Context: an optimization exercise on an open-source flow, tuned for small area and a short achievable clock period. The choices shown serve that exercise and are no tape-out recipe.
Function was checked by simulation only, so behaviour that the tests miss may differ from the original.
Some runs may be left out. An edit can pass the tests and still lose a function that they never use.

Fig. 1: run 1, met4 routing
Drawn at 1 px/um. Supply wires on this layer in grey. Cells faint in the background.
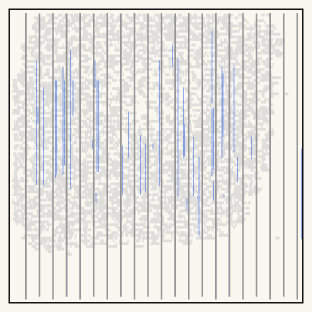
Fig. 2: run 1, I/O pins on the die edge
Drawn at 1.5 px/um. Pins as bars across the die edge, other pins in grey.
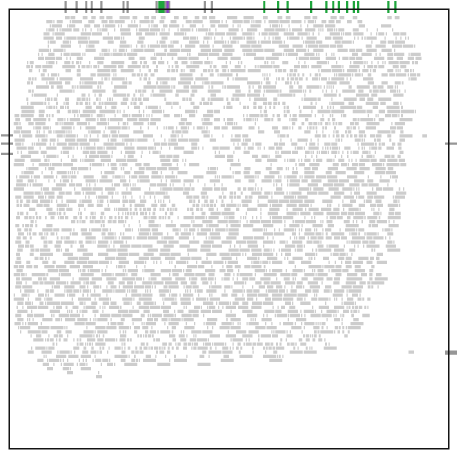
Fig. 3: run 1, cell area per tile
Drawn at 1 px/um. 29 x 29 tiles, from black (low) to pale yellow (high), 0 to 100% covered.
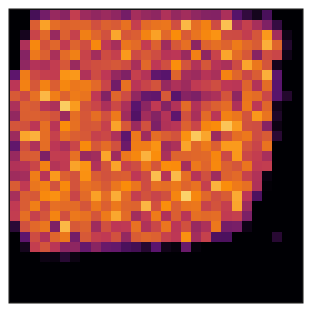
**flow/config.mk**
```make
export PLATFORM = sky130hd
export DESIGN_NAME = notch_filter
export DESIGN_NICKNAME = notch_filter
export VERILOG_FILES = /design/flow/design.v
export SDC_FILE = /design/flow/constraint.sdc
export NUM_CORES = 4
export LEC_CHECK = 0
export CAP_MARGIN = 20
export CORE_MARGIN = 2
export CORE_UTILIZATION = 40
export SLEW_MARGIN = 20
```
**flow/constraint.sdc**
```tcl
create_clock -name core_clock -period 12.0 [get_ports {clk}]
set_input_delay 2.4000 -clock core_clock [delete_from_list [all_inputs] [get_ports {clk}]]
set_output_delay 2.4000 -clock core_clock [all_outputs]
set_load 0.01 [all_outputs]
```
**flow/design.v**
```verilog
`timescale 1ns / 1ps
module notch_filter #(
    parameter int DATA_WIDTH = 16
)(
    input  logic                    clk,
    input  logic                    rst_n,
    input  logic                    valid_i,
    input  logic signed [DATA_WIDTH-1:0] data_i,
    output logic                    valid_o,
    output logic signed [DATA_WIDTH-1:0] data_o
);
    localparam signed [15:0] B0 = 16'd15725; 
    localparam signed [15:0] B1 = 16'd25443; 
    localparam signed [15:0] B2 = 16'd15725; 
    localparam signed [15:0] A1 = 16'd25443; 
    localparam signed [15:0] A2 = 16'd15066; 
    logic signed [31:0] s1, s2;
    logic signed [DATA_WIDTH-1:0] x_reg;  
    logic signed [31:0] y_reg;            
    typedef enum logic { ST_CALC_OUT, ST_UPDATE_STATE } state_t;
    state_t state;
    always_ff @(posedge clk or negedge rst_n) begin
        if (!rst_n) begin
            valid_o <= 0;
            data_o  <= 0;
            s1      <= 0;
            s2      <= 0;
            x_reg   <= 0;
            y_reg   <= 0;
            state   <= ST_CALC_OUT;
        end else begin
            valid_o <= 0;  
            case (state)
                ST_CALC_OUT: begin
                    if (valid_i) begin
                        x_reg <= data_i;
                        y_reg <= (data_i * B0) + s1;
                        state <= ST_UPDATE_STATE;
                    end
                end
                ST_UPDATE_STATE: begin
                    data_o  <= y_reg[29:14];  
                    valid_o <= 1;             
                    s1 <= (x_reg * B1) - ((y_reg >>> 14) * A1) + s2;
                    s2 <= (x_reg * B2) - ((y_reg >>> 14) * A2);
                    state <= ST_CALC_OUT;
                end
            endcase
        end
    end
endmodule
```
**flow/run.sh**
```bash
#!/bin/bash
# synth_recipe.tcl (not shown) runs the flow's synth.tcl, then flattens the netlist and writes it again
# the make line also repeats each setting of config.mk as NAME=value (left out here)
make -C /OpenROAD-flow-scripts/flow DESIGN_CONFIG=/design/flow/config.mk WORK_HOME=/design/flow/orfs CLKGATE_MAP_FILE= SYNTH_SCRIPT=/design/flow/synth_recipe.tcl finish
```
==> flow_summary.yaml, run 1 <==
timing:
  worst-slew-pin-transition_ns: 1.06
  rsz0062_at_grt: "no"
  fin_worst_skew_ns: 0.0313
  final.period_utilization: 0.940
  post-route-min-period_ns: 11.28
  max_slew_margin: 0.296
  drv_slew: 0
placed_design:
  hpwlAfterDp_um: 76600
  placement.setup.worst_slack_ns: 0.853
  finalWeightedCongestion: 0.969
yosys:
  syn-cell-area_mm2: 0.0332
  post-synth-top-area-cell: "sky130_fd_sc_hd__fa_1"
  ys_seq_area_frac: 0.0875
floorplanning:
  die_height_um: 292
  placementRows: 105
  initial_core_util: 0.404
  chipWidth_um: 292
final_layout:
  sequential_cell_area_mm2: 0.00291
  final.fill_count: 7979
  layout.nets: 4610
  flow.area_growth_from_synthesis_pct: 7.12
worst_setup_path:
  worstSetupEndpointType: "register"
  worstPathBufferInverterCount: 9
  arrival_ns: 11.67
  rr_endpoint: "s2[31]$_DFFE_PN0P_"
drt:
  detail_route.vias_per_cell: 4.85
  drtIter0Drc: 1097
  routed_wire_length_per_instance_um: 19.5
  routed-via-count: 21342
  drt_wl_total_um: 86000
  drt_first_pass_iters: 5
  drt.antenna.violating_nets: 0
run_status:
  status: "no timing/DRC/antenna violations"
hold_path:
  hold_path_startpoint: "s1[0]$_DFFE_PN0P_"
clock_network:
  clock_tree.root_cell: "sky130_fd_sc_hd__clkbuf_16"
  total_of_hold_buffers_inserted_after_clock_tree_synthesis: 0
  worstSkewPairLatency_ns: 0.51
  clkTransAtPathRegs_ns: 0.08
global_route:
  maximum_number_of_pins_on_one_net_before_global_route_repair: 67
  grt_usage: 0.216
  grt.overflow.total: 0
## Picture notes: Fig. 1
wire length on this layer: 2,370 um
nets with wire on the layer: 31
share of all routed wire: 2.8%

## Picture notes: Fig. 2
| port | colour | pins | direction | edge |
|---|---|---|---|---|
| data_i | green | 16 | input | top |
| valid_o | purple | 1 | output | top |
all pins by edge: 30 top, 3 right, 3 left

## Picture notes: Fig. 3
nearly empty tiles: 27%
mean over tiles: 40%
fullest tile: 91%
emptiest ninth of the die: bottom right
tiles over 75% full: 6.8%

run 1: worst max path at each step:
stage / startpoint / end / slack, ns / depth (start not counted)
after global routing: y_reg[22]$_DFFE_PN0P_ / s2[31]$_DFFE_PN0P_ / 0.12 / 43
after detailed placement: y_reg[21]$_DFFE_PN0P_ / s2[31]$_DFFE_PN0P_ / 0.85 / 43
after CTS: y_reg[22]$_DFFE_PN0P_ / s2[31]$_DFFE_PN0P_ / 0.81 / 43
final: y_reg[22]$_DFFE_PN0P_ / s2[31]$_DFFE_PN0P_ / 0.72 / 43
after global placement: y_reg[22]$_DFFE_PN0P_ / s2[31]$_DFFE_PN0P_ / 1.09 / 43
after floorplan: y_reg[31]$_DFFE_PN0P_ / s2[31]$_DFFE_PN0P_ / 1.30 / 37
run 1: kinds of logic after synthesis:
family                   synth area share
XOR/XNOR                           0.0326
AO/OA/AOI/OAI                      0.0631
multiplexers                       0.0170
AND/OR/NAND/NOR                    0.0388
buffers and inverters               0.125
adder cells (fa/ha/maj)             0.636
flip-flops                         0.0875
run 1: cell usage after synthesis, drive strengths merged, types with 2 or more instances:
| cell | instances |
|---|---|
| nand2b | 15 |
| or2 | 7 |
| a41oi | 3 |
| o21ai | 103 |
| or3 | 10 |
| nor4 | 2 |
| o21bai | 12 |
| nand3b | 5 |
| buf | 2 |
| o21a | 18 |
| inv | 1082 |
| and4 | 3 |
| mux2 | 43 |
| xor2 | 44 |
| and3 | 8 |
| ha | 579 |
| nor3b | 2 |
| dfrtp | 116 |
| fa | 692 |
| nand4 | 10 |
| a21oi | 85 |
| a31o | 2 |
| nand3 | 18 |
| nor2 | 63 |
| o41ai | 4 |
| a211o | 3 |
| nor2b | 6 |
| a31oi | 6 |
| a21o | 51 |
| o211ai | 6 |
| o31ai | 7 |
| a211oi | 15 |
| and2 | 2 |
| mux2i | 8 |
| a21boi | 3 |
| a2111oi | 3 |
| nor3 | 14 |
| clkbuf | 24 |
| nand2 | 102 |
| xnor2 | 77 |
run 1: placed cells by master, fill, tap and decap left out, types with 18 or more instances in the layout:
| master | Yosys | layout |
|---|---|---|
| sky130_fd_sc_hd__inv_1 | 1082 | 1082 |
| sky130_fd_sc_hd__nor2_1 | 63 | 63 |
| sky130_fd_sc_hd__fa_1 | 692 | 692 |
| sky130_fd_sc_hd__ha_1 | 579 | 579 |
| sky130_fd_sc_hd__o21a_1 | 18 | 18 |
| sky130_fd_sc_hd__o21ai_0 | 89 | 89 |
| sky130_fd_sc_hd__xor2_1 | 44 | 44 |
| sky130_fd_sc_hd__mux2_2 | 41 | 41 |
| sky130_fd_sc_hd__a21oi_1 | 84 | 84 |
| sky130_fd_sc_hd__a21o_1 | 51 | 51 |
| sky130_fd_sc_hd__xnor2_1 | 77 | 77 |
| sky130_fd_sc_hd__dfrtp_1 | 116 | 114 |
| sky130_fd_sc_hd__nand2_1 | 102 | 102 |
| sky130_fd_sc_hd__clkdlybuf4s50_1 | 0 | 34 |
| sky130_fd_sc_hd__buf_4 | 0 | 20 |
| sky130_fd_sc_hd__nand3_1 | 18 | 18 |
run 1: layer usage:
metal | part of all wire | global-route usage | vias up
li1 | - | - | 9940
met1 | 0.44 | 0.293 | 10898
met2 | 0.47 | 0.349 | 413
met3 | 0.058 | 0.0470 | 87
met4 | 0.028 | 0.0601 | 4
met5 | 0.00029 | 0 | -
run 1: per-stage QoR:
| step | std cells | hold WS (ns) | cell area (um^2) |
|---|---|---|---|
| floorplan | 3272 | 0.352 | 33200 |
| global placement | 4371 | 0.491 | 34900 |
| detailed placement | 4371 | 0.494 | 34900 |
| CTS | 4403 | 0.507 | 35600 |
| global route | 4403 | 0.531 | 35600 |
| finish | 4403 | 0.504 | 35600 |
run 1: final cells by class:
| type | instances | area share |
|---|---|---|
| repair buffers | 55 | 0.0141 |
| well taps | 1070 | 0.0377 |
| clock buffers | 19 | 0.0125 |
| flip-flops and latches | 116 | 0.0818 |
| multi-input cells | 2047 | 0.735 |
| clock inverters | 13 | 0.00486 |
| inverters | 1083 | 0.114 |
Fig. 4: run 1, M1 wires
Drawn at 1 px/um. Supply wires on this layer in grey. Cells faint in the background.
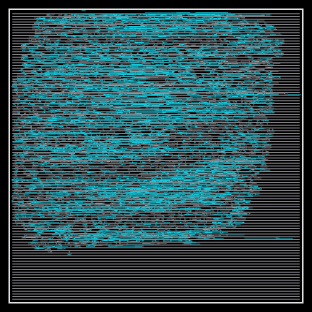

==> run 2, diff against run 1 <==
==> flow/design.v (replaced) <==
`timescale 1ns / 1ps
module notch_filter #(
    parameter int DATA_WIDTH = 16
)(
    input  logic                    clk,
    input  logic                    rst_n,
    input  logic                    valid_i,
    input  logic signed [DATA_WIDTH-1:0] data_i,
    output logic                    valid_o,
    output logic signed [DATA_WIDTH-1:0] data_o
);
    logic signed [15:0] x;
    logic signed [31:0] s1, s2;
    logic signed [18:0] d;
    logic p1, p2, p3;
    logic signed [31:0] xw, yq, dw, y, s1n, s2n;
    assign xw = 32'(x);
    assign yq = s1 >>> 14;
    assign dw = 32'(d);
    assign y   = (xw <<< 14) - (xw <<< 9) - (xw <<< 7) - (xw <<< 4) - (xw <<< 2) + xw + s1;
    assign s1n = (dw <<< 14) + (dw <<< 13) + (dw <<< 9) + (dw <<< 8) + (dw <<< 6) + (dw <<< 5) + (dw <<< 1) + dw + s2;
    assign s2n = (xw <<< 14) - (xw <<< 9) - (xw <<< 7) - (xw <<< 4) - (xw <<< 2) + xw
               - (yq <<< 14) + (yq <<< 10) + (yq <<< 8) + (yq <<< 5) + (yq <<< 3) - (yq <<< 1);
    always_ff @(posedge clk or negedge rst_n) begin
        if (!rst_n) begin
            p1 <= 1'b0; p2 <= 1'b0; p3 <= 1'b0;
            s1 <= '0; s2 <= '0; x <= '0; d <= '0;
        end else begin
            p1 <= valid_i;
            p2 <= p1;
            p3 <= p2;
            if (valid_i) x <= data_i;
            if (p1) s1 <= y;
            if (p2) d <= 19'(xw - yq);
            if (p3) begin
                s1 <= s1n;
                s2 <= s2n;
            end
        end
    end
    assign valid_o = p2;
    assign data_o  = s1[29:14];
endmodule
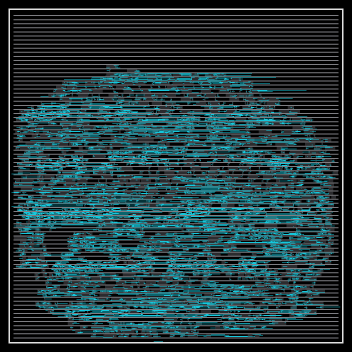
Fig. 5. M1 wires (run 2).
Drawn at 1.5 px/um. Supply wires on this layer in grey. Cells faint in the background.
main direction: horizontal
wire length on this layer: 21.3 mm
longest straight run: 63.9 um
nets with wire on the layer: 2,380

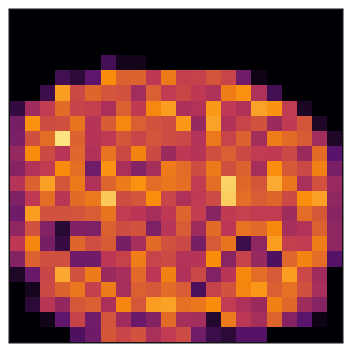
Fig. 6. Cell area per tile (run 2).
Drawn at 1.5 px/um. 22 x 22 tiles, from black (low) to pale yellow (high), 0 to 100% covered.
nearly empty tiles: 25%
mean over tiles: 40%
emptiest ninth of the die: top right
tiles over 75% full: 6.0%
fullest tile: 94%

==> run 2 against run 1 <==
Against the previous run: utilization about the same; non-clock buffer count down 14; maximum frequency grew 33%.
==> flow_summary.yaml, run 2 <==
final_layout:
  layoutNonFillerInstCount: 2578
  final_cell_mix: "378 x sky130_fd_sc_hd__inv_1, 281 x sky130_fd_sc_hd__ha_1, 268 x sky130_fd_sc_hd__fa_1"
  flow.area_growth_from_synthesis_pct: 6.68
  final.fill_count: 4513
  most_common_cell_after_layout_fill_and_taps_aside: "sky130_fd_sc_hd__inv_1"
yosys:
  synthTopCellsByCount: "378 x sky130_fd_sc_hd__inv_1, 281 x sky130_fd_sc_hd__ha_1, 268 x sky130_fd_sc_hd__fa_1"
  portion_of_netlist_area_occupied_by_mux_cells: 0.0356
  syn-cell-area_mm2: 0.0189
  synth_compound_gate_area_share: 0.137
  flip_flop_and_latch_count_after_synthesis: 102
  post_synth_xor_area_fraction: 0.0654
  yosys.area_share.simple: 0.0707
  synth_top_family_by_area: "adder cells"
  post-synth-top-area-cell: "sky130_fd_sc_hd__fa_1"
  synthAdderAreaFrac: 0.470
  ys_seq_area_frac: 0.135
drt:
  detail_route.vias_per_cell: 5.25
  drtIter0Drc: 698
  drt_wl_total_um: 46300
  drt_first_pass_iters: 7
  routed_wire_length_per_instance_um: 18.0
timing:
  drv_slew: 0
  worst-slew-pin-transition_ns: 1.02
  final.period_utilization: 0.705
  post-route-min-period_ns: 8.46
  rsz0062_at_grt: "no"
  fin_worst_skew_ns: 0.00941
global_route:
  maximum_number_of_pins_on_one_net_before_global_route_repair: 82
  grt_usage: 0.198
worst_setup_path:
  worstPathBufferInverterCount: 5
  worstSetupEndpointType: "register"
  arrival_ns: 8.73
run_status:
  status: "no timing/DRC/antenna violations"
floorplanning:
  fp.dieArea_mm2: 0.0490
  placementRows: 79
  chipWidth_um: 221
placed_design:
  dpl.cell_count: 2562
  finalWeightedCongestion: 0.888
  hpwlAfterDp_um: 38400
clock_network:
  total_of_hold_buffers_inserted_after_clock_tree_synthesis: 0
  clock_tree.root_cell: "sky130_fd_sc_hd__clkbuf_16"
  worstSkewPairLatency_ns: 0.39
  clkTransAtPathRegs_ns: 0.08
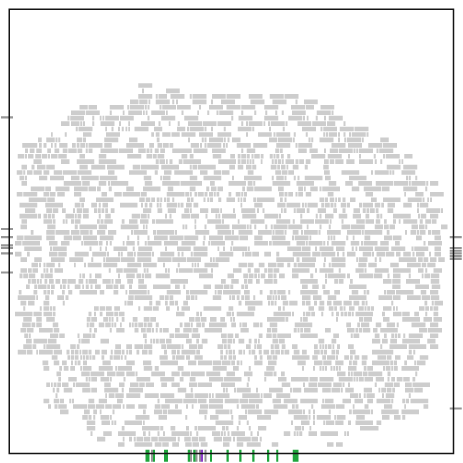
Fig. 7. I/O pins on the die edge (run 2).
Drawn at 2 px/um. Pins as bars across the die edge, other pins in grey.
| port | colour | pins | direction | edge |
|---|---|---|---|---|
| valid_o | purple | 1 | output | bottom |
| data_i | green | 16 | input | bottom |
all pins by edge: 22 bottom, 7 left, 7 right

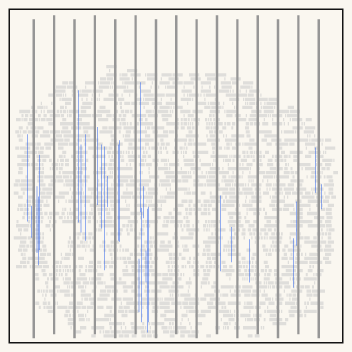
Fig. 8. Met4 routing (run 2).
Drawn at 1.5 px/um. Supply wires on this layer in grey. Cells faint in the background.
longest straight run: 87.7 um
wire length on this layer: 1,400 um
main direction: vertical

## run 2: kinds of logic (layout without fill, tap and decap cells)
family,after synthesis,in the layout
XOR/XNOR,141,141
buffers and inverters,421,435
multiplexers,62,62
AO/OA/AOI/OAI,393,393
adder cells (fa/ha/maj),549,549
AND/OR/NAND/NOR,289,289
flip-flops,102,102
## run 2: final timing paths
check,startpoint,end,slack (ns),cells after the start
worst max register to register,x[5]$_DFFE_PN0P_,s2[29]$_DFFE_PN0P_,3.54,28
max in group asynchronous,rst_n,p3$_DFF_PN0_,8.63,2
worst max-delay path,x[5]$_DFFE_PN0P_,s2[29]$_DFFE_PN0P_,3.54,28
worst min-delay path,s2[1]$_DFFE_PN0P_,s2[1]$_DFFE_PN0P_,0.53,2
min in group asynchronous,rst_n,s1[1]$_DFFE_PN0P_,2.01,1
worst min register to register,s2[1]$_DFFE_PN0P_,s2[1]$_DFFE_PN0P_,0.53,2
## run 2: cell type report
type                       count  area (um^2)  share of cell area
timing repair buffer          41          393              0.0195
clock inverter                 7          104             0.00515
inverter                     378         1420              0.0704
sequential                   102         2550               0.127
multi-input combinational   1434        14700               0.729
tap                          607          759              0.0377
clock buffer                   9          225              0.0112
## run 2: worst reg2reg max path, delay by kind of cell, from the launching register on
kind | cells | cell delay (ns)
flip-flops | 1 | 0.52
AND/OR/NAND/NOR | 4 | 1.08
AO/OA/AOI/OAI | 7 | 1.97
buffers and inverters | 5 | 0.48
multiplexers | 1 | 0.26
XOR/XNOR | 2 | 0.29
adder cells (fa/ha/maj) | 9 | 3.77
## run 2: metal layers
metal / share of wire / global-route usage / vias up
met4: 0.030 / 0.0604 / 0
li1: - / - / 6443
met3: 0.034 / 0.0250 / 60
met1: 0.46 / 0.269 / 6778
met5: 0 / 0 / -
met2: 0.48 / 0.331 / 250
## run 2: through the flow
step / area [um^2] / hold slack, ns / setup WS, ns / utilization
4_1_cts: 20200 / 0.539 / 3.56 / 0.433
3_3_place_gp: 19800 / 0.508 / 3.82 / 0.426
6_report: 20200 / 0.534 / 3.54 / 0.433
5_1_grt: 20200 / 0.559 / 2.95 / 0.433
2_1_floorplan: 18900 / 0.391 / 4.33 / -
3_5_place_dp: 19800 / 0.521 / 3.60 / 0.426
Fig. 9: run 2, CTS result over the die
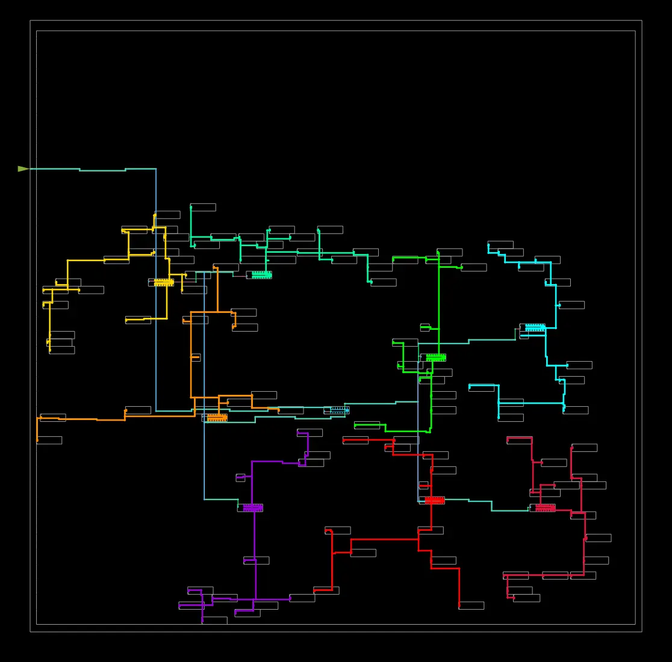

--- run 3 (changed files replaced; the others as in run 2) ---
==> flow/design.v <==
`timescale 1ns / 1ps
module nf_fa (input logic a, input logic b, input logic c, output logic s, output logic co);
    assign s = a ^ b ^ c;
    assign co = (a & b) | (a & c) | (b & c);
endmodule
module nf_ha (input logic a, input logic b, output logic s, output logic co);
    assign s = a ^ b;
    assign co = a & b;
endmodule
module nf_add8 (input logic [7:0] a, input logic [7:0] b, input logic cin, output logic [8:0] y);
    logic [8:0] c;
    assign c[0] = cin;
    for (genvar i = 0; i < 8; i++) begin : g
        nf_fa u (.a(a[i]), .b(b[i]), .c(c[i]), .s(y[i]), .co(c[i + 1]));
    end
    assign y[8] = c[8];
endmodule
module notch_filter #(
    parameter int DATA_WIDTH = 16
)(
    input  logic                    clk,
    input  logic                    rst_n,
    input  logic                    valid_i,
    input  logic signed [DATA_WIDTH-1:0] data_i,
    output logic                    valid_o,
    output logic signed [DATA_WIDTH-1:0] data_o
);
    logic [15:0] x;
    logic [31:0] s1, s2;
    logic [8:1] p;
    logic n80;
    logic n81;
    logic n82;
    logic n83;
    logic n84;
    logic n85;
    logic n86;
    logic n87;
    logic n88;
    logic n89;
    logic n90;
    logic n91;
    logic n92;
    logic n93;
    logic n94;
    logic n95;
    logic n96;
    logic n97;
    logic n98;
    logic n99;
    logic n100;
    logic n101;
    logic n102;
    logic n103;
    logic n104;
    logic n105;
    logic n106;
    logic n107;
    logic n108;
    logic n109;
    logic n110;
    logic n111;
    logic n112;
    logic n113;
    logic n114;
    logic n115;
    logic n116;
    logic n117;
    logic n118;
    logic n119;
    logic n120;
    logic n121;
    logic n122;
    logic n123;
    logic n124;
    logic n125;
    logic n126;
    logic n127;
    logic n128;
    logic n129;
    logic n130;
    logic n131;
    logic n132;
    logic n133;
    logic n134;
    logic n135;
    logic n136;
    logic n137;
    logic n138;
    logic n139;
    logic n140;
    logic n141;
    logic n142;
    logic n143;
    logic n144;
    logic n145;
    logic n146;
    logic n147;
    logic n148;
    logic n149;
    logic n150;
    logic n151;
    logic n152;
    logic n153;
    logic n154;
    logic n155;
    logic n156;
    logic n157;
    logic n158;
    logic n159;
    logic n160;
    logic n161;
    logic n162;
    logic n163;
    logic n164;
    logic n165;
    logic n166;
    logic n167;
    logic n168;
    logic n169;
    logic n170;
    logic n171;
    logic n172;
    logic n173;
    logic n174;
    logic n175;
    logic n176;
    logic n177;
    logic n178;
    logic n179;
    logic n180;
    logic n181;
    logic n182;
    logic n183;
    logic n184;
    logic n185;
    logic n186;
    logic n187;
    logic n188;
    logic n189;
    logic n190;
    logic n191;
    logic n192;
    logic n193;
    logic n194;
    logic n195;
    logic n196;
    logic n197;
    logic n198;
    logic n199;
    logic n200;
    logic n201;
    logic n208;
    logic n209;
    logic n210;
    logic n211;
    logic n212;
    logic n213;
    logic n214;
    logic n215;
    logic n216;
    logic n217;
    logic n218;
    logic n219;
    logic n220;
    logic n221;
    logic n222;
    logic n223;
    logic n224;
    logic n225;
    logic n226;
    logic n227;
    logic n228;
    logic n229;
    logic n230;
    logic n231;
    logic n232;
    logic n233;
    logic n234;
    logic n235;
    logic n236;
    logic n237;
    logic n238;
    logic n239;
    logic n240;
    logic n241;
    logic n242;
    logic n243;
    logic n244;
    logic n245;
    logic n246;
    logic n247;
    logic n248;
    logic n249;
    logic n250;
    logic n251;
    logic n252;
    logic n253;
    logic n254;
    logic n255;
    logic n256;
    logic n257;
    logic n258;
    logic n259;
    logic n260;
    logic n261;
    logic n262;
    logic n263;
    logic n266;
    logic n267;
    logic n268;
    logic n269;
    logic n270;
    logic n271;
    logic n272;
    logic n273;
    logic n274;
    logic n275;
    logic n276;
    logic n277;
    logic n278;
    logic n279;
    logic n280;
    logic n281;
    logic n282;
    logic n283;
    logic n284;
    logic n285;
    logic n286;
    logic n287;
    logic n288;
    logic n289;
    logic n290;
    logic n291;
    logic n292;
    logic n293;
    logic n294;
    logic n295;
    logic n296;
    logic n297;
    logic n298;
    logic n299;
    logic n300;
    logic n301;
    logic n302;
    logic n303;
    logic n304;
    logic n305;
    logic n306;
    logic n307;
    logic n308;
    logic n309;
    logic n310;
    logic n311;
    logic n312;
    logic n313;
    logic n314;
    logic n315;
    logic n316;
    logic n317;
    logic n318;
    logic n319;
    logic n320;
    logic n321;
    logic n322;
    logic n323;
    logic n324;
    logic n325;
    logic n326;
    logic n327;
    logic n328;
    logic n329;
    logic n348;
    logic n349;
    logic n350;
    logic n351;
    logic n352;
    logic n353;
    logic n354;
    logic n355;
    logic n356;
    logic n357;
    logic n358;
    logic n359;
    logic n360;
    logic n361;
    logic n362;
    logic n363;
    logic n364;
    logic n365;
    logic n366;
    logic n367;
    logic n368;
    logic n369;
    logic n370;
    logic n371;
    logic n372;
    logic n373;
    logic n374;
    logic n375;
    logic n376;
    logic n377;
    logic n378;
    logic n379;
    logic n380;
    logic n381;
    logic n382;
    logic n383;
    logic n384;
    logic n385;
    logic n412;
    logic n413;
    logic n414;
    logic n415;
    logic n416;
    logic n417;
    logic n418;
    logic n419;
    logic n420;
    logic n421;
    logic n422;
    logic n423;
    logic n424;
    logic n425;
    logic n426;
    logic n427;
    logic n428;
    logic n429;
    logic n430;
    logic n431;
    logic n432;
    logic n433;
    logic n434;
    logic n435;
    logic n436;
    logic n437;
    logic n438;
    logic n439;
    logic n440;
    logic n441;
    logic n442;
    logic n443;
    logic n444;
    logic n445;
    logic n446;
    logic n447;
    logic n448;
    logic n449;
    logic n450;
    logic n451;
    logic n452;
    logic n453;
    logic n454;
    logic n455;
    logic n456;
    logic n457;
    logic n458;
    logic n459;
    logic n460;
    logic n461;
    logic n462;
    logic n463;
    logic n464;
    logic n465;
    logic n466;
    logic n467;
    logic n468;
    logic n469;
    logic n470;
    logic n471;
    logic n472;
    logic n473;
    logic n474;
    logic n475;
    logic n476;
    logic n477;
    logic n478;
    logic n479;
    logic n480;
    logic n481;
    logic n482;
    logic n483;
    logic n484;
    logic n485;
    logic n486;
    logic n487;
    logic n488;
    logic n489;
    logic n490;
    logic n491;
    logic n492;
    logic n493;
    logic n494;
    logic n495;
    logic n496;
    logic n497;
    logic n498;
    logic n499;
    logic n500;
    logic n501;
    logic n502;
    logic n503;
    logic n504;
    logic n505;
    logic n506;
    logic n507;
    logic n508;
    logic n509;
    logic n510;
    logic n511;
    logic n512;
    logic n513;
    logic n514;
    logic n515;
    logic n516;
    logic n517;
    logic n518;
    logic n519;
    logic n520;
    logic n521;
    logic n522;
    logic n523;
    logic n524;
    logic n525;
    logic n526;
    logic n527;
    logic n528;
    logic n529;
    logic n530;
    logic n531;
    logic n532;
    logic n533;
    logic n534;
    logic n535;
    logic n536;
    logic n537;
    logic n538;
    logic n539;
    logic n540;
    logic n541;
    logic n542;
    logic n543;
    logic n544;
    logic n545;
    logic n546;
    logic n547;
    logic n548;
    logic n549;
    logic n550;
    logic n551;
    logic n552;
    logic n553;
    logic n554;
    logic n555;
    logic n556;
    logic n557;
    logic n558;
    logic n559;
    logic n560;
    logic n561;
    logic n562;
    logic n563;
    logic n564;
    logic n565;
    logic n566;
    logic n567;
    logic n568;
    logic n569;
    logic n570;
    logic n571;
    logic n572;
    logic n573;
    logic n574;
    logic n575;
    logic n576;
    logic n577;
    logic n578;
    logic n579;
    logic n580;
    logic n581;
    logic n582;
    logic n583;
    logic n584;
    logic n585;
    logic n586;
    logic n587;
    logic n588;
    logic n589;
    logic n590;
    logic n591;
    logic n592;
    logic n593;
    logic n594;
    logic n595;
    logic n596;
    logic n597;
    logic n88_d1;
    logic n90_d1;
    logic n92_d1;
    logic n94_d1;
    logic n96_d1;
    logic n98_d1;
    logic n99_d1;
    logic n108_d1;
    logic n109_d1;
    logic n120_d1;
    logic n121_d1;
    logic n138_d1;
    logic n140_d1;
    logic n141_d1;
    logic n145_d1;
    logic n162_d1;
    logic n163_d1;
    logic n180_d1;
    logic n181_d1;
    logic n200_d1;
    logic n201_d1;
    logic n222_d1;
    logic n223_d1;
    logic n240_d1;
    logic n241_d1;
    logic n258_d1;
    logic n260_d1;
    logic n261_d1;
    logic n285_d1;
    logic n302_d1;
    logic n303_d1;
    logic n321_d1;
    logic n348_d1;
    logic n350_d1;
    logic n352_d1;
    logic n353_d1;
    logic n364_d1;
    logic n366_d1;
    logic n368_d1;
    logic n370_d1;
    logic n372_d1;
    logic n373_d1;
    logic n380_d1;
    logic n382_d1;
    logic n384_d1;
    logic n384_d2;
    logic n412_d1;
    logic n412_d2;
    logic n413_d1;
    logic n414_d1;
    logic n416_d1;
    logic n418_d1;
    logic n420_d1;
    logic n422_d1;
    logic n424_d1;
    logic n426_d1;
    logic n428_d1;
    logic n430_d1;
    logic n431_d1;
    logic n440_d1;
    logic n442_d1;
    logic n444_d1;
    logic n446_d1;
    logic n447_d1;
    logic n448_d1;
    logic n450_d1;
    logic n452_d1;
    logic n454_d1;
    logic n456_d1;
    logic n457_d1;
    logic n458_d1;
    logic n460_d1;
    logic n462_d1;
    logic n464_d1;
    logic n466_d1;
    logic n468_d1;
    logic n470_d1;
    logic n472_d1;
    logic n474_d1;
    logic n476_d1;
    logic n477_d1;
    logic n478_d1;
    logic n480_d1;
    logic n482_d1;
    logic n484_d1;
    logic n485_d1;
    logic n486_d1;
    logic n487_d1;
    logic n504_d1;
    logic n505_d1;
    logic n524_d1;
    logic n525_d1;
    logic n535_d1;
    logic n549_d1;
    logic n566_d1;
    logic n567_d1;
    logic n586_d1;
    logic n587_d1;
    logic xd15_1;
    logic xd15_2;
    nf_ha u80 (.a(x[2]), .b(x[0]), .s(n80), .co(n81));
    nf_fa u82 (.a(x[3]), .b(x[1]), .c(n81), .s(n82), .co(n83));
    nf_fa u84 (.a(x[4]), .b(x[2]), .c(n83), .s(n84), .co(n85));
    nf_fa u86 (.a(x[5]), .b(x[3]), .c(n85), .s(n86), .co(n87));
    nf_fa u88 (.a(x[6]), .b(x[4]), .c(n87), .s(n88), .co(n89));
    nf_fa u90 (.a(x[7]), .b(x[5]), .c(n89), .s(n90), .co(n91));
    nf_fa u92 (.a(x[8]), .b(x[6]), .c(n91), .s(n92), .co(n93));
    nf_fa u94 (.a(x[9]), .b(x[7]), .c(n93), .s(n94), .co(n95));
    nf_fa u96 (.a(x[10]), .b(x[8]), .c(n95), .s(n96), .co(n97));
    nf_fa u98 (.a(x[11]), .b(x[9]), .c(n97), .s(n98), .co(n99));
    nf_fa u100 (.a(x[12]), .b(x[10]), .c(n99_d1), .s(n100), .co(n101));
    nf_fa u102 (.a(x[13]), .b(x[11]), .c(n101), .s(n102), .co(n103));
    nf_fa u104 (.a(x[14]), .b(x[12]), .c(n103), .s(n104), .co(n105));
    nf_fa u106 (.a(x[15]), .b(x[13]), .c(n105), .s(n106), .co(n107));
    nf_fa u108 (.a(x[15]), .b(x[14]), .c(n107), .s(n108), .co(n109));
    nf_ha u110 (.a(n86), .b(x[0]), .s(n110), .co(n111));
    nf_fa u112 (.a(n88), .b(x[1]), .c(n111), .s(n112), .co(n113));
    nf_fa u114 (.a(n90), .b(n80), .c(n113), .s(n114), .co(n115));
    nf_fa u116 (.a(n92), .b(n82), .c(n115), .s(n116), .co(n117));
    nf_fa u118 (.a(n94), .b(n84), .c(n117), .s(n118), .co(n119));
    nf_fa u120 (.a(n96), .b(n86), .c(n119), .s(n120), .co(n121));
    nf_fa u122 (.a(n98_d1), .b(n88_d1), .c(n121_d1), .s(n122), .co(n123));
    nf_fa u124 (.a(n100), .b(n90_d1), .c(n123), .s(n124), .co(n125));
    nf_fa u126 (.a(n102), .b(n92_d1), .c(n125), .s(n126), .co(n127));
    nf_fa u128 (.a(n104), .b(n94_d1), .c(n127), .s(n128), .co(n129));
    nf_fa u130 (.a(n106), .b(n96_d1), .c(n129), .s(n130), .co(n131));
    nf_fa u132 (.a(n108), .b(n98_d1), .c(n131), .s(n132), .co(n133));
    nf_fa u134 (.a(n109), .b(n100), .c(n133), .s(n134), .co(n135));
    nf_fa u136 (.a(x[15]), .b(n102), .c(n135), .s(n136), .co(n137));
    nf_fa u138 (.a(x[15]), .b(n104), .c(n137), .s(n138), .co(n139));
    nf_fa u140 (.a(x[15]), .b(n106), .c(n139), .s(n140), .co(n141));
    nf_fa u142 (.a(x[15]), .b(n108_d1), .c(n141_d1), .s(n142), .co(n143));
    nf_fa u144 (.a(x[15]), .b(n109_d1), .c(n143), .s(n144), .co(n145));
    nf_ha u146 (.a(~x[1]), .b(~x[0]), .s(n146), .co(n147));
    nf_ha u148 (.a(~n80), .b(n147), .s(n148), .co(n149));
    nf_ha u150 (.a(~n82), .b(n149), .s(n150), .co(n151));
    nf_ha u152 (.a(~n84), .b(n151), .s(n152), .co(n153));
    nf_ha u154 (.a(~n110), .b(n153), .s(n154), .co(n155));
    nf_ha u156 (.a(~n112), .b(n155), .s(n156), .co(n157));
    nf_ha u158 (.a(~n114), .b(n157), .s(n158), .co(n159));
    nf_ha u160 (.a(~n116), .b(n159), .s(n160), .co(n161));
    nf_ha u162 (.a(~n118), .b(n161), .s(n162), .co(n163));
    nf_ha u164 (.a(~n120_d1), .b(n163_d1), .s(n164), .co(n165));
    nf_ha u166 (.a(~n122), .b(n165), .s(n166), .co(n167));
    nf_fa u168 (.a(x[0]), .b(~n124), .c(n167), .s(n168), .co(n169));
    nf_fa u170 (.a(x[1]), .b(~n126), .c(n169), .s(n170), .co(n171));
    nf_fa u172 (.a(x[2]), .b(~n128), .c(n171), .s(n172), .co(n173));
    nf_fa u174 (.a(x[3]), .b(~n130), .c(n173), .s(n174), .co(n175));
    nf_fa u176 (.a(x[4]), .b(~n132), .c(n175), .s(n176), .co(n177));
    nf_fa u178 (.a(x[5]), .b(~n134), .c(n177), .s(n178), .co(n179));
    nf_fa u180 (.a(x[6]), .b(~n136), .c(n179), .s(n180), .co(n181));
    nf_fa u182 (.a(x[7]), .b(~n138_d1), .c(n181_d1), .s(n182), .co(n183));
    nf_fa u184 (.a(x[8]), .b(~n140_d1), .c(n183), .s(n184), .co(n185));
    nf_fa u186 (.a(x[9]), .b(~n142), .c(n185), .s(n186), .co(n187));
    nf_fa u188 (.a(x[10]), .b(~n144), .c(n187), .s(n188), .co(n189));
    nf_fa u190 (.a(x[11]), .b(~n145), .c(n189), .s(n190), .co(n191));
    nf_fa u192 (.a(x[12]), .b(~n145), .c(n191), .s(n192), .co(n193));
    nf_fa u194 (.a(x[13]), .b(~n145), .c(n193), .s(n194), .co(n195));
    nf_fa u196 (.a(x[14]), .b(~n145), .c(n195), .s(n196), .co(n197));
    nf_fa u198 (.a(x[15]), .b(~n145), .c(n197), .s(n198), .co(n199));
    nf_fa u200 (.a(x[15]), .b(~n145), .c(n199), .s(n200), .co(n201));
    nf_fa u208 (.a(x[3]), .b(n146), .c(n81), .s(n208), .co(n209));
    nf_fa u210 (.a(x[4]), .b(n148), .c(n209), .s(n210), .co(n211));
    nf_fa u212 (.a(x[5]), .b(n150), .c(n211), .s(n212), .co(n213));
    nf_fa u214 (.a(x[6]), .b(n152), .c(n213), .s(n214), .co(n215));
    nf_fa u216 (.a(x[7]), .b(n154), .c(n215), .s(n216), .co(n217));
    nf_fa u218 (.a(x[8]), .b(n156), .c(n217), .s(n218), .co(n219));
    nf_fa u220 (.a(x[9]), .b(n158), .c(n219), .s(n220), .co(n221));
    nf_fa u222 (.a(x[10]), .b(n160), .c(n221), .s(n222), .co(n223));
    nf_fa u224 (.a(x[11]), .b(n162_d1), .c(n223_d1), .s(n224), .co(n225));
    nf_fa u226 (.a(x[12]), .b(n164), .c(n225), .s(n226), .co(n227));
    nf_fa u228 (.a(x[13]), .b(n166), .c(n227), .s(n228), .co(n229));
    nf_fa u230 (.a(x[14]), .b(n168), .c(n229), .s(n230), .co(n231));
    nf_fa u232 (.a(x[15]), .b(n170), .c(n231), .s(n232), .co(n233));
    nf_fa u234 (.a(x[15]), .b(n172), .c(n233), .s(n234), .co(n235));
    nf_fa u236 (.a(x[15]), .b(n174), .c(n235), .s(n236), .co(n237));
    nf_fa u238 (.a(x[15]), .b(n176), .c(n237), .s(n238), .co(n239));
    nf_fa u240 (.a(x[15]), .b(n178), .c(n239), .s(n240), .co(n241));
    nf_fa u242 (.a(x[15]), .b(n180_d1), .c(n241_d1), .s(n242), .co(n243));
    nf_fa u244 (.a(x[15]), .b(n182), .c(n243), .s(n244), .co(n245));
    nf_fa u246 (.a(x[15]), .b(n184), .c(n245), .s(n246), .co(n247));
    nf_fa u248 (.a(x[15]), .b(n186), .c(n247), .s(n248), .co(n249));
    nf_fa u250 (.a(x[15]), .b(n188), .c(n249), .s(n250), .co(n251));
    nf_fa u252 (.a(x[15]), .b(n190), .c(n251), .s(n252), .co(n253));
    nf_fa u254 (.a(x[15]), .b(n192), .c(n253), .s(n254), .co(n255));
    nf_fa u256 (.a(x[15]), .b(n194), .c(n255), .s(n256), .co(n257));
    nf_fa u258 (.a(x[15]), .b(n196), .c(n257), .s(n258), .co(n259));
    nf_fa u260 (.a(x[15]), .b(n198), .c(n259), .s(n260), .co(n261));
    nf_fa u262 (.a(x[15]), .b(n200_d1), .c(n261_d1), .s(n262), .co(n263));
    nf_ha u266 (.a(s1[0]), .b(x[0]), .s(n266), .co(n267));
    nf_fa u268 (.a(s1[1]), .b(x[1]), .c(n267), .s(n268), .co(n269));
    nf_fa u270 (.a(s1[2]), .b(n80), .c(n269), .s(n270), .co(n271));
    nf_fa u272 (.a(s1[3]), .b(n208), .c(n271), .s(n272), .co(n273));
    nf_fa u274 (.a(s1[4]), .b(n210), .c(n273), .s(n274), .co(n275));
    nf_fa u276 (.a(s1[5]), .b(n212), .c(n275), .s(n276), .co(n277));
    nf_fa u278 (.a(s1[6]), .b(n214), .c(n277), .s(n278), .co(n279));
    nf_fa u280 (.a(s1[7]), .b(n216), .c(n279), .s(n280), .co(n281));
    nf_fa u282 (.a(s1[8]), .b(n218), .c(n281), .s(n282), .co(n283));
    nf_fa u284 (.a(s1[9]), .b(n220), .c(n283), .s(n284), .co(n285));
    nf_fa u286 (.a(s1[10]), .b(n222_d1), .c(n285_d1), .s(n286), .co(n287));
    nf_fa u288 (.a(s1[11]), .b(n224), .c(n287), .s(n288), .co(n289));
    nf_fa u290 (.a(s1[12]), .b(n226), .c(n289), .s(n290), .co(n291));
    nf_fa u292 (.a(s1[13]), .b(n228), .c(n291), .s(n292), .co(n293));
    nf_fa u294 (.a(s1[14]), .b(n230), .c(n293), .s(n294), .co(n295));
    nf_fa u296 (.a(s1[15]), .b(n232), .c(n295), .s(n296), .co(n297));
    nf_fa u298 (.a(s1[16]), .b(n234), .c(n297), .s(n298), .co(n299));
    nf_fa u300 (.a(s1[17]), .b(n236), .c(n299), .s(n300), .co(n301));
    nf_fa u302 (.a(s1[18]), .b(n238), .c(n301), .s(n302), .co(n303));
    nf_fa u304 (.a(s1[19]), .b(n240_d1), .c(n303_d1), .s(n304), .co(n305));
    nf_fa u306 (.a(s1[20]), .b(n242), .c(n305), .s(n306), .co(n307));
    nf_fa u308 (.a(s1[21]), .b(n244), .c(n307), .s(n308), .co(n309));
    nf_fa u310 (.a(s1[22]), .b(n246), .c(n309), .s(n310), .co(n311));
    nf_fa u312 (.a(s1[23]), .b(n248), .c(n311), .s(n312), .co(n313));
    nf_fa u314 (.a(s1[24]), .b(n250), .c(n313), .s(n314), .co(n315));
    nf_fa u316 (.a(s1[25]), .b(n252), .c(n315), .s(n316), .co(n317));
    nf_fa u318 (.a(s1[26]), .b(n254), .c(n317), .s(n318), .co(n319));
    nf_fa u320 (.a(s1[27]), .b(n256), .c(n319), .s(n320), .co(n321));
    nf_fa u322 (.a(s1[28]), .b(n258_d1), .c(n321_d1), .s(n322), .co(n323));
    nf_fa u324 (.a(s1[29]), .b(n260_d1), .c(n323), .s(n324), .co(n325));
    nf_fa u326 (.a(s1[30]), .b(n262), .c(n325), .s(n326), .co(n327));
    nf_fa u328 (.a(s1[31]), .b(n262), .c(n327), .s(n328), .co(n329));
    nf_ha u348 (.a(~x[0]), .b(n294), .s(n348), .co(n349));
    nf_fa u350 (.a(~x[1]), .b(n296), .c(n349), .s(n350), .co(n351));
    nf_fa u352 (.a(~x[2]), .b(n298), .c(n351), .s(n352), .co(n353));
    nf_fa u354 (.a(x[3]), .b(s1[17]), .c(~n353_d1), .s(n354), .co(n355));
    nf_fa u356 (.a(x[4]), .b(~n302_d1), .c(n355), .s(n356), .co(n357));
    nf_fa u358 (.a(x[5]), .b(~n304), .c(n357), .s(n358), .co(n359));
    nf_fa u360 (.a(x[6]), .b(~n306), .c(n359), .s(n360), .co(n361));
    nf_fa u362 (.a(x[7]), .b(~n308), .c(n361), .s(n362), .co(n363));
    nf_fa u364 (.a(x[8]), .b(~n310), .c(n363), .s(n364), .co(n365));
    nf_fa u366 (.a(x[9]), .b(~n312), .c(n365), .s(n366), .co(n367));
    nf_fa u368 (.a(x[10]), .b(~n314), .c(n367), .s(n368), .co(n369));
    nf_fa u370 (.a(x[11]), .b(~n316), .c(n369), .s(n370), .co(n371));
    nf_fa u372 (.a(x[12]), .b(~n318), .c(n371), .s(n372), .co(n373));
    nf_fa u374 (.a(x[13]), .b(s1[27]), .c(n373_d1), .s(n374), .co(n375));
    nf_fa u376 (.a(x[14]), .b(~n322), .c(n375), .s(n376), .co(n377));
    nf_fa u378 (.a(x[15]), .b(~n324), .c(n377), .s(n378), .co(n379));
    nf_fa u380 (.a(x[15]), .b(~n326), .c(n379), .s(n380), .co(n381));
    nf_fa u382 (.a(x[15]), .b(~n328), .c(n381), .s(n382), .co(n383));
    nf_fa u384 (.a(x[15]), .b(~n328), .c(n383), .s(n384), .co(n385));
    nf_ha u412 (.a(~n350), .b(~n348), .s(n412), .co(n413));
    nf_fa u414 (.a(n352_d1), .b(n350_d1), .c(~n413_d1), .s(n414), .co(n415));
    nf_fa u416 (.a(~n354), .b(n352_d1), .c(n415), .s(n416), .co(n417));
    nf_fa u418 (.a(n356), .b(n354), .c(~n417), .s(n418), .co(n419));
    nf_fa u420 (.a(n358), .b(n356), .c(n419), .s(n420), .co(n421));
    nf_fa u422 (.a(n360), .b(n358), .c(n421), .s(n422), .co(n423));
    nf_fa u424 (.a(n362), .b(n360), .c(n423), .s(n424), .co(n425));
    nf_fa u426 (.a(n364), .b(n362), .c(n425), .s(n426), .co(n427));
    nf_fa u428 (.a(n366), .b(n364), .c(n427), .s(n428), .co(n429));
    nf_fa u430 (.a(n368), .b(n366), .c(n429), .s(n430), .co(n431));
    nf_fa u432 (.a(n370_d1), .b(n368_d1), .c(n431_d1), .s(n432), .co(n433));
    nf_fa u434 (.a(n372_d1), .b(n370_d1), .c(n433), .s(n434), .co(n435));
    nf_fa u436 (.a(n374), .b(n372_d1), .c(n435), .s(n436), .co(n437));
    nf_fa u438 (.a(n376), .b(n374), .c(n437), .s(n438), .co(n439));
    nf_fa u440 (.a(n378), .b(n376), .c(n439), .s(n440), .co(n441));
    nf_fa u442 (.a(n380), .b(n378), .c(n441), .s(n442), .co(n443));
    nf_fa u444 (.a(n382), .b(n380), .c(n443), .s(n444), .co(n445));
    nf_fa u446 (.a(n384), .b(n382), .c(n445), .s(n446), .co(n447));
    nf_ha u448 (.a(n420), .b(~n348_d1), .s(n448), .co(n449));
    nf_fa u450 (.a(n422), .b(n412_d1), .c(n449), .s(n450), .co(n451));
    nf_fa u452 (.a(n424), .b(~n414), .c(n451), .s(n452), .co(n453));
    nf_fa u454 (.a(n426), .b(~n416), .c(n453), .s(n454), .co(n455));
    nf_fa u456 (.a(n428), .b(n418), .c(n455), .s(n456), .co(n457));
    nf_fa u458 (.a(n430_d1), .b(n420_d1), .c(n457_d1), .s(n458), .co(n459));
    nf_fa u460 (.a(n432), .b(n422_d1), .c(n459), .s(n460), .co(n461));
    nf_fa u462 (.a(n434), .b(n424_d1), .c(n461), .s(n462), .co(n463));
    nf_fa u464 (.a(n436), .b(n426_d1), .c(n463), .s(n464), .co(n465));
    nf_fa u466 (.a(n438), .b(n428_d1), .c(n465), .s(n466), .co(n467));
    nf_fa u468 (.a(n440), .b(n430_d1), .c(n467), .s(n468), .co(n469));
    nf_fa u470 (.a(n442), .b(n432), .c(n469), .s(n470), .co(n471));
    nf_fa u472 (.a(n444), .b(n434), .c(n471), .s(n472), .co(n473));
    nf_fa u474 (.a(n446), .b(n436), .c(n473), .s(n474), .co(n475));
    nf_fa u476 (.a(n447), .b(n438), .c(n475), .s(n476), .co(n477));
    nf_fa u478 (.a(n447_d1), .b(n440_d1), .c(n477_d1), .s(n478), .co(n479));
    nf_fa u480 (.a(n447_d1), .b(n442_d1), .c(n479), .s(n480), .co(n481));
    nf_fa u482 (.a(n447_d1), .b(n444_d1), .c(n481), .s(n482), .co(n483));
    nf_fa u484 (.a(n447_d1), .b(n446_d1), .c(n483), .s(n484), .co(n485));
    nf_ha u486 (.a(n454), .b(~n348_d1), .s(n486), .co(n487));
    nf_fa u488 (.a(n456_d1), .b(n412_d2), .c(n487_d1), .s(n488), .co(n489));
    nf_fa u490 (.a(n458), .b(~n414_d1), .c(n489), .s(n490), .co(n491));
    nf_fa u492 (.a(n460), .b(~n416_d1), .c(n491), .s(n492), .co(n493));
    nf_fa u494 (.a(n462), .b(n418_d1), .c(n493), .s(n494), .co(n495));
    nf_fa u496 (.a(n464), .b(n448_d1), .c(n495), .s(n496), .co(n497));
    nf_fa u498 (.a(n466), .b(n450_d1), .c(n497), .s(n498), .co(n499));
    nf_fa u500 (.a(n468), .b(n452_d1), .c(n499), .s(n500), .co(n501));
    nf_fa u502 (.a(n470), .b(n454_d1), .c(n501), .s(n502), .co(n503));
    nf_fa u504 (.a(n472), .b(n456_d1), .c(n503), .s(n504), .co(n505));
    nf_fa u506 (.a(n474_d1), .b(n458_d1), .c(n505_d1), .s(n506), .co(n507));
    nf_fa u508 (.a(n476_d1), .b(n460_d1), .c(n507), .s(n508), .co(n509));
    nf_fa u510 (.a(n478), .b(n462_d1), .c(n509), .s(n510), .co(n511));
    nf_fa u512 (.a(n480), .b(n464_d1), .c(n511), .s(n512), .co(n513));
    nf_fa u514 (.a(n482), .b(n466_d1), .c(n513), .s(n514), .co(n515));
    nf_fa u516 (.a(n484), .b(n468_d1), .c(n515), .s(n516), .co(n517));
    nf_fa u518 (.a(n485), .b(n470_d1), .c(n517), .s(n518), .co(n519));
    nf_fa u520 (.a(n485), .b(n472_d1), .c(n519), .s(n520), .co(n521));
    nf_fa u522 (.a(n485), .b(n474_d1), .c(n521), .s(n522), .co(n523));
    nf_fa u524 (.a(n485), .b(n476_d1), .c(n523), .s(n524), .co(n525));
    nf_fa u526 (.a(n485_d1), .b(n478_d1), .c(n525_d1), .s(n526), .co(n527));
    nf_fa u528 (.a(n485_d1), .b(n480_d1), .c(n527), .s(n528), .co(n529));
    nf_fa u530 (.a(n485_d1), .b(n482_d1), .c(n529), .s(n530), .co(n531));
    nf_fa u532 (.a(n485_d1), .b(n484_d1), .c(n531), .s(n532), .co(n533));
    nf_ha u534 (.a(~n348), .b(s2[0]), .s(n534), .co(n535));
    nf_fa u536 (.a(n412_d1), .b(s2[1]), .c(n535_d1), .s(n536), .co(n537));
    nf_fa u538 (.a(~n414), .b(s2[2]), .c(n537), .s(n538), .co(n539));
    nf_fa u540 (.a(~n416), .b(s2[3]), .c(n539), .s(n540), .co(n541));
    nf_fa u542 (.a(n418), .b(s2[4]), .c(n541), .s(n542), .co(n543));
    nf_fa u544 (.a(n448), .b(s2[5]), .c(n543), .s(n544), .co(n545));
    nf_fa u546 (.a(n450), .b(s2[6]), .c(n545), .s(n546), .co(n547));
    nf_fa u548 (.a(n452), .b(s2[7]), .c(n547), .s(n548), .co(n549));
    nf_fa u550 (.a(n486_d1), .b(s2[8]), .c(n549_d1), .s(n550), .co(n551));
    nf_fa u552 (.a(n488), .b(s2[9]), .c(n551), .s(n552), .co(n553));
    nf_fa u554 (.a(n490), .b(s2[10]), .c(n553), .s(n554), .co(n555));
    nf_fa u556 (.a(n492), .b(s2[11]), .c(n555), .s(n556), .co(n557));
    nf_fa u558 (.a(n494), .b(s2[12]), .c(n557), .s(n558), .co(n559));
    nf_fa u560 (.a(n496), .b(s2[13]), .c(n559), .s(n560), .co(n561));
    nf_fa u562 (.a(n498), .b(s2[14]), .c(n561), .s(n562), .co(n563));
    nf_fa u564 (.a(n500), .b(s2[15]), .c(n563), .s(n564), .co(n565));
    nf_fa u566 (.a(n502), .b(s2[16]), .c(n565), .s(n566), .co(n567));
    nf_fa u568 (.a(n504_d1), .b(s2[17]), .c(n567_d1), .s(n568), .co(n569));
    nf_fa u570 (.a(n506), .b(s2[18]), .c(n569), .s(n570), .co(n571));
    nf_fa u572 (.a(n508), .b(s2[19]), .c(n571), .s(n572), .co(n573));
    nf_fa u574 (.a(n510), .b(s2[20]), .c(n573), .s(n574), .co(n575));
    nf_fa u576 (.a(n512), .b(s2[21]), .c(n575), .s(n576), .co(n577));
    nf_fa u578 (.a(n514), .b(s2[22]), .c(n577), .s(n578), .co(n579));
    nf_fa u580 (.a(n516), .b(s2[23]), .c(n579), .s(n580), .co(n581));
    nf_fa u582 (.a(n518), .b(s2[24]), .c(n581), .s(n582), .co(n583));
    nf_fa u584 (.a(n520), .b(s2[25]), .c(n583), .s(n584), .co(n585));
    nf_fa u586 (.a(n522), .b(s2[26]), .c(n585), .s(n586), .co(n587));
    nf_fa u588 (.a(n524_d1), .b(s2[27]), .c(n587_d1), .s(n588), .co(n589));
    nf_fa u590 (.a(n526), .b(s2[28]), .c(n589), .s(n590), .co(n591));
    nf_fa u592 (.a(n528), .b(s2[29]), .c(n591), .s(n592), .co(n593));
    nf_fa u594 (.a(n530), .b(s2[30]), .c(n593), .s(n594), .co(n595));
    nf_fa u596 (.a(n532), .b(s2[31]), .c(n595), .s(n596), .co(n597));
    always_ff @(posedge clk) begin
        n88_d1 <= n88;
        n90_d1 <= n90;
        n92_d1 <= n92;
        n94_d1 <= n94;
        n96_d1 <= n96;
        n98_d1 <= n98;
        n99_d1 <= n99;
        n108_d1 <= n108;
        n109_d1 <= n109;
        n120_d1 <= n120;
        n121_d1 <= n121;
        n138_d1 <= n138;
        n140_d1 <= n140;
        n141_d1 <= n141;
        n145_d1 <= n145;
        n162_d1 <= n162;
        n163_d1 <= n163;
        n180_d1 <= n180;
        n181_d1 <= n181;
        n200_d1 <= n200;
        n201_d1 <= n201;
        n222_d1 <= n222;
        n223_d1 <= n223;
        n240_d1 <= n240;
        n241_d1 <= n241;
        n258_d1 <= n258;
        n260_d1 <= n260;
        n261_d1 <= n261;
        n285_d1 <= n285;
        n302_d1 <= n302;
        n303_d1 <= n303;
        n321_d1 <= n321;
        n348_d1 <= n348;
        n350_d1 <= n350;
        n352_d1 <= n352;
        n353_d1 <= n353;
        n364_d1 <= n364;
        n366_d1 <= n366;
        n368_d1 <= n368;
        n370_d1 <= n370;
        n372_d1 <= n372;
        n373_d1 <= n373;
        n380_d1 <= n380;
        n382_d1 <= n382;
        n384_d1 <= n384;
        n384_d2 <= n384_d1;
        n412_d1 <= n412;
        n412_d2 <= n412_d1;
        n413_d1 <= n413;
        n414_d1 <= n414;
        n416_d1 <= n416;
        n418_d1 <= n418;
        n420_d1 <= n420;
        n422_d1 <= n422;
        n424_d1 <= n424;
        n426_d1 <= n426;
        n428_d1 <= n428;
        n430_d1 <= n430;
        n431_d1 <= n431;
        n440_d1 <= n440;
        n442_d1 <= n442;
        n444_d1 <= n444;
        n446_d1 <= n446;
        n447_d1 <= n447;
        n448_d1 <= n448;
        n450_d1 <= n450;
        n452_d1 <= n452;
        n454_d1 <= n454;
        n456_d1 <= n456;
        n457_d1 <= n457;
        n458_d1 <= n458;
        n460_d1 <= n460;
        n462_d1 <= n462;
        n464_d1 <= n464;
        n466_d1 <= n466;
        n468_d1 <= n468;
        n470_d1 <= n470;
        n472_d1 <= n472;
        n474_d1 <= n474;
        n476_d1 <= n476;
        n477_d1 <= n477;
        n478_d1 <= n478;
        n480_d1 <= n480;
        n482_d1 <= n482;
        n484_d1 <= n484;
        n485_d1 <= n485;
        n486_d1 <= n486;
        n487_d1 <= n487;
        n504_d1 <= n504;
        n505_d1 <= n505;
        n524_d1 <= n524;
        n525_d1 <= n525;
        n535_d1 <= n535;
        n549_d1 <= n549;
        n566_d1 <= n566;
        n567_d1 <= n567;
        n586_d1 <= n586;
        n587_d1 <= n587;
        xd15_1 <= x[15];
        xd15_2 <= xd15_1;
        if (valid_i) x <= data_i;
    end
    always_ff @(posedge clk or negedge rst_n) begin
        if (!rst_n) begin
            p  <= '0;
            s1 <= '0;
            s2 <= '0;
        end else begin
            p <= {p[7:1], valid_i};
            if (p[2]) s1[0] <= n534;
            if (p[3]) s1[1] <= n536;
            if (p[3]) s1[2] <= n538;
            if (p[3]) s1[3] <= n540;
            if (p[3]) s1[4] <= n542;
            if (p[3]) s1[5] <= n544;
            if (p[3]) s1[6] <= n546;
            if (p[3]) s1[7] <= n548;
            if (p[4]) s1[8] <= n550;
            if (p[4]) s1[9] <= n552;
            if (p[4]) s1[10] <= n554;
            if (p[4]) s1[11] <= n556;
            if (p[4]) s1[12] <= n558;
            if (p[4]) s1[13] <= n560;
            if (p[2]) s1[14] <= ~n294;
            if (p[4]) s1[14] <= n562;
            if (p[2]) s1[15] <= ~n296;
            if (p[4]) s1[15] <= n564;
            if (p[2]) s1[16] <= ~n298;
            if (p[5]) s1[16] <= n566_d1;
            if (p[2]) s1[17] <= ~n300;
            if (p[5]) s1[17] <= n568;
            if (p[3]) s1[18] <= ~n302_d1;
            if (p[5]) s1[18] <= n570;
            if (p[3]) s1[19] <= ~n304;
            if (p[5]) s1[19] <= n572;
            if (p[3]) s1[20] <= ~n306;
            if (p[5]) s1[20] <= n574;
            if (p[3]) s1[21] <= ~n308;
            if (p[5]) s1[21] <= n576;
            if (p[3]) s1[22] <= ~n310;
            if (p[5]) s1[22] <= n578;
            if (p[3]) s1[23] <= ~n312;
            if (p[5]) s1[23] <= n580;
            if (p[3]) s1[24] <= ~n314;
            if (p[5]) s1[24] <= n582;
            if (p[3]) s1[25] <= ~n316;
            if (p[5]) s1[25] <= n584;
            if (p[3]) s1[26] <= ~n318;
            if (p[6]) s1[26] <= n586_d1;
            if (p[3]) s1[27] <= ~n320;
            if (p[6]) s1[27] <= n588;
            if (p[4]) s1[28] <= ~n322;
            if (p[6]) s1[28] <= n590;
            if (p[4]) s1[29] <= ~n324;
            if (p[6]) s1[29] <= n592;
            if (p[4]) s1[30] <= ~n326;
            if (p[6]) s1[30] <= n594;
            if (p[4]) s1[31] <= ~n328;
            if (p[6]) s1[31] <= n596;
            if (p[5]) s2[7:0] <= ds_s2;
            if (p[6]) s2[15:8] <= ds_s2;
            if (p[7]) s2[23:16] <= ds_s2;
            if (p[8]) s2[31:24] <= ds_s2;
        end
    end
    logic [15:0] ds_xq1;
    logic [15:0] ds_xq2;
    logic [15:0] ds_xq3;
    logic [7:0] ds_x, ds_q, ds_d, ds_e, ds_e5, ds_e165, ds_t2, ds_s2;
    logic [7:0] ds_rd, ds_rd1, ds_rd2, ds_rd3, ds_re, ds_re165, ds_dr, ds_qr;
    logic [1:0] ds_eh, ds_e165h;
    logic [4:0] ds_e5h;
    logic ds_ca1, ds_ca2, ds_cb1, ds_cb2, ds_cc1, ds_cc2;
    logic [8:0] ds_sa1, ds_sa2, ds_sb1, ds_sb2, ds_sc1, ds_sc2;
    nf_add8 u_ds_sa2 (.a(ds_dr), .b(ds_qr), .cin(p[4] | ds_ca2), .y(ds_sa2));
    assign ds_e = ds_sa2[7:0];
    nf_add8 u_ds_sb1 (.a(ds_e), .b({ds_e[5:0], p[4] ? 2'b0 : ds_eh}), .cin(~p[4] & ds_cb1), .y(ds_sb1));
    assign ds_e5 = ds_sb1[7:0];
    nf_add8 u_ds_sb2 (.a(ds_e5), .b({ds_e5[2:0], p[4] ? 5'b0 : ds_e5h}), .cin(~p[4] & ds_cb2), .y(ds_sb2));
    assign ds_e165 = ds_sb2[7:0];
    nf_add8 u_ds_sc1 (.a(ds_re), .b({p[5] ? 2'b0 : ds_rd2[1:0], (p[5] | p[6]) ? 6'b0 : ds_rd3[7:2]}), .cin(~p[5] & ds_cc1), .y(ds_sc1));
    assign ds_t2 = ds_sc1[7:0];
    nf_add8 u_ds_sc2 (.a(ds_t2), .b(~{ds_re165[5:0], p[5] ? 2'b0 : ds_e165h}), .cin(p[5] | ds_cc2), .y(ds_sc2));
    assign ds_s2 = ds_sc2[7:0];
    always_ff @(posedge clk) begin
        ds_dr <= p[3] ? {n362, n360, n358, n356, n354, ~n352_d1, ~n350_d1, ~n348_d1} : p[4] ? {n378, n376, n374, n372_d1, n370_d1, n368_d1, n366_d1, n364_d1} : p[5] ? {n384_d1, n384_d1, n384_d1, n384_d1, n384_d1, n384_d1, n382_d1, n380_d1} : {n384_d2, n384_d2, n384_d2, n384_d2, n384_d2, n384_d2, n384_d2, n384_d2};
        ds_qr <= p[3] ? {~n308, ~n306, ~n304, ~n302_d1, s1[17], s1[16], s1[15], s1[14]} : p[4] ? {~n324, ~n322, s1[27], s1[26], s1[25], s1[24], s1[23], s1[22]} : p[5] ? {s1[31], s1[31], s1[31], s1[31], s1[31], s1[31], s1[31], s1[30]} : {s1[31], s1[31], s1[31], s1[31], s1[31], s1[31], s1[31], s1[31]};
        ds_ca2 <= ds_sa2[8];
        ds_cb1 <= ds_sb1[8];
        ds_cb2 <= ds_sb2[8];
        ds_eh <= ds_e[7:6];
        ds_e5h <= ds_e5[7:3];
        ds_re <= ds_e;
        ds_re165 <= ds_e165;
        ds_rd1 <= ds_dr;
        ds_rd2 <= ds_rd1;
        ds_rd3 <= ds_rd2;
        ds_cc1 <= ds_sc1[8];
        ds_cc2 <= ds_sc2[8];
        ds_e165h <= ds_re165[7:6];
    end
    assign valid_o = p[4];
    assign data_o[0] = ~s1[14];
    assign data_o[1] = ~s1[15];
    assign data_o[2] = ~s1[16];
    assign data_o[3] = ~s1[17];
    assign data_o[4] = ~s1[18];
    assign data_o[5] = ~s1[19];
    assign data_o[6] = ~s1[20];
    assign data_o[7] = ~s1[21];
    assign data_o[8] = ~s1[22];
    assign data_o[9] = ~s1[23];
    assign data_o[10] = ~s1[24];
    assign data_o[11] = ~s1[25];
    assign data_o[12] = ~s1[26];
    assign data_o[13] = ~s1[27];
    assign data_o[14] = n322;
    assign data_o[15] = n324;
endmodule
==> flow/config.mk <==
export PLATFORM = sky130hd
export DESIGN_NAME = notch_filter
export DESIGN_NICKNAME = notch_filter
export VERILOG_FILES = /design/flow/design.v
export SDC_FILE = /design/flow/constraint.sdc
export NUM_CORES = 4
export LEC_CHECK = 0
export CAP_MARGIN = 20
export CORE_MARGIN = 2
export CORE_UTILIZATION = 40
export SLEW_MARGIN = 20
export SYNTH_HIERARCHICAL = 1
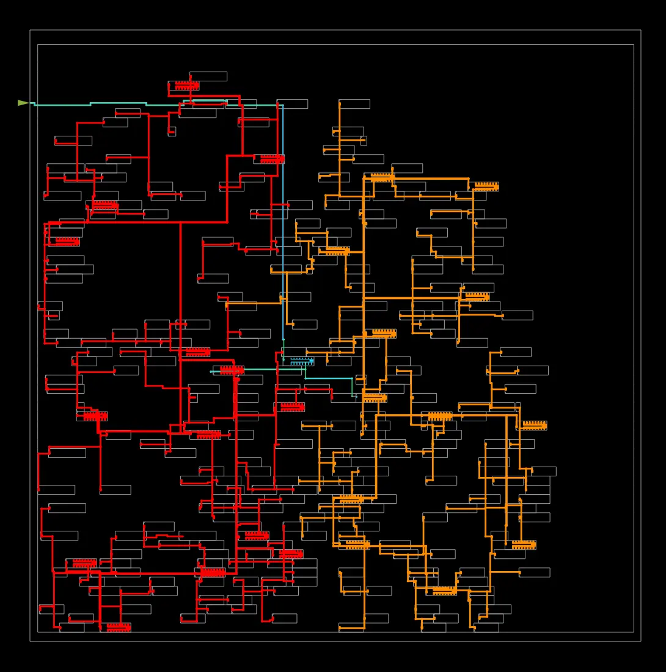
Fig. 10. CTS result over the die (run 3).
number of sinks handled by clock tree synthesis: 250
H-tree levels: 1
Inserted Clock Buffers: 27
clock root buffer master: sky130_fd_sc_hd__clkbuf_16
flip-flop and latch count: 250

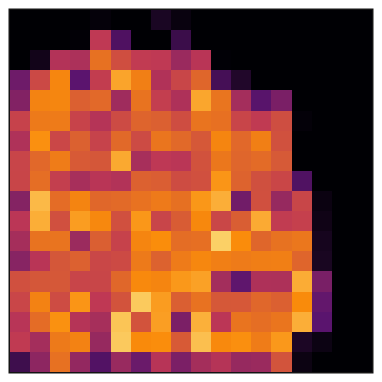
Fig. 11. Cell area per tile (run 3).
Drawn at 2 px/um. 18 x 18 tiles, from black (low) to pale yellow (high), 0 to 100% covered.
tiles over 75% full: 9.6%
emptiest ninth of the die: top right
nearly empty tiles: 26%

==> run 3 against run 2 <==
Against the previous run: utilization rose by 2.8 points; flip-flop and latch count rose by 148; maximum frequency rose by 55%; sequential share of layout area rose by 26 points; clock skew rose by 0.013 ns; global-route usage fell by 3.3 points; cell count fell by 51%; clock-buffer cell count rose by 28; non-clock buffer count fell by 1; critical path type unchanged; highest routed layer unchanged.
==> flow_summary.yaml, run 3 <==
yosys:
  post-synth-top-area-cell: "sky130_fd_sc_hd__fa_1"
  flip_flop_and_latch_count_after_synthesis: 250
  synthTopCellsByCount: "254 x sky130_fd_sc_hd__fa_1, 162 x sky130_fd_sc_hd__dfxtp_1, 72 x sky130_fd_sc_hd__dfrtp_1"
  synthMostInstantiatedCell: "sky130_fd_sc_hd__fa_1"
floorplanning:
  placementRows: 64
timing:
  final.period_utilization: 0.454
  fin_worst_skew_ns: 0.0223
  post-route-min-period_ns: 5.45
final_layout:
  final_cell_mix: "254 x sky130_fd_sc_hd__fa_1, 162 x sky130_fd_sc_hd__dfxtp_1, 72 x sky130_fd_sc_hd__dfrtp_1"
  flow.area_growth_from_synthesis_pct: 13.2
  fin_area_mm2: 0.0142
drt:
  drt_wl_total_um: 25300
  routed-via-count: 5827
  drt.antenna.violating_nets: 0
  routed_wire_length_per_instance_um: 20.1
  drtIter0Drc: 266
worst_setup_path:
  worstSetupEndpointType: "register"
  arrival_ns: 5.86
global_route:
  maximum_number_of_pins_on_one_net_before_global_route_repair: 73
  grt.overflow.total: 0
  grt_usage: 0.165
placed_design:
  hpwlAfterDp_um: 20000
  dp_area_mm2: 0.0132
  finalWeightedCongestion: 0.791
run_status:
  status: "no timing/DRC/antenna violations"
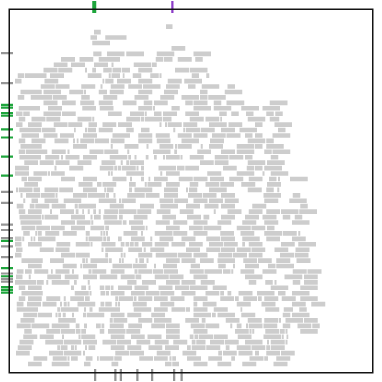
Fig. 12. I/O pins on the die edge (run 3).
Drawn at 2 px/um. Pins as bars across the die edge, other pins in grey.
| port | colour | pins | direction | edge |
|---|---|---|---|---|
| data_i | green | 16 | input | 14 left, 2 top |
| valid_o | purple | 1 | output | top |
all pins by edge: 26 left, 7 bottom, 3 top

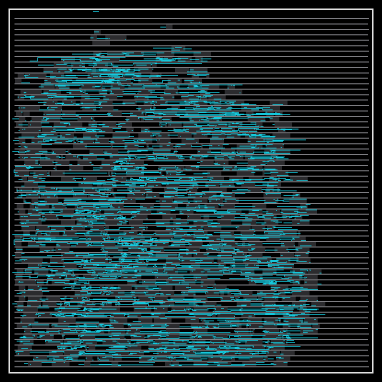
Fig. 13. M1 wires (run 3).
Drawn at 2 px/um. Supply wires on this layer in grey. Cells faint in the background.
longest straight run: 82.8 um
nets with wire on the layer: 1,047
wire length on this layer: 11,300 um
share of all routed wire: 45%
main direction: horizontal

==> run 3: changes by cell type after synthesis, sizes merged, moves of 45 or more <==
cell / delta
xor2: -45
dfxtp: +162
nand2: -64
a21oi: -102
o21ai: -71
xnor2: -96
inv: -307
ha: -262
a21o: -49
nor2: -63
==> run 3: worst paths after layout <==
check / startpoint / end / slack (ns) / depth (start not counted)
worst max-delay path: p[5]$_DFF_PN0_ / s2[15]$_DFFE_PN0P_ / 6.55 / 13
worst min-delay path: ds_rd2[7]$_DFF_P_ / ds_rd3[7]$_DFF_P_ / 0.32 / 0
worst max register to register: p[5]$_DFF_PN0_ / s2[15]$_DFFE_PN0P_ / 6.55 / 13
worst min register to register: ds_rd2[7]$_DFF_P_ / ds_rd3[7]$_DFF_P_ / 0.32 / 0
max in group asynchronous: rst_n / s2[15]$_DFFE_PN0P_ / 9.57 / 1
min in group asynchronous: rst_n / s1[29]$_DFFE_PN0P_ / 1.84 / 1
==> run 3: area by class of cell <==
cell class,count,area [um^2],share of cell area
Timing Repair Buffer,40,389,0.0274
Clock buffer,37,806,0.0568
Clock inverter,13,135,0.00952
Multi-Input combinational cell,450,6570,0.463
Sequential cell,250,5530,0.389
Tap cell,396,495,0.0349
Inverter,71,267,0.0188
==> run 3: per-layer routing <==
metal  wire [um]  track usage  vias to the layer above
li1            -            -                     2573
met1       11300        0.242                     3106
met2       11900        0.264                      115
met3        1530       0.0256                       33
met4         464       0.0348                        0
met5           0            0                        -
==> run 3: Yosys stat by module (local to each module, per instance) <==
module,copies in the design,area (um^2),cells inside,flops+latches
nf_ha,19,12.5,1,0
nf_add8,5,7.51,1,0
notch_filter,1,7180,519,250
nf_fa,254,20.0,1,0
==> run 3: worst max-delay path, delay by kind of cell (launching register included) <==
family / cells / cell delay (ns)
adders and majority gates: 9 / 3.84
buffers and inverters: 1 / 0.43
and+or+nand+nor: 2 / 0.43
DFF: 1 / 0.32
muxes: 1 / 0.30
==> run 3: logic make-up (layout without fill, tap and decap cells) <==
kind of cell | count (synthesis) | after routing | share of synthesized area
adders and majority gates | 273 | 273 | 0.424
muxes | 52 | 52 | 0.0461
buffers and inverters | 97 | 161 | 0.0351
AOI/OAI and AO/OA | 55 | 55 | 0.0278
and+or+nand+nor | 70 | 70 | 0.0258
DFF | 250 | 250 | 0.441
==> run 3: per-stage QoR <==
step | std cells | util | setup WS, ns
final | 1257 | 0.462 | 6.55
after global routing | 1257 | 0.462 | 6.34
after global placement | 1207 | 0.431 | 6.57
after floorplan | 797 | - | 6.38
after CTS | 1257 | 0.461 | 6.50
after detailed placement | 1207 | 0.431 | 6.52
Fig. 14: run 3, met4 routing
Drawn at 2 px/um. Supply wires on this layer in grey. Cells faint in the background.
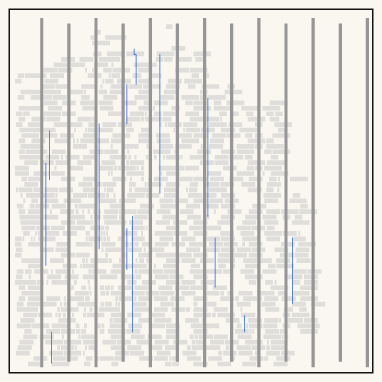

==> run 4, diff against run 3 <==
--- a/flow/design.v
+++ b/flow/design.v
@@ -7,6 +7,11 @@
     assign s = a ^ b;
     assign co = a & b;
 endmodule
+module nf_csa8 (input logic [7:0] a, input logic [7:0] b, input logic [7:0] c, output logic [15:0] y);
+    for (genvar i = 0; i < 8; i++) begin : g
+        nf_fa u (.a(a[i]), .b(b[i]), .c(c[i]), .s(y[i]), .co(y[8 + i]));
+    end
+endmodule
 module nf_add8 (input logic [7:0] a, input logic [7:0] b, input logic cin, output logic [8:0] y);
     logic [8:0] c;
     assign c[0] = cin;
@@ -494,6 +499,9 @@
     logic n595;
     logic n596;
     logic n597;
+    logic xs1;
+    logic xs2;
+    logic xs3;
     logic n88_d1;
     logic n90_d1;
     logic n92_d1;
@@ -593,7 +601,6 @@
     logic n586_d1;
     logic n587_d1;
     logic xd15_1;
-    logic xd15_2;
     nf_ha u80 (.a(x[2]), .b(x[0]), .s(n80), .co(n81));
     nf_fa u82 (.a(x[3]), .b(x[1]), .c(n81), .s(n82), .co(n83));
     nf_fa u84 (.a(x[4]), .b(x[2]), .c(n83), .s(n84), .co(n85));
@@ -607,8 +614,8 @@
     nf_fa u100 (.a(x[12]), .b(x[10]), .c(n99_d1), .s(n100), .co(n101));
     nf_fa u102 (.a(x[13]), .b(x[11]), .c(n101), .s(n102), .co(n103));
     nf_fa u104 (.a(x[14]), .b(x[12]), .c(n103), .s(n104), .co(n105));
-    nf_fa u106 (.a(x[15]), .b(x[13]), .c(n105), .s(n106), .co(n107));
-    nf_fa u108 (.a(x[15]), .b(x[14]), .c(n107), .s(n108), .co(n109));
+    nf_fa u106 (.a(xs1), .b(x[13]), .c(n105), .s(n106), .co(n107));
+    nf_fa u108 (.a(xs1), .b(x[14]), .c(n107), .s(n108), .co(n109));
     nf_ha u110 (.a(n86), .b(x[0]), .s(n110), .co(n111));
     nf_fa u112 (.a(n88), .b(x[1]), .c(n111), .s(n112), .co(n113));
     nf_fa u114 (.a(n90), .b(n80), .c(n113), .s(n114), .co(n115));
@@ -622,11 +629,11 @@
     nf_fa u130 (.a(n106), .b(n96_d1), .c(n129), .s(n130), .co(n131));
     nf_fa u132 (.a(n108), .b(n98_d1), .c(n131), .s(n132), .co(n133));
     nf_fa u134 (.a(n109), .b(n100), .c(n133), .s(n134), .co(n135));
-    nf_fa u136 (.a(x[15]), .b(n102), .c(n135), .s(n136), .co(n137));
-    nf_fa u138 (.a(x[15]), .b(n104), .c(n137), .s(n138), .co(n139));
-    nf_fa u140 (.a(x[15]), .b(n106), .c(n139), .s(n140), .co(n141));
-    nf_fa u142 (.a(x[15]), .b(n108_d1), .c(n141_d1), .s(n142), .co(n143));
-    nf_fa u144 (.a(x[15]), .b(n109_d1), .c(n143), .s(n144), .co(n145));
+    nf_fa u136 (.a(xs1), .b(n102), .c(n135), .s(n136), .co(n137));
+    nf_fa u138 (.a(xs1), .b(n104), .c(n137), .s(n138), .co(n139));
+    nf_fa u140 (.a(xs1), .b(n106), .c(n139), .s(n140), .co(n141));
+    nf_fa u142 (.a(xs2), .b(n108_d1), .c(n141_d1), .s(n142), .co(n143));
+    nf_fa u144 (.a(xs2), .b(n109_d1), .c(n143), .s(n144), .co(n145));
     nf_ha u146 (.a(~x[1]), .b(~x[0]), .s(n146), .co(n147));
     nf_ha u148 (.a(~n80), .b(n147), .s(n148), .co(n149));
     nf_ha u150 (.a(~n82), .b(n149), .s(n150), .co(n151));
@@ -653,8 +660,8 @@
     nf_fa u192 (.a(x[12]), .b(~n145), .c(n191), .s(n192), .co(n193));
     nf_fa u194 (.a(x[13]), .b(~n145), .c(n193), .s(n194), .co(n195));
     nf_fa u196 (.a(x[14]), .b(~n145), .c(n195), .s(n196), .co(n197));
-    nf_fa u198 (.a(x[15]), .b(~n145), .c(n197), .s(n198), .co(n199));
-    nf_fa u200 (.a(x[15]), .b(~n145), .c(n199), .s(n200), .co(n201));
+    nf_fa u198 (.a(xs2), .b(~n145), .c(n197), .s(n198), .co(n199));
+    nf_fa u200 (.a(xs2), .b(~n145), .c(n199), .s(n200), .co(n201));
     nf_fa u208 (.a(x[3]), .b(n146), .c(n81), .s(n208), .co(n209));
     nf_fa u210 (.a(x[4]), .b(n148), .c(n209), .s(n210), .co(n211));
     nf_fa u212 (.a(x[5]), .b(n150), .c(n211), .s(n212), .co(n213));
@@ -667,22 +674,22 @@
     nf_fa u226 (.a(x[12]), .b(n164), .c(n225), .s(n226), .co(n227));
     nf_fa u228 (.a(x[13]), .b(n166), .c(n227), .s(n228), .co(n229));
     nf_fa u230 (.a(x[14]), .b(n168), .c(n229), .s(n230), .co(n231));
-    nf_fa u232 (.a(x[15]), .b(n170), .c(n231), .s(n232), .co(n233));
-    nf_fa u234 (.a(x[15]), .b(n172), .c(n233), .s(n234), .co(n235));
-    nf_fa u236 (.a(x[15]), .b(n174), .c(n235), .s(n236), .co(n237));
-    nf_fa u238 (.a(x[15]), .b(n176), .c(n237), .s(n238), .co(n239));
-    nf_fa u240 (.a(x[15]), .b(n178), .c(n239), .s(n240), .co(n241));
-    nf_fa u242 (.a(x[15]), .b(n180_d1), .c(n241_d1), .s(n242), .co(n243));
-    nf_fa u244 (.a(x[15]), .b(n182), .c(n243), .s(n244), .co(n245));
-    nf_fa u246 (.a(x[15]), .b(n184), .c(n245), .s(n246), .co(n247));
-    nf_fa u248 (.a(x[15]), .b(n186), .c(n247), .s(n248), .co(n249));
-    nf_fa u250 (.a(x[15]), .b(n188), .c(n249), .s(n250), .co(n251));
-    nf_fa u252 (.a(x[15]), .b(n190), .c(n251), .s(n252), .co(n253));
-    nf_fa u254 (.a(x[15]), .b(n192), .c(n253), .s(n254), .co(n255));
-    nf_fa u256 (.a(x[15]), .b(n194), .c(n255), .s(n256), .co(n257));
-    nf_fa u258 (.a(x[15]), .b(n196), .c(n257), .s(n258), .co(n259));
-    nf_fa u260 (.a(x[15]), .b(n198), .c(n259), .s(n260), .co(n261));
-    nf_fa u262 (.a(x[15]), .b(n200_d1), .c(n261_d1), .s(n262), .co(n263));
+    nf_fa u232 (.a(xs1), .b(n170), .c(n231), .s(n232), .co(n233));
+    nf_fa u234 (.a(xs1), .b(n172), .c(n233), .s(n234), .co(n235));
+    nf_fa u236 (.a(xs1), .b(n174), .c(n235), .s(n236), .co(n237));
+    nf_fa u238 (.a(xs1), .b(n176), .c(n237), .s(n238), .co(n239));
+    nf_fa u240 (.a(xs1), .b(n178), .c(n239), .s(n240), .co(n241));
+    nf_fa u242 (.a(xs2), .b(n180_d1), .c(n241_d1), .s(n242), .co(n243));
+    nf_fa u244 (.a(xs2), .b(n182), .c(n243), .s(n244), .co(n245));
+    nf_fa u246 (.a(xs2), .b(n184), .c(n245), .s(n246), .co(n247));
+    nf_fa u248 (.a(xs2), .b(n186), .c(n247), .s(n248), .co(n249));
+    nf_fa u250 (.a(xs2), .b(n188), .c(n249), .s(n250), .co(n251));
+    nf_fa u252 (.a(xs2), .b(n190), .c(n251), .s(n252), .co(n253));
+    nf_fa u254 (.a(xs2), .b(n192), .c(n253), .s(n254), .co(n255));
+    nf_fa u256 (.a(xs2), .b(n194), .c(n255), .s(n256), .co(n257));
+    nf_fa u258 (.a(xs2), .b(n196), .c(n257), .s(n258), .co(n259));
+    nf_fa u260 (.a(xs2), .b(n198), .c(n259), .s(n260), .co(n261));
+    nf_fa u262 (.a(xs3), .b(n200_d1), .c(n261_d1), .s(n262), .co(n263));
     nf_ha u266 (.a(s1[0]), .b(x[0]), .s(n266), .co(n267));
     nf_fa u268 (.a(s1[1]), .b(x[1]), .c(n267), .s(n268), .co(n269));
     nf_fa u270 (.a(s1[2]), .b(n80), .c(n269), .s(n270), .co(n271));
@@ -730,10 +737,10 @@
     nf_fa u372 (.a(x[12]), .b(~n318), .c(n371), .s(n372), .co(n373));
     nf_fa u374 (.a(x[13]), .b(s1[27]), .c(n373_d1), .s(n374), .co(n375));
     nf_fa u376 (.a(x[14]), .b(~n322), .c(n375), .s(n376), .co(n377));
-    nf_fa u378 (.a(x[15]), .b(~n324), .c(n377), .s(n378), .co(n379));
-    nf_fa u380 (.a(x[15]), .b(~n326), .c(n379), .s(n380), .co(n381));
-    nf_fa u382 (.a(x[15]), .b(~n328), .c(n381), .s(n382), .co(n383));
-    nf_fa u384 (.a(x[15]), .b(~n328), .c(n383), .s(n384), .co(n385));
+    nf_fa u378 (.a(xs3), .b(~n324), .c(n377), .s(n378), .co(n379));
+    nf_fa u380 (.a(xs3), .b(~n326), .c(n379), .s(n380), .co(n381));
+    nf_fa u382 (.a(xs3), .b(~n328), .c(n381), .s(n382), .co(n383));
+    nf_fa u384 (.a(xs3), .b(~n328), .c(n383), .s(n384), .co(n385));
     nf_ha u412 (.a(~n350), .b(~n348), .s(n412), .co(n413));
     nf_fa u414 (.a(n352_d1), .b(n350_d1), .c(~n413_d1), .s(n414), .co(n415));
     nf_fa u416 (.a(~n354), .b(n352_d1), .c(n415), .s(n416), .co(n417));
@@ -828,6 +835,9 @@
     nf_fa u594 (.a(n530), .b(s2[30]), .c(n593), .s(n594), .co(n595));
     nf_fa u596 (.a(n532), .b(s2[31]), .c(n595), .s(n596), .co(n597));
     always_ff @(posedge clk) begin
+        xs1 <= x[15];
+        xs2 <= xs1;
+        xs3 <= xs2;
         n88_d1 <= n88;
         n90_d1 <= n90;
         n92_d1 <= n92;
@@ -927,7 +937,6 @@
         n586_d1 <= n586;
         n587_d1 <= n587;
         xd15_1 <= x[15];
-        xd15_2 <= xd15_1;
         if (valid_i) x <= data_i;
     end
     always_ff @(posedge clk or negedge rst_n) begin
@@ -999,35 +1008,36 @@
     logic [7:0] ds_x, ds_q, ds_d, ds_e, ds_e5, ds_e165, ds_t2, ds_s2;
     logic [7:0] ds_rd, ds_rd1, ds_rd2, ds_rd3, ds_re, ds_re165, ds_dr, ds_qr;
     logic [1:0] ds_eh, ds_e165h;
-    logic [4:0] ds_e5h;
+    logic [6:0] ds_e5h;
+    logic [7:0] ds_re5, ds_v, ds_w;
+    logic [15:0] ds_cs;
     logic ds_ca1, ds_ca2, ds_cb1, ds_cb2, ds_cc1, ds_cc2;
     logic [8:0] ds_sa1, ds_sa2, ds_sb1, ds_sb2, ds_sc1, ds_sc2;
     nf_add8 u_ds_sa2 (.a(ds_dr), .b(ds_qr), .cin(p[4] | ds_ca2), .y(ds_sa2));
     assign ds_e = ds_sa2[7:0];
     nf_add8 u_ds_sb1 (.a(ds_e), .b({ds_e[5:0], p[4] ? 2'b0 : ds_eh}), .cin(~p[4] & ds_cb1), .y(ds_sb1));
     assign ds_e5 = ds_sb1[7:0];
-    nf_add8 u_ds_sb2 (.a(ds_e5), .b({ds_e5[2:0], p[4] ? 5'b0 : ds_e5h}), .cin(~p[4] & ds_cb2), .y(ds_sb2));
-    assign ds_e165 = ds_sb2[7:0];
-    nf_add8 u_ds_sc1 (.a(ds_re), .b({p[5] ? 2'b0 : ds_rd2[1:0], (p[5] | p[6]) ? 6'b0 : ds_rd3[7:2]}), .cin(~p[5] & ds_cc1), .y(ds_sc1));
+    nf_add8 u_ds_sc1 (.a(ds_e), .b({p[4] ? 2'b0 : ds_rd1[1:0], (p[4] | p[5]) ? 6'b0 : ds_rd2[7:2]}), .cin(~p[4] & ds_cc1), .y(ds_sc1));
     assign ds_t2 = ds_sc1[7:0];
-    nf_add8 u_ds_sc2 (.a(ds_t2), .b(~{ds_re165[5:0], p[5] ? 2'b0 : ds_e165h}), .cin(p[5] | ds_cc2), .y(ds_sc2));
+    assign ds_v = ~{ds_re5[5:0], p[5] ? 2'b0 : ds_e5h[6:5]};
+    assign ds_w = ~{ds_re5[0], p[5] ? 7'b0 : ds_e5h};
+    nf_csa8 u_ds_cs (.a(ds_re), .b(ds_v), .c(ds_w), .y(ds_cs));
+    nf_add8 u_ds_sc2 (.a(ds_cs[7:0]), .b({ds_cs[14:8], p[5] | ds_cb2}), .cin(p[5] | ds_cc2), .y(ds_sc2));
     assign ds_s2 = ds_sc2[7:0];
     always_ff @(posedge clk) begin
         ds_dr <= p[3] ? {n362, n360, n358, n356, n354, ~n352_d1, ~n350_d1, ~n348_d1} : p[4] ? {n378, n376, n374, n372_d1, n370_d1, n368_d1, n366_d1, n364_d1} : p[5] ? {n384_d1, n384_d1, n384_d1, n384_d1, n384_d1, n384_d1, n382_d1, n380_d1} : {n384_d2, n384_d2, n384_d2, n384_d2, n384_d2, n384_d2, n384_d2, n384_d2};
         ds_qr <= p[3] ? {~n308, ~n306, ~n304, ~n302_d1, s1[17], s1[16], s1[15], s1[14]} : p[4] ? {~n324, ~n322, s1[27], s1[26], s1[25], s1[24], s1[23], s1[22]} : p[5] ? {s1[31], s1[31], s1[31], s1[31], s1[31], s1[31], s1[31], s1[30]} : {s1[31], s1[31], s1[31], s1[31], s1[31], s1[31], s1[31], s1[31]};
         ds_ca2 <= ds_sa2[8];
         ds_cb1 <= ds_sb1[8];
-        ds_cb2 <= ds_sb2[8];
+        ds_cb2 <= ds_cs[15];
         ds_eh <= ds_e[7:6];
-        ds_e5h <= ds_e5[7:3];
-        ds_re <= ds_e;
-        ds_re165 <= ds_e165;
+        ds_e5h <= ds_re5[7:1];
+        ds_re <= ds_t2;
+        ds_re5 <= ds_e5;
         ds_rd1 <= ds_dr;
         ds_rd2 <= ds_rd1;
-        ds_rd3 <= ds_rd2;
         ds_cc1 <= ds_sc1[8];
         ds_cc2 <= ds_sc2[8];
-        ds_e165h <= ds_re165[7:6];
     end
     assign valid_o = p[4];
     assign data_o[0] = ~s1[14];
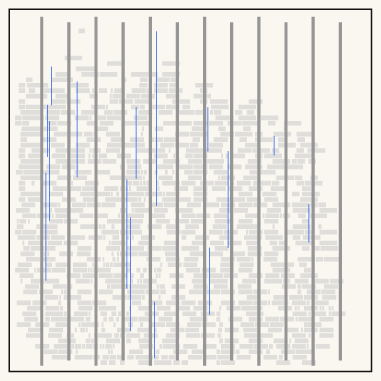
Fig. 15. Met4 routing (run 4).
Drawn at 2 px/um. Supply wires on this layer in grey. Cells faint in the background.
nets with wire on the layer: 7
share of all routed wire: 2.4%
longest straight run: 87.0 um

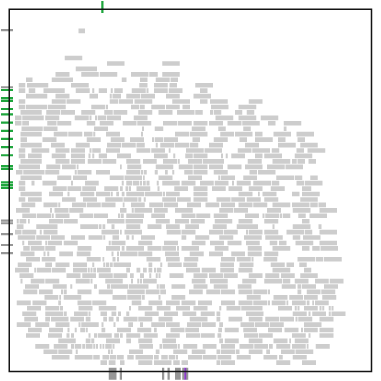
Fig. 16. I/O pins on the die edge (run 4).
Drawn at 2 px/um. Pins as bars across the die edge, other pins in grey.
| port | colour | pins | direction | edge |
|---|---|---|---|---|
| data_i | green | 16 | input | 15 left, 1 top |
| valid_o | purple | 1 | output | bottom |
all pins by edge: 22 left, 13 bottom, 1 top

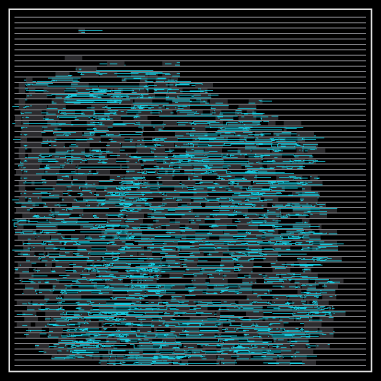
Fig. 17. M1 wires (run 4).
Drawn at 2 px/um. Supply wires on this layer in grey. Cells faint in the background.
longest straight run: 101 um
wire length on this layer: 11,600 um
share of all routed wire: 48%

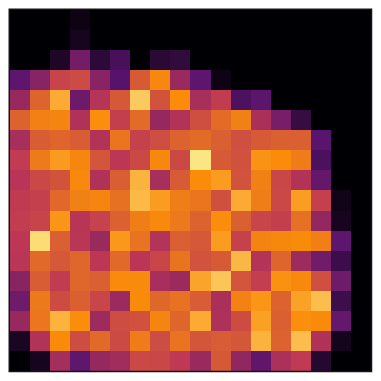
Fig. 18. Cell area per tile (run 4).
Drawn at 2 px/um. 18 x 18 tiles, from black (low) to pale yellow (high), 0 to 100% covered.
emptiest ninth of the die: top right
nearly empty tiles: 24%
densest ninth of the die: middle
fullest tile: 95%
mean over tiles: 42%
tiles over 75% full: 9.6%

==> run 4 against run 3 <==
Against the previous run: flip-flop and latch count fell by 3; highest routed layer unchanged; clock-buffer cell count shrank 2; cell count shrank 0.24%; design area barely moved; wire length shrank 4.1%; sequential share of layout area fell by 0.42 points; setup slack improved by 0.13 ns; still clean on timing, DRC and antenna; critical path type unchanged.
==> flow_summary.yaml, run 4 <==
timing:
  post-route-min-period_ns: 5.32
  worst-slew-pin-transition_ns: 1.00
  drv_slew: 0
  final.period_utilization: 0.444
  max_slew_margin: 0.331
  rsz0062_at_grt: "no"
hold_path:
  hold_path_startpoint: "ds_rd1[5]$_DFF_P_"
  cell_depth_of_the_worst_hold_path: 0
  timing.hold.worst_endpoint: "ds_rd2[5]$_DFF_P_"
floorplanning:
  placementRows: 64
  fp.dieArea_mm2: 0.0325
  initial_core_util: 0.407
  die_height_um: 180
clock_network:
  cts-buffers-inserted: 28
  clock_sink_count: 247
worst_setup_path:
  r2r-start: "p[5]$_DFF_PN0_"
  worstSetupEndpointType: "register"
  path_delay_family: "adder cells"
  arrival_ns: 5.73
drt:
  drtIter0Drc: 267
  drt_first_pass_iters: 4
  routed-via-count: 5766
  routed_wire_length_per_instance_um: 19.3
global_route:
  maximum_number_of_pins_on_one_net_before_global_route_repair: 73
  grt.overflow.total: 0
final_layout:
  postLayoutCoreUtil: 0.464
placed_design:
  hpwlAfterDp_um: 19100
  dpl.cell_count: 1202
  dp_area_mm2: 0.0132
run_status:
  status: "no timing/DRC/antenna violations"
yosys:
  ys_seq_area_frac: 0.439
  syn-cell-area_mm2: 0.0124
run 4: how the worst max path moves through the flow:
stage          cells past startpoint           start            endpoint
2_1_floorplan                     14  p[5]$_DFF_PN0_  s2[15]$_DFFE_PN0P_
6_report                          13  p[5]$_DFF_PN0_   s2[7]$_DFFE_PN0P_
4_1_cts                           13  p[5]$_DFF_PN0_  s2[31]$_DFFE_PN0P_
3_3_place_gp                       9     xs2$_DFF_P_   s1[7]$_DFFE_PN0P_
3_5_place_dp                      13  p[5]$_DFF_PN0_  s2[15]$_DFFE_PN0P_
5_1_grt                           13  p[5]$_DFF_PN0_  s2[31]$_DFFE_PN0P_
run 4: logic make-up (layout without fill, tap and decap cells):
kind of cell               count (synthesis)  after routing  share of synthesized area
and+or+nand+nor                           70             70                     0.0254
muxes                                     52             52                     0.0464
AOI/OAI and AO/OA                         55             55                     0.0270
buffers and inverters                     96            161                     0.0345
adders and majority gates                273            273                      0.428
DFF                                      247            247                      0.439
run 4: per-stage QoR:
step                      hold WS [ns]  setup WS, ns
after CTS                        0.326          6.68
after detailed placement         0.312          6.68
after global placement           0.311          6.77
after floorplan                  0.310          7.02
after global routing             0.340          6.47
final                            0.327          6.68
run 4: final cells by class:
class                      instances  area [um^2]
timing repair buffer              39          385
clock buffer                      35          832
tap                              396          495
multi-input combinational        450         6550
fill                            2670        16400
sequential                       247         5470
clock inverter                    16          191
inverter                          71          267
run 4: modules after synthesis (local to each module, per instance), a selection:
module	copies in the design	cells inside	area, um^2	flip-flops and latches
notch_filter	1	516	7100	247
nf_fa	254	1	20.0	0
nf_ha	19	1	12.5	0
nf_add8	4	1	7.51	0
run 4: layer usage:
layer,up-vias,global-route usage,wire length [um],share of wire
met4,0,0.0400,588,0.024
met3,37,0.0293,1230,0.051
met5,-,0,0,0
li1,2561,-,-,-
met1,3053,0.235,11600,0.48
met2,115,0.238,10800,0.45
Fig. 19: run 4, CTS result over the die
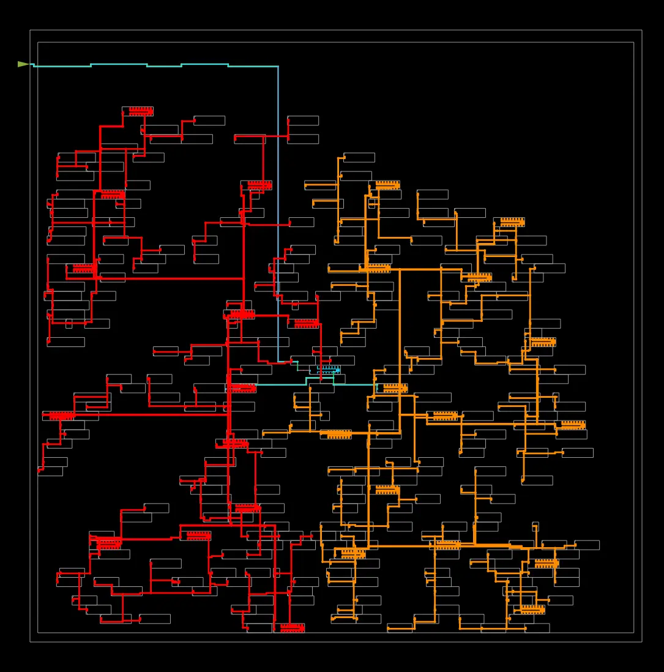

==> run 5, diff against run 4 <==
--- a/flow/design.v
+++ b/flow/design.v
@@ -508,32 +508,33 @@
     logic n94_d1;
     logic n96_d1;
     logic n98_d1;
-    logic n99_d1;
+    logic n100_d1;
+    logic n101_d1;
     logic n108_d1;
     logic n109_d1;
     logic n120_d1;
     logic n121_d1;
-    logic n138_d1;
     logic n140_d1;
     logic n141_d1;
     logic n145_d1;
     logic n162_d1;
     logic n163_d1;
     logic n180_d1;
-    logic n181_d1;
+    logic n182_d1;
+    logic n183_d1;
     logic n200_d1;
-    logic n201_d1;
+    logic n220_d1;
     logic n222_d1;
     logic n223_d1;
     logic n240_d1;
     logic n241_d1;
-    logic n258_d1;
     logic n260_d1;
     logic n261_d1;
-    logic n285_d1;
+    logic n283_d1;
     logic n302_d1;
     logic n303_d1;
-    logic n321_d1;
+    logic n322_d1;
+    logic n323_d1;
     logic n348_d1;
     logic n350_d1;
     logic n352_d1;
@@ -611,11 +612,11 @@
     nf_fa u94 (.a(x[9]), .b(x[7]), .c(n93), .s(n94), .co(n95));
     nf_fa u96 (.a(x[10]), .b(x[8]), .c(n95), .s(n96), .co(n97));
     nf_fa u98 (.a(x[11]), .b(x[9]), .c(n97), .s(n98), .co(n99));
-    nf_fa u100 (.a(x[12]), .b(x[10]), .c(n99_d1), .s(n100), .co(n101));
-    nf_fa u102 (.a(x[13]), .b(x[11]), .c(n101), .s(n102), .co(n103));
+    nf_fa u100 (.a(x[12]), .b(x[10]), .c(n99), .s(n100), .co(n101));
+    nf_fa u102 (.a(x[13]), .b(x[11]), .c(n101_d1), .s(n102), .co(n103));
     nf_fa u104 (.a(x[14]), .b(x[12]), .c(n103), .s(n104), .co(n105));
-    nf_fa u106 (.a(xs1), .b(x[13]), .c(n105), .s(n106), .co(n107));
-    nf_fa u108 (.a(xs1), .b(x[14]), .c(n107), .s(n108), .co(n109));
+    nf_fa u106 (.a(x[15]), .b(x[13]), .c(n105), .s(n106), .co(n107));
+    nf_fa u108 (.a(x[15]), .b(x[14]), .c(n107), .s(n108), .co(n109));
     nf_ha u110 (.a(n86), .b(x[0]), .s(n110), .co(n111));
     nf_fa u112 (.a(n88), .b(x[1]), .c(n111), .s(n112), .co(n113));
     nf_fa u114 (.a(n90), .b(n80), .c(n113), .s(n114), .co(n115));
@@ -623,15 +624,15 @@
     nf_fa u118 (.a(n94), .b(n84), .c(n117), .s(n118), .co(n119));
     nf_fa u120 (.a(n96), .b(n86), .c(n119), .s(n120), .co(n121));
     nf_fa u122 (.a(n98_d1), .b(n88_d1), .c(n121_d1), .s(n122), .co(n123));
-    nf_fa u124 (.a(n100), .b(n90_d1), .c(n123), .s(n124), .co(n125));
+    nf_fa u124 (.a(n100_d1), .b(n90_d1), .c(n123), .s(n124), .co(n125));
     nf_fa u126 (.a(n102), .b(n92_d1), .c(n125), .s(n126), .co(n127));
     nf_fa u128 (.a(n104), .b(n94_d1), .c(n127), .s(n128), .co(n129));
     nf_fa u130 (.a(n106), .b(n96_d1), .c(n129), .s(n130), .co(n131));
     nf_fa u132 (.a(n108), .b(n98_d1), .c(n131), .s(n132), .co(n133));
-    nf_fa u134 (.a(n109), .b(n100), .c(n133), .s(n134), .co(n135));
-    nf_fa u136 (.a(xs1), .b(n102), .c(n135), .s(n136), .co(n137));
-    nf_fa u138 (.a(xs1), .b(n104), .c(n137), .s(n138), .co(n139));
-    nf_fa u140 (.a(xs1), .b(n106), .c(n139), .s(n140), .co(n141));
+    nf_fa u134 (.a(n109), .b(n100_d1), .c(n133), .s(n134), .co(n135));
+    nf_fa u136 (.a(x[15]), .b(n102), .c(n135), .s(n136), .co(n137));
+    nf_fa u138 (.a(x[15]), .b(n104), .c(n137), .s(n138), .co(n139));
+    nf_fa u140 (.a(x[15]), .b(n106), .c(n139), .s(n140), .co(n141));
     nf_fa u142 (.a(xs2), .b(n108_d1), .c(n141_d1), .s(n142), .co(n143));
     nf_fa u144 (.a(xs2), .b(n109_d1), .c(n143), .s(n144), .co(n145));
     nf_ha u146 (.a(~x[1]), .b(~x[0]), .s(n146), .co(n147));
@@ -652,8 +653,8 @@
     nf_fa u176 (.a(x[4]), .b(~n132), .c(n175), .s(n176), .co(n177));
     nf_fa u178 (.a(x[5]), .b(~n134), .c(n177), .s(n178), .co(n179));
     nf_fa u180 (.a(x[6]), .b(~n136), .c(n179), .s(n180), .co(n181));
-    nf_fa u182 (.a(x[7]), .b(~n138_d1), .c(n181_d1), .s(n182), .co(n183));
-    nf_fa u184 (.a(x[8]), .b(~n140_d1), .c(n183), .s(n184), .co(n185));
+    nf_fa u182 (.a(x[7]), .b(~n138), .c(n181), .s(n182), .co(n183));
+    nf_fa u184 (.a(x[8]), .b(~n140_d1), .c(n183_d1), .s(n184), .co(n185));
     nf_fa u186 (.a(x[9]), .b(~n142), .c(n185), .s(n186), .co(n187));
     nf_fa u188 (.a(x[10]), .b(~n144), .c(n187), .s(n188), .co(n189));
     nf_fa u190 (.a(x[11]), .b(~n145), .c(n189), .s(n190), .co(n191));
@@ -661,7 +662,7 @@
     nf_fa u194 (.a(x[13]), .b(~n145), .c(n193), .s(n194), .co(n195));
     nf_fa u196 (.a(x[14]), .b(~n145), .c(n195), .s(n196), .co(n197));
     nf_fa u198 (.a(xs2), .b(~n145), .c(n197), .s(n198), .co(n199));
-    nf_fa u200 (.a(xs2), .b(~n145), .c(n199), .s(n200), .co(n201));
+    nf_fa u200 (.a(xs1), .b(~n145), .c(n199), .s(n200), .co(n201));
     nf_fa u208 (.a(x[3]), .b(n146), .c(n81), .s(n208), .co(n209));
     nf_fa u210 (.a(x[4]), .b(n148), .c(n209), .s(n210), .co(n211));
     nf_fa u212 (.a(x[5]), .b(n150), .c(n211), .s(n212), .co(n213));
@@ -674,21 +675,21 @@
     nf_fa u226 (.a(x[12]), .b(n164), .c(n225), .s(n226), .co(n227));
     nf_fa u228 (.a(x[13]), .b(n166), .c(n227), .s(n228), .co(n229));
     nf_fa u230 (.a(x[14]), .b(n168), .c(n229), .s(n230), .co(n231));
-    nf_fa u232 (.a(xs1), .b(n170), .c(n231), .s(n232), .co(n233));
-    nf_fa u234 (.a(xs1), .b(n172), .c(n233), .s(n234), .co(n235));
-    nf_fa u236 (.a(xs1), .b(n174), .c(n235), .s(n236), .co(n237));
-    nf_fa u238 (.a(xs1), .b(n176), .c(n237), .s(n238), .co(n239));
-    nf_fa u240 (.a(xs1), .b(n178), .c(n239), .s(n240), .co(n241));
+    nf_fa u232 (.a(x[15]), .b(n170), .c(n231), .s(n232), .co(n233));
+    nf_fa u234 (.a(x[15]), .b(n172), .c(n233), .s(n234), .co(n235));
+    nf_fa u236 (.a(x[15]), .b(n174), .c(n235), .s(n236), .co(n237));
+    nf_fa u238 (.a(x[15]), .b(n176), .c(n237), .s(n238), .co(n239));
+    nf_fa u240 (.a(x[15]), .b(n178), .c(n239), .s(n240), .co(n241));
     nf_fa u242 (.a(xs2), .b(n180_d1), .c(n241_d1), .s(n242), .co(n243));
-    nf_fa u244 (.a(xs2), .b(n182), .c(n243), .s(n244), .co(n245));
+    nf_fa u244 (.a(xs2), .b(n182_d1), .c(n243), .s(n244), .co(n245));
     nf_fa u246 (.a(xs2), .b(n184), .c(n245), .s(n246), .co(n247));
-    nf_fa u248 (.a(xs2), .b(n186), .c(n247), .s(n248), .co(n249));
-    nf_fa u250 (.a(xs2), .b(n188), .c(n249), .s(n250), .co(n251));
+    nf_fa u248 (.a(xs1), .b(n186), .c(n247), .s(n248), .co(n249));
+    nf_fa u250 (.a(x[15]), .b(n188), .c(n249), .s(n250), .co(n251));
     nf_fa u252 (.a(xs2), .b(n190), .c(n251), .s(n252), .co(n253));
-    nf_fa u254 (.a(xs2), .b(n192), .c(n253), .s(n254), .co(n255));
-    nf_fa u256 (.a(xs2), .b(n194), .c(n255), .s(n256), .co(n257));
+    nf_fa u254 (.a(xs1), .b(n192), .c(n253), .s(n254), .co(n255));
+    nf_fa u256 (.a(x[15]), .b(n194), .c(n255), .s(n256), .co(n257));
     nf_fa u258 (.a(xs2), .b(n196), .c(n257), .s(n258), .co(n259));
-    nf_fa u260 (.a(xs2), .b(n198), .c(n259), .s(n260), .co(n261));
+    nf_fa u260 (.a(xs1), .b(n198), .c(n259), .s(n260), .co(n261));
     nf_fa u262 (.a(xs3), .b(n200_d1), .c(n261_d1), .s(n262), .co(n263));
     nf_ha u266 (.a(s1[0]), .b(x[0]), .s(n266), .co(n267));
     nf_fa u268 (.a(s1[1]), .b(x[1]), .c(n267), .s(n268), .co(n269));
@@ -699,8 +700,8 @@
     nf_fa u278 (.a(s1[6]), .b(n214), .c(n277), .s(n278), .co(n279));
     nf_fa u280 (.a(s1[7]), .b(n216), .c(n279), .s(n280), .co(n281));
     nf_fa u282 (.a(s1[8]), .b(n218), .c(n281), .s(n282), .co(n283));
-    nf_fa u284 (.a(s1[9]), .b(n220), .c(n283), .s(n284), .co(n285));
-    nf_fa u286 (.a(s1[10]), .b(n222_d1), .c(n285_d1), .s(n286), .co(n287));
+    nf_fa u284 (.a(s1[9]), .b(n220_d1), .c(n283_d1), .s(n284), .co(n285));
+    nf_fa u286 (.a(s1[10]), .b(n222_d1), .c(n285), .s(n286), .co(n287));
     nf_fa u288 (.a(s1[11]), .b(n224), .c(n287), .s(n288), .co(n289));
     nf_fa u290 (.a(s1[12]), .b(n226), .c(n289), .s(n290), .co(n291));
     nf_fa u292 (.a(s1[13]), .b(n228), .c(n291), .s(n292), .co(n293));
@@ -718,8 +719,8 @@
     nf_fa u316 (.a(s1[25]), .b(n252), .c(n315), .s(n316), .co(n317));
     nf_fa u318 (.a(s1[26]), .b(n254), .c(n317), .s(n318), .co(n319));
     nf_fa u320 (.a(s1[27]), .b(n256), .c(n319), .s(n320), .co(n321));
-    nf_fa u322 (.a(s1[28]), .b(n258_d1), .c(n321_d1), .s(n322), .co(n323));
-    nf_fa u324 (.a(s1[29]), .b(n260_d1), .c(n323), .s(n324), .co(n325));
+    nf_fa u322 (.a(s1[28]), .b(n258), .c(n321), .s(n322), .co(n323));
+    nf_fa u324 (.a(s1[29]), .b(n260_d1), .c(n323_d1), .s(n324), .co(n325));
     nf_fa u326 (.a(s1[30]), .b(n262), .c(n325), .s(n326), .co(n327));
     nf_fa u328 (.a(s1[31]), .b(n262), .c(n327), .s(n328), .co(n329));
     nf_ha u348 (.a(~x[0]), .b(n294), .s(n348), .co(n349));
@@ -736,7 +737,7 @@
     nf_fa u370 (.a(x[11]), .b(~n316), .c(n369), .s(n370), .co(n371));
     nf_fa u372 (.a(x[12]), .b(~n318), .c(n371), .s(n372), .co(n373));
     nf_fa u374 (.a(x[13]), .b(s1[27]), .c(n373_d1), .s(n374), .co(n375));
-    nf_fa u376 (.a(x[14]), .b(~n322), .c(n375), .s(n376), .co(n377));
+    nf_fa u376 (.a(x[14]), .b(~n322_d1), .c(n375), .s(n376), .co(n377));
     nf_fa u378 (.a(xs3), .b(~n324), .c(n377), .s(n378), .co(n379));
     nf_fa u380 (.a(xs3), .b(~n326), .c(n379), .s(n380), .co(n381));
     nf_fa u382 (.a(xs3), .b(~n328), .c(n381), .s(n382), .co(n383));
@@ -844,32 +845,33 @@
         n94_d1 <= n94;
         n96_d1 <= n96;
         n98_d1 <= n98;
-        n99_d1 <= n99;
+        n100_d1 <= n100;
+        n101_d1 <= n101;
         n108_d1 <= n108;
         n109_d1 <= n109;
         n120_d1 <= n120;
         n121_d1 <= n121;
-        n138_d1 <= n138;
         n140_d1 <= n140;
         n141_d1 <= n141;
         n145_d1 <= n145;
         n162_d1 <= n162;
         n163_d1 <= n163;
         n180_d1 <= n180;
-        n181_d1 <= n181;
+        n182_d1 <= n182;
+        n183_d1 <= n183;
         n200_d1 <= n200;
-        n201_d1 <= n201;
+        n220_d1 <= n220;
         n222_d1 <= n222;
         n223_d1 <= n223;
         n240_d1 <= n240;
         n241_d1 <= n241;
-        n258_d1 <= n258;
         n260_d1 <= n260;
         n261_d1 <= n261;
-        n285_d1 <= n285;
+        n283_d1 <= n283;
         n302_d1 <= n302;
         n303_d1 <= n303;
-        n321_d1 <= n321;
+        n322_d1 <= n322;
+        n323_d1 <= n323;
         n348_d1 <= n348;
         n350_d1 <= n350;
         n352_d1 <= n352;
@@ -988,7 +990,7 @@
             if (p[6]) s1[26] <= n586_d1;
             if (p[3]) s1[27] <= ~n320;
             if (p[6]) s1[27] <= n588;
-            if (p[4]) s1[28] <= ~n322;
+            if (p[4]) s1[28] <= ~n322_d1;
             if (p[6]) s1[28] <= n590;
             if (p[4]) s1[29] <= ~n324;
             if (p[6]) s1[29] <= n592;
@@ -1013,31 +1015,31 @@
     logic [15:0] ds_cs;
     logic ds_ca1, ds_ca2, ds_cb1, ds_cb2, ds_cc1, ds_cc2;
     logic [8:0] ds_sa1, ds_sa2, ds_sb1, ds_sb2, ds_sc1, ds_sc2;
-    nf_add8 u_ds_sa2 (.a(ds_dr), .b(ds_qr), .cin(p[4] | ds_ca2), .y(ds_sa2));
+    nf_add8 u_ds_sa2 (.a(ds_dr), .b(ds_qr), .cin(ds_ca2), .y(ds_sa2));
     assign ds_e = ds_sa2[7:0];
-    nf_add8 u_ds_sb1 (.a(ds_e), .b({ds_e[5:0], p[4] ? 2'b0 : ds_eh}), .cin(~p[4] & ds_cb1), .y(ds_sb1));
+    nf_add8 u_ds_sb1 (.a(ds_e), .b({ds_e[5:0], ds_eh}), .cin(ds_cb1), .y(ds_sb1));
     assign ds_e5 = ds_sb1[7:0];
-    nf_add8 u_ds_sc1 (.a(ds_e), .b({p[4] ? 2'b0 : ds_rd1[1:0], (p[4] | p[5]) ? 6'b0 : ds_rd2[7:2]}), .cin(~p[4] & ds_cc1), .y(ds_sc1));
+    nf_add8 u_ds_sc1 (.a(ds_e), .b({ds_rd1[1:0], ds_rd2[7:2]}), .cin(ds_cc1), .y(ds_sc1));
     assign ds_t2 = ds_sc1[7:0];
-    assign ds_v = ~{ds_re5[5:0], p[5] ? 2'b0 : ds_e5h[6:5]};
-    assign ds_w = ~{ds_re5[0], p[5] ? 7'b0 : ds_e5h};
+    assign ds_v = ~{ds_re5[5:0], ds_e5h[6:5]};
+    assign ds_w = ~{ds_re5[0], ds_e5h};
     nf_csa8 u_ds_cs (.a(ds_re), .b(ds_v), .c(ds_w), .y(ds_cs));
-    nf_add8 u_ds_sc2 (.a(ds_cs[7:0]), .b({ds_cs[14:8], p[5] | ds_cb2}), .cin(p[5] | ds_cc2), .y(ds_sc2));
+    nf_add8 u_ds_sc2 (.a(ds_cs[7:0]), .b({ds_cs[14:8], ds_cb2}), .cin(ds_cc2), .y(ds_sc2));
     assign ds_s2 = ds_sc2[7:0];
     always_ff @(posedge clk) begin
         ds_dr <= p[3] ? {n362, n360, n358, n356, n354, ~n352_d1, ~n350_d1, ~n348_d1} : p[4] ? {n378, n376, n374, n372_d1, n370_d1, n368_d1, n366_d1, n364_d1} : p[5] ? {n384_d1, n384_d1, n384_d1, n384_d1, n384_d1, n384_d1, n382_d1, n380_d1} : {n384_d2, n384_d2, n384_d2, n384_d2, n384_d2, n384_d2, n384_d2, n384_d2};
-        ds_qr <= p[3] ? {~n308, ~n306, ~n304, ~n302_d1, s1[17], s1[16], s1[15], s1[14]} : p[4] ? {~n324, ~n322, s1[27], s1[26], s1[25], s1[24], s1[23], s1[22]} : p[5] ? {s1[31], s1[31], s1[31], s1[31], s1[31], s1[31], s1[31], s1[30]} : {s1[31], s1[31], s1[31], s1[31], s1[31], s1[31], s1[31], s1[31]};
-        ds_ca2 <= ds_sa2[8];
-        ds_cb1 <= ds_sb1[8];
-        ds_cb2 <= ds_cs[15];
-        ds_eh <= ds_e[7:6];
-        ds_e5h <= ds_re5[7:1];
+        ds_qr <= p[3] ? {~n308, ~n306, ~n304, ~n302_d1, s1[17], s1[16], s1[15], s1[14]} : p[4] ? {~n324, ~n322_d1, s1[27], s1[26], s1[25], s1[24], s1[23], s1[22]} : p[5] ? {s1[31], s1[31], s1[31], s1[31], s1[31], s1[31], s1[31], s1[30]} : {s1[31], s1[31], s1[31], s1[31], s1[31], s1[31], s1[31], s1[31]};
+        ds_ca2 <= p[3] | ds_sa2[8];
+        ds_cb1 <= ~p[3] & ds_sb1[8];
+        ds_cc1 <= ~p[3] & ds_sc1[8];
+        ds_eh <= p[3] ? 2'b0 : ds_e[7:6];
+        ds_rd1 <= p[3] ? 8'b0 : ds_dr;
+        ds_rd2 <= (p[3] | p[4]) ? 8'b0 : ds_rd1;
         ds_re <= ds_t2;
         ds_re5 <= ds_e5;
-        ds_rd1 <= ds_dr;
-        ds_rd2 <= ds_rd1;
-        ds_cc1 <= ds_sc1[8];
-        ds_cc2 <= ds_sc2[8];
+        ds_cb2 <= p[4] | ds_cs[15];
+        ds_cc2 <= p[4] | ds_sc2[8];
+        ds_e5h <= p[4] ? 7'b0 : ds_re5[7:1];
     end
     assign valid_o = p[4];
     assign data_o[0] = ~s1[14];
@@ -1054,6 +1056,6 @@
     assign data_o[11] = ~s1[25];
     assign data_o[12] = ~s1[26];
     assign data_o[13] = ~s1[27];
-    assign data_o[14] = n322;
+    assign data_o[14] = n322_d1;
     assign data_o[15] = n324;
 endmodule
--- a/flow/config.mk
+++ b/flow/config.mk
@@ -8,5 +8,7 @@
 export CAP_MARGIN = 20
 export CORE_MARGIN = 2
 export CORE_UTILIZATION = 40
+export CTS_CLUSTER_DIAMETER = 100
+export CTS_CLUSTER_SIZE = 30
 export SLEW_MARGIN = 20
 export SYNTH_HIERARCHICAL = 1
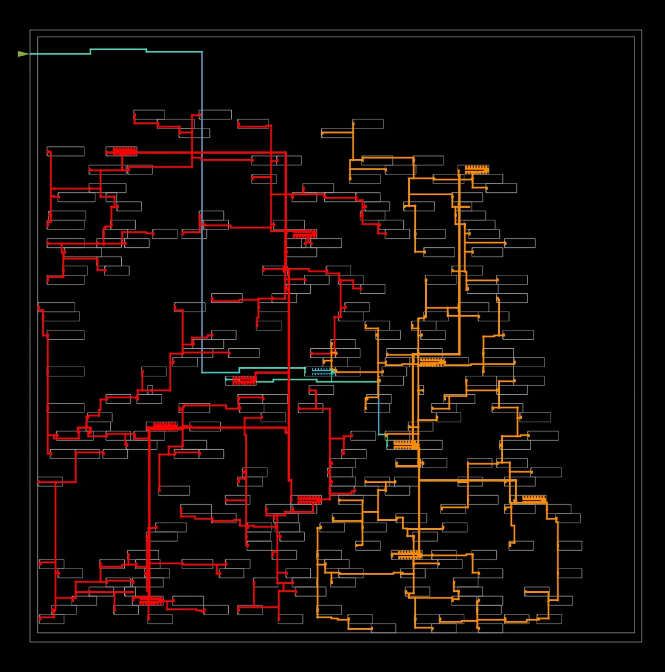
Fig. 20. CTS result over the die (run 5).
Inserted Clock Buffers: 12
number of sinks handled by clock tree synthesis: 249
flip-flop and latch count: 249

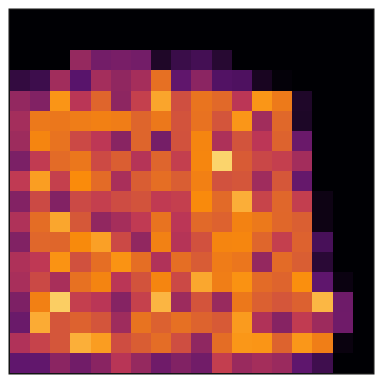
Fig. 21. Cell area per tile (run 5).
Drawn at 2 px/um. 18 x 18 tiles, from black (low) to pale yellow (high), 0 to 100% covered.
nearly empty tiles: 25%
tiles over 75% full: 7.4%
emptiest ninth of the die: top right
fullest tile: 91%
mean over tiles: 40%

==> run 5 against run 4 <==
Against the previous run: design area is 3.5% lower; sequential share of layout area increased by 1.7 points; worst hold slack better by 0.039 ns; clock-buffer cell count fell by 18; setup slack better by 0.36 ns; clock skew rose by 0.017 ns; critical path type unchanged.
==> flow_summary.yaml, run 5 <==
run_status:
  status: "no timing/DRC/antenna violations"
yosys:
  post_synth_xor_area_fraction: 0
  portion_of_netlist_area_occupied_by_mux_cells: 0.0459
  post-synth-top-area-cell: "sky130_fd_sc_hd__fa_1"
  syn-cell-area_mm2: 0.0126
  ys_seq_area_frac: 0.437
  synthAdderAreaFrac: 0.422
  synthMostInstantiatedCell: "sky130_fd_sc_hd__fa_1"
  yosys.area_share.simple: 0.0279
  flip_flop_and_latch_count_after_synthesis: 249
  synth_compound_gate_area_share: 0.0302
timing:
  drv_slew: 0
  rsz0062_at_grt: "no"
  post-route-min-period_ns: 4.96
  setup_ws_ns: 7.04
  final.period_utilization: 0.414
worst_setup_path:
  worstSetupEndpointType: "register"
  arrival_ns: 5.35
clock_network:
  clock_tree.htree_level_count: 1
  worstSkewPairLatency_ns: 0.50
  clkTransAtPathRegs_ns: 0.11
  total_of_hold_buffers_inserted_after_clock_tree_synthesis: 0
  clock_tree.root_cell: "sky130_fd_sc_hd__clkbuf_16"
final_layout:
  most_common_cell_after_layout_fill_and_taps_aside: "sky130_fd_sc_hd__fa_1"
  layoutNonFillerInstCount: 1239
  final.fill_count: 2783
  flow.area_growth_from_synthesis_pct: 8.65
  fin_area_mm2: 0.0137
  final_cell_mix: "254 x sky130_fd_sc_hd__fa_1, 161 x sky130_fd_sc_hd__dfxtp_1, 76 x sky130_fd_sc_hd__inv_1"
placed_design:
  dp_area_mm2: 0.0133
  placement.setup.worst_slack_ns: 6.99
  finalWeightedCongestion: 0.787
  dpl.cell_count: 1218
  hpwlAfterDp_um: 19900
drt:
  drt_first_pass_iters: 5
  routed_wire_length_per_instance_um: 19.9
  routed-via-count: 5775
  drt_wl_total_um: 24700
  drt.antenna.violating_nets: 0
floorplanning:
  placementRows: 65
  fp.dieArea_mm2: 0.0330
  chipWidth_um: 182
  initial_core_util: 0.403
global_route:
  grt.overflow.total: 0
  grt_usage: 0.162
  maximum_number_of_pins_on_one_net_before_global_route_repair: 73
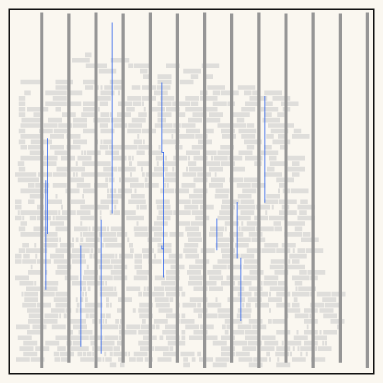
Fig. 22. Met4 routing (run 5).
Drawn at 2 px/um. Supply wires on this layer in grey. Cells faint in the background.
wire length on this layer: 543 um
main direction: vertical
share of all routed wire: 2.2%
nets with wire on the layer: 7

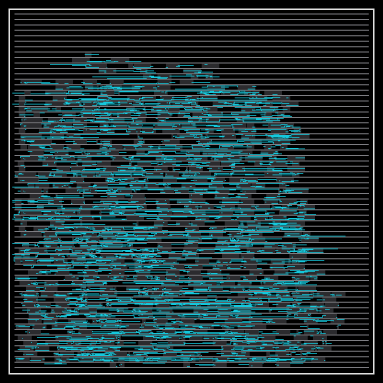
Fig. 23. M1 wires (run 5).
Drawn at 2 px/um. Supply wires on this layer in grey. Cells faint in the background.
main direction: horizontal
wire length on this layer: 11,700 um

run 5: changes by cell type after synthesis, sizes merged, moves of 2 or more:
cell | before | now
nor2b | 8 | 15
inv | 71 | 77
nand2 | 40 | 34
o221a | 0 | 5
o22ai | 7 | 2
dfxtp | 159 | 161
run 5: worst paths after layout:
| kind | to | cells after the start | slack [ns] | startpoint |
|---|---|---|---|---|
| setup / recovery | n322_d1$_DFF_P_ | 10 | 7.04 | xs2$_DFF_P_ |
| hold / removal | n384_d2$_DFF_P_ | 0 | 0.37 | n384_d1$_DFF_P_ |
| setup reg to reg | n322_d1$_DFF_P_ | 10 | 7.04 | xs2$_DFF_P_ |
| hold reg to reg | n384_d2$_DFF_P_ | 0 | 0.37 | n384_d1$_DFF_P_ |
| max in group asynchronous | s2[10]$_DFFE_PN0P_ | 2 | 9.53 | rst_n |
| min in group asynchronous | s1[31]$_DFFE_PN0P_ | 1 | 1.84 | rst_n |
run 5: kinds of logic (layout without fill, tap and decap cells):
kind of cell               count (synthesis)  count (layout)
buffers and inverters                    102             137
muxes                                     52              52
and+or+nand+nor                           72              72
DFF                                      249             249
AOI/OAI and AO/OA                         54              54
adders and majority gates                273             273
run 5: Yosys stat by module, one instance, submodules excluded, excerpt:
module	flops+latches	cells	cell area (um^2)
notch_filter	249	525	7250
nf_add8	0	1	7.51
nf_fa	0	1	20.0
nf_ha	0	1	12.5
run 5: final cells by class:
| cell class | instances | area [um^2] | share of cell area |
|---|---|---|---|
| Clock buffer | 17 | 340 | 0.0248 |
| Clock inverter | 3 | 28.8 | 0.00210 |
| Inverter | 77 | 289 | 0.0211 |
| Multi-Input combinational cell | 451 | 6630 | 0.484 |
| Sequential cell | 249 | 5510 | 0.402 |
| Tap cell | 402 | 503 | 0.0367 |
| Timing Repair Buffer | 40 | 398 | 0.0290 |
run 5: critical path, cell delays in order (launching register included):
cell	delay (ns)
sky130_fd_sc_hd__dfxtp_1	0.73
sky130_fd_sc_hd__fa_1	0.53
sky130_fd_sc_hd__fa_1	0.43
sky130_fd_sc_hd__fa_1	0.39
sky130_fd_sc_hd__fa_1	0.39
sky130_fd_sc_hd__fa_1	0.39
sky130_fd_sc_hd__fa_1	0.40
sky130_fd_sc_hd__fa_1	0.39
sky130_fd_sc_hd__fa_1	0.39
sky130_fd_sc_hd__fa_1	0.39
sky130_fd_sc_hd__fa_1	0.43
run 5: through the flow:
| stage | util | hold slack, ns |
|---|---|---|
| global route | 0.437 | 0.379 |
| global placement | 0.425 | 0.334 |
| detailed placement | 0.425 | 0.349 |
| finish | 0.437 | 0.366 |
| floorplan | - | 0.331 |
| CTS | 0.437 | 0.366 |
run 5: layer usage:
| layer | vias to the layer above | global-route usage | wire length [um] |
|---|---|---|---|
| met5 | - | 0 | 0 |
| met4 | 0 | 0.0380 | 542 |
| met3 | 25 | 0.0217 | 901 |
| met2 | 104 | 0.255 | 11600 |
| met1 | 3107 | 0.242 | 11700 |
| li1 | 2539 | - | - |

## static timing again, ports no longer ideal
Ports are ideal in the flow. The routed layouts listed here were re-timed in OpenROAD. Step 1: set_driving_cell puts a clkbuf_16 on clk and a buf_2 on each other input, an assumption about the parent block. Step 2, shift: input delay + t, output delay - t, t = (earliest + latest rising clock arrival at the registers) / 2. This alone moves slack from input paths to output paths. a / b / c = ideal ports / drivers / drivers and shift; a / b = the first two.
run | shift t [ns] | slack for setup (ns) | slew at the worst register clock pin (ns) | worst slew at a driven data input, ns | cell pins on the clock port's net
run 1 | 0.561 | 0.725 / 0.725 / 0.725 | 0.08 / 0.08 | 0.05 | 1
run 2 | 0.439 | 3.540 / 3.540 / 3.540 | 0.08 / 0.08 | 0.04 | 1
run 3 | 0.579 | 6.546 / 6.546 / 6.546 | 0.06 / 0.06 | 0.04 | 1
run 4 | 0.579 | 6.676 / 6.676 / 6.676 | 0.06 / 0.06 | 0.03 | 1
run 5 | 0.538 | 7.037 / 7.037 / 7.037 | 0.12 / 0.12 | 0.04 | 1
After both steps every run listed still meets setup and hold.
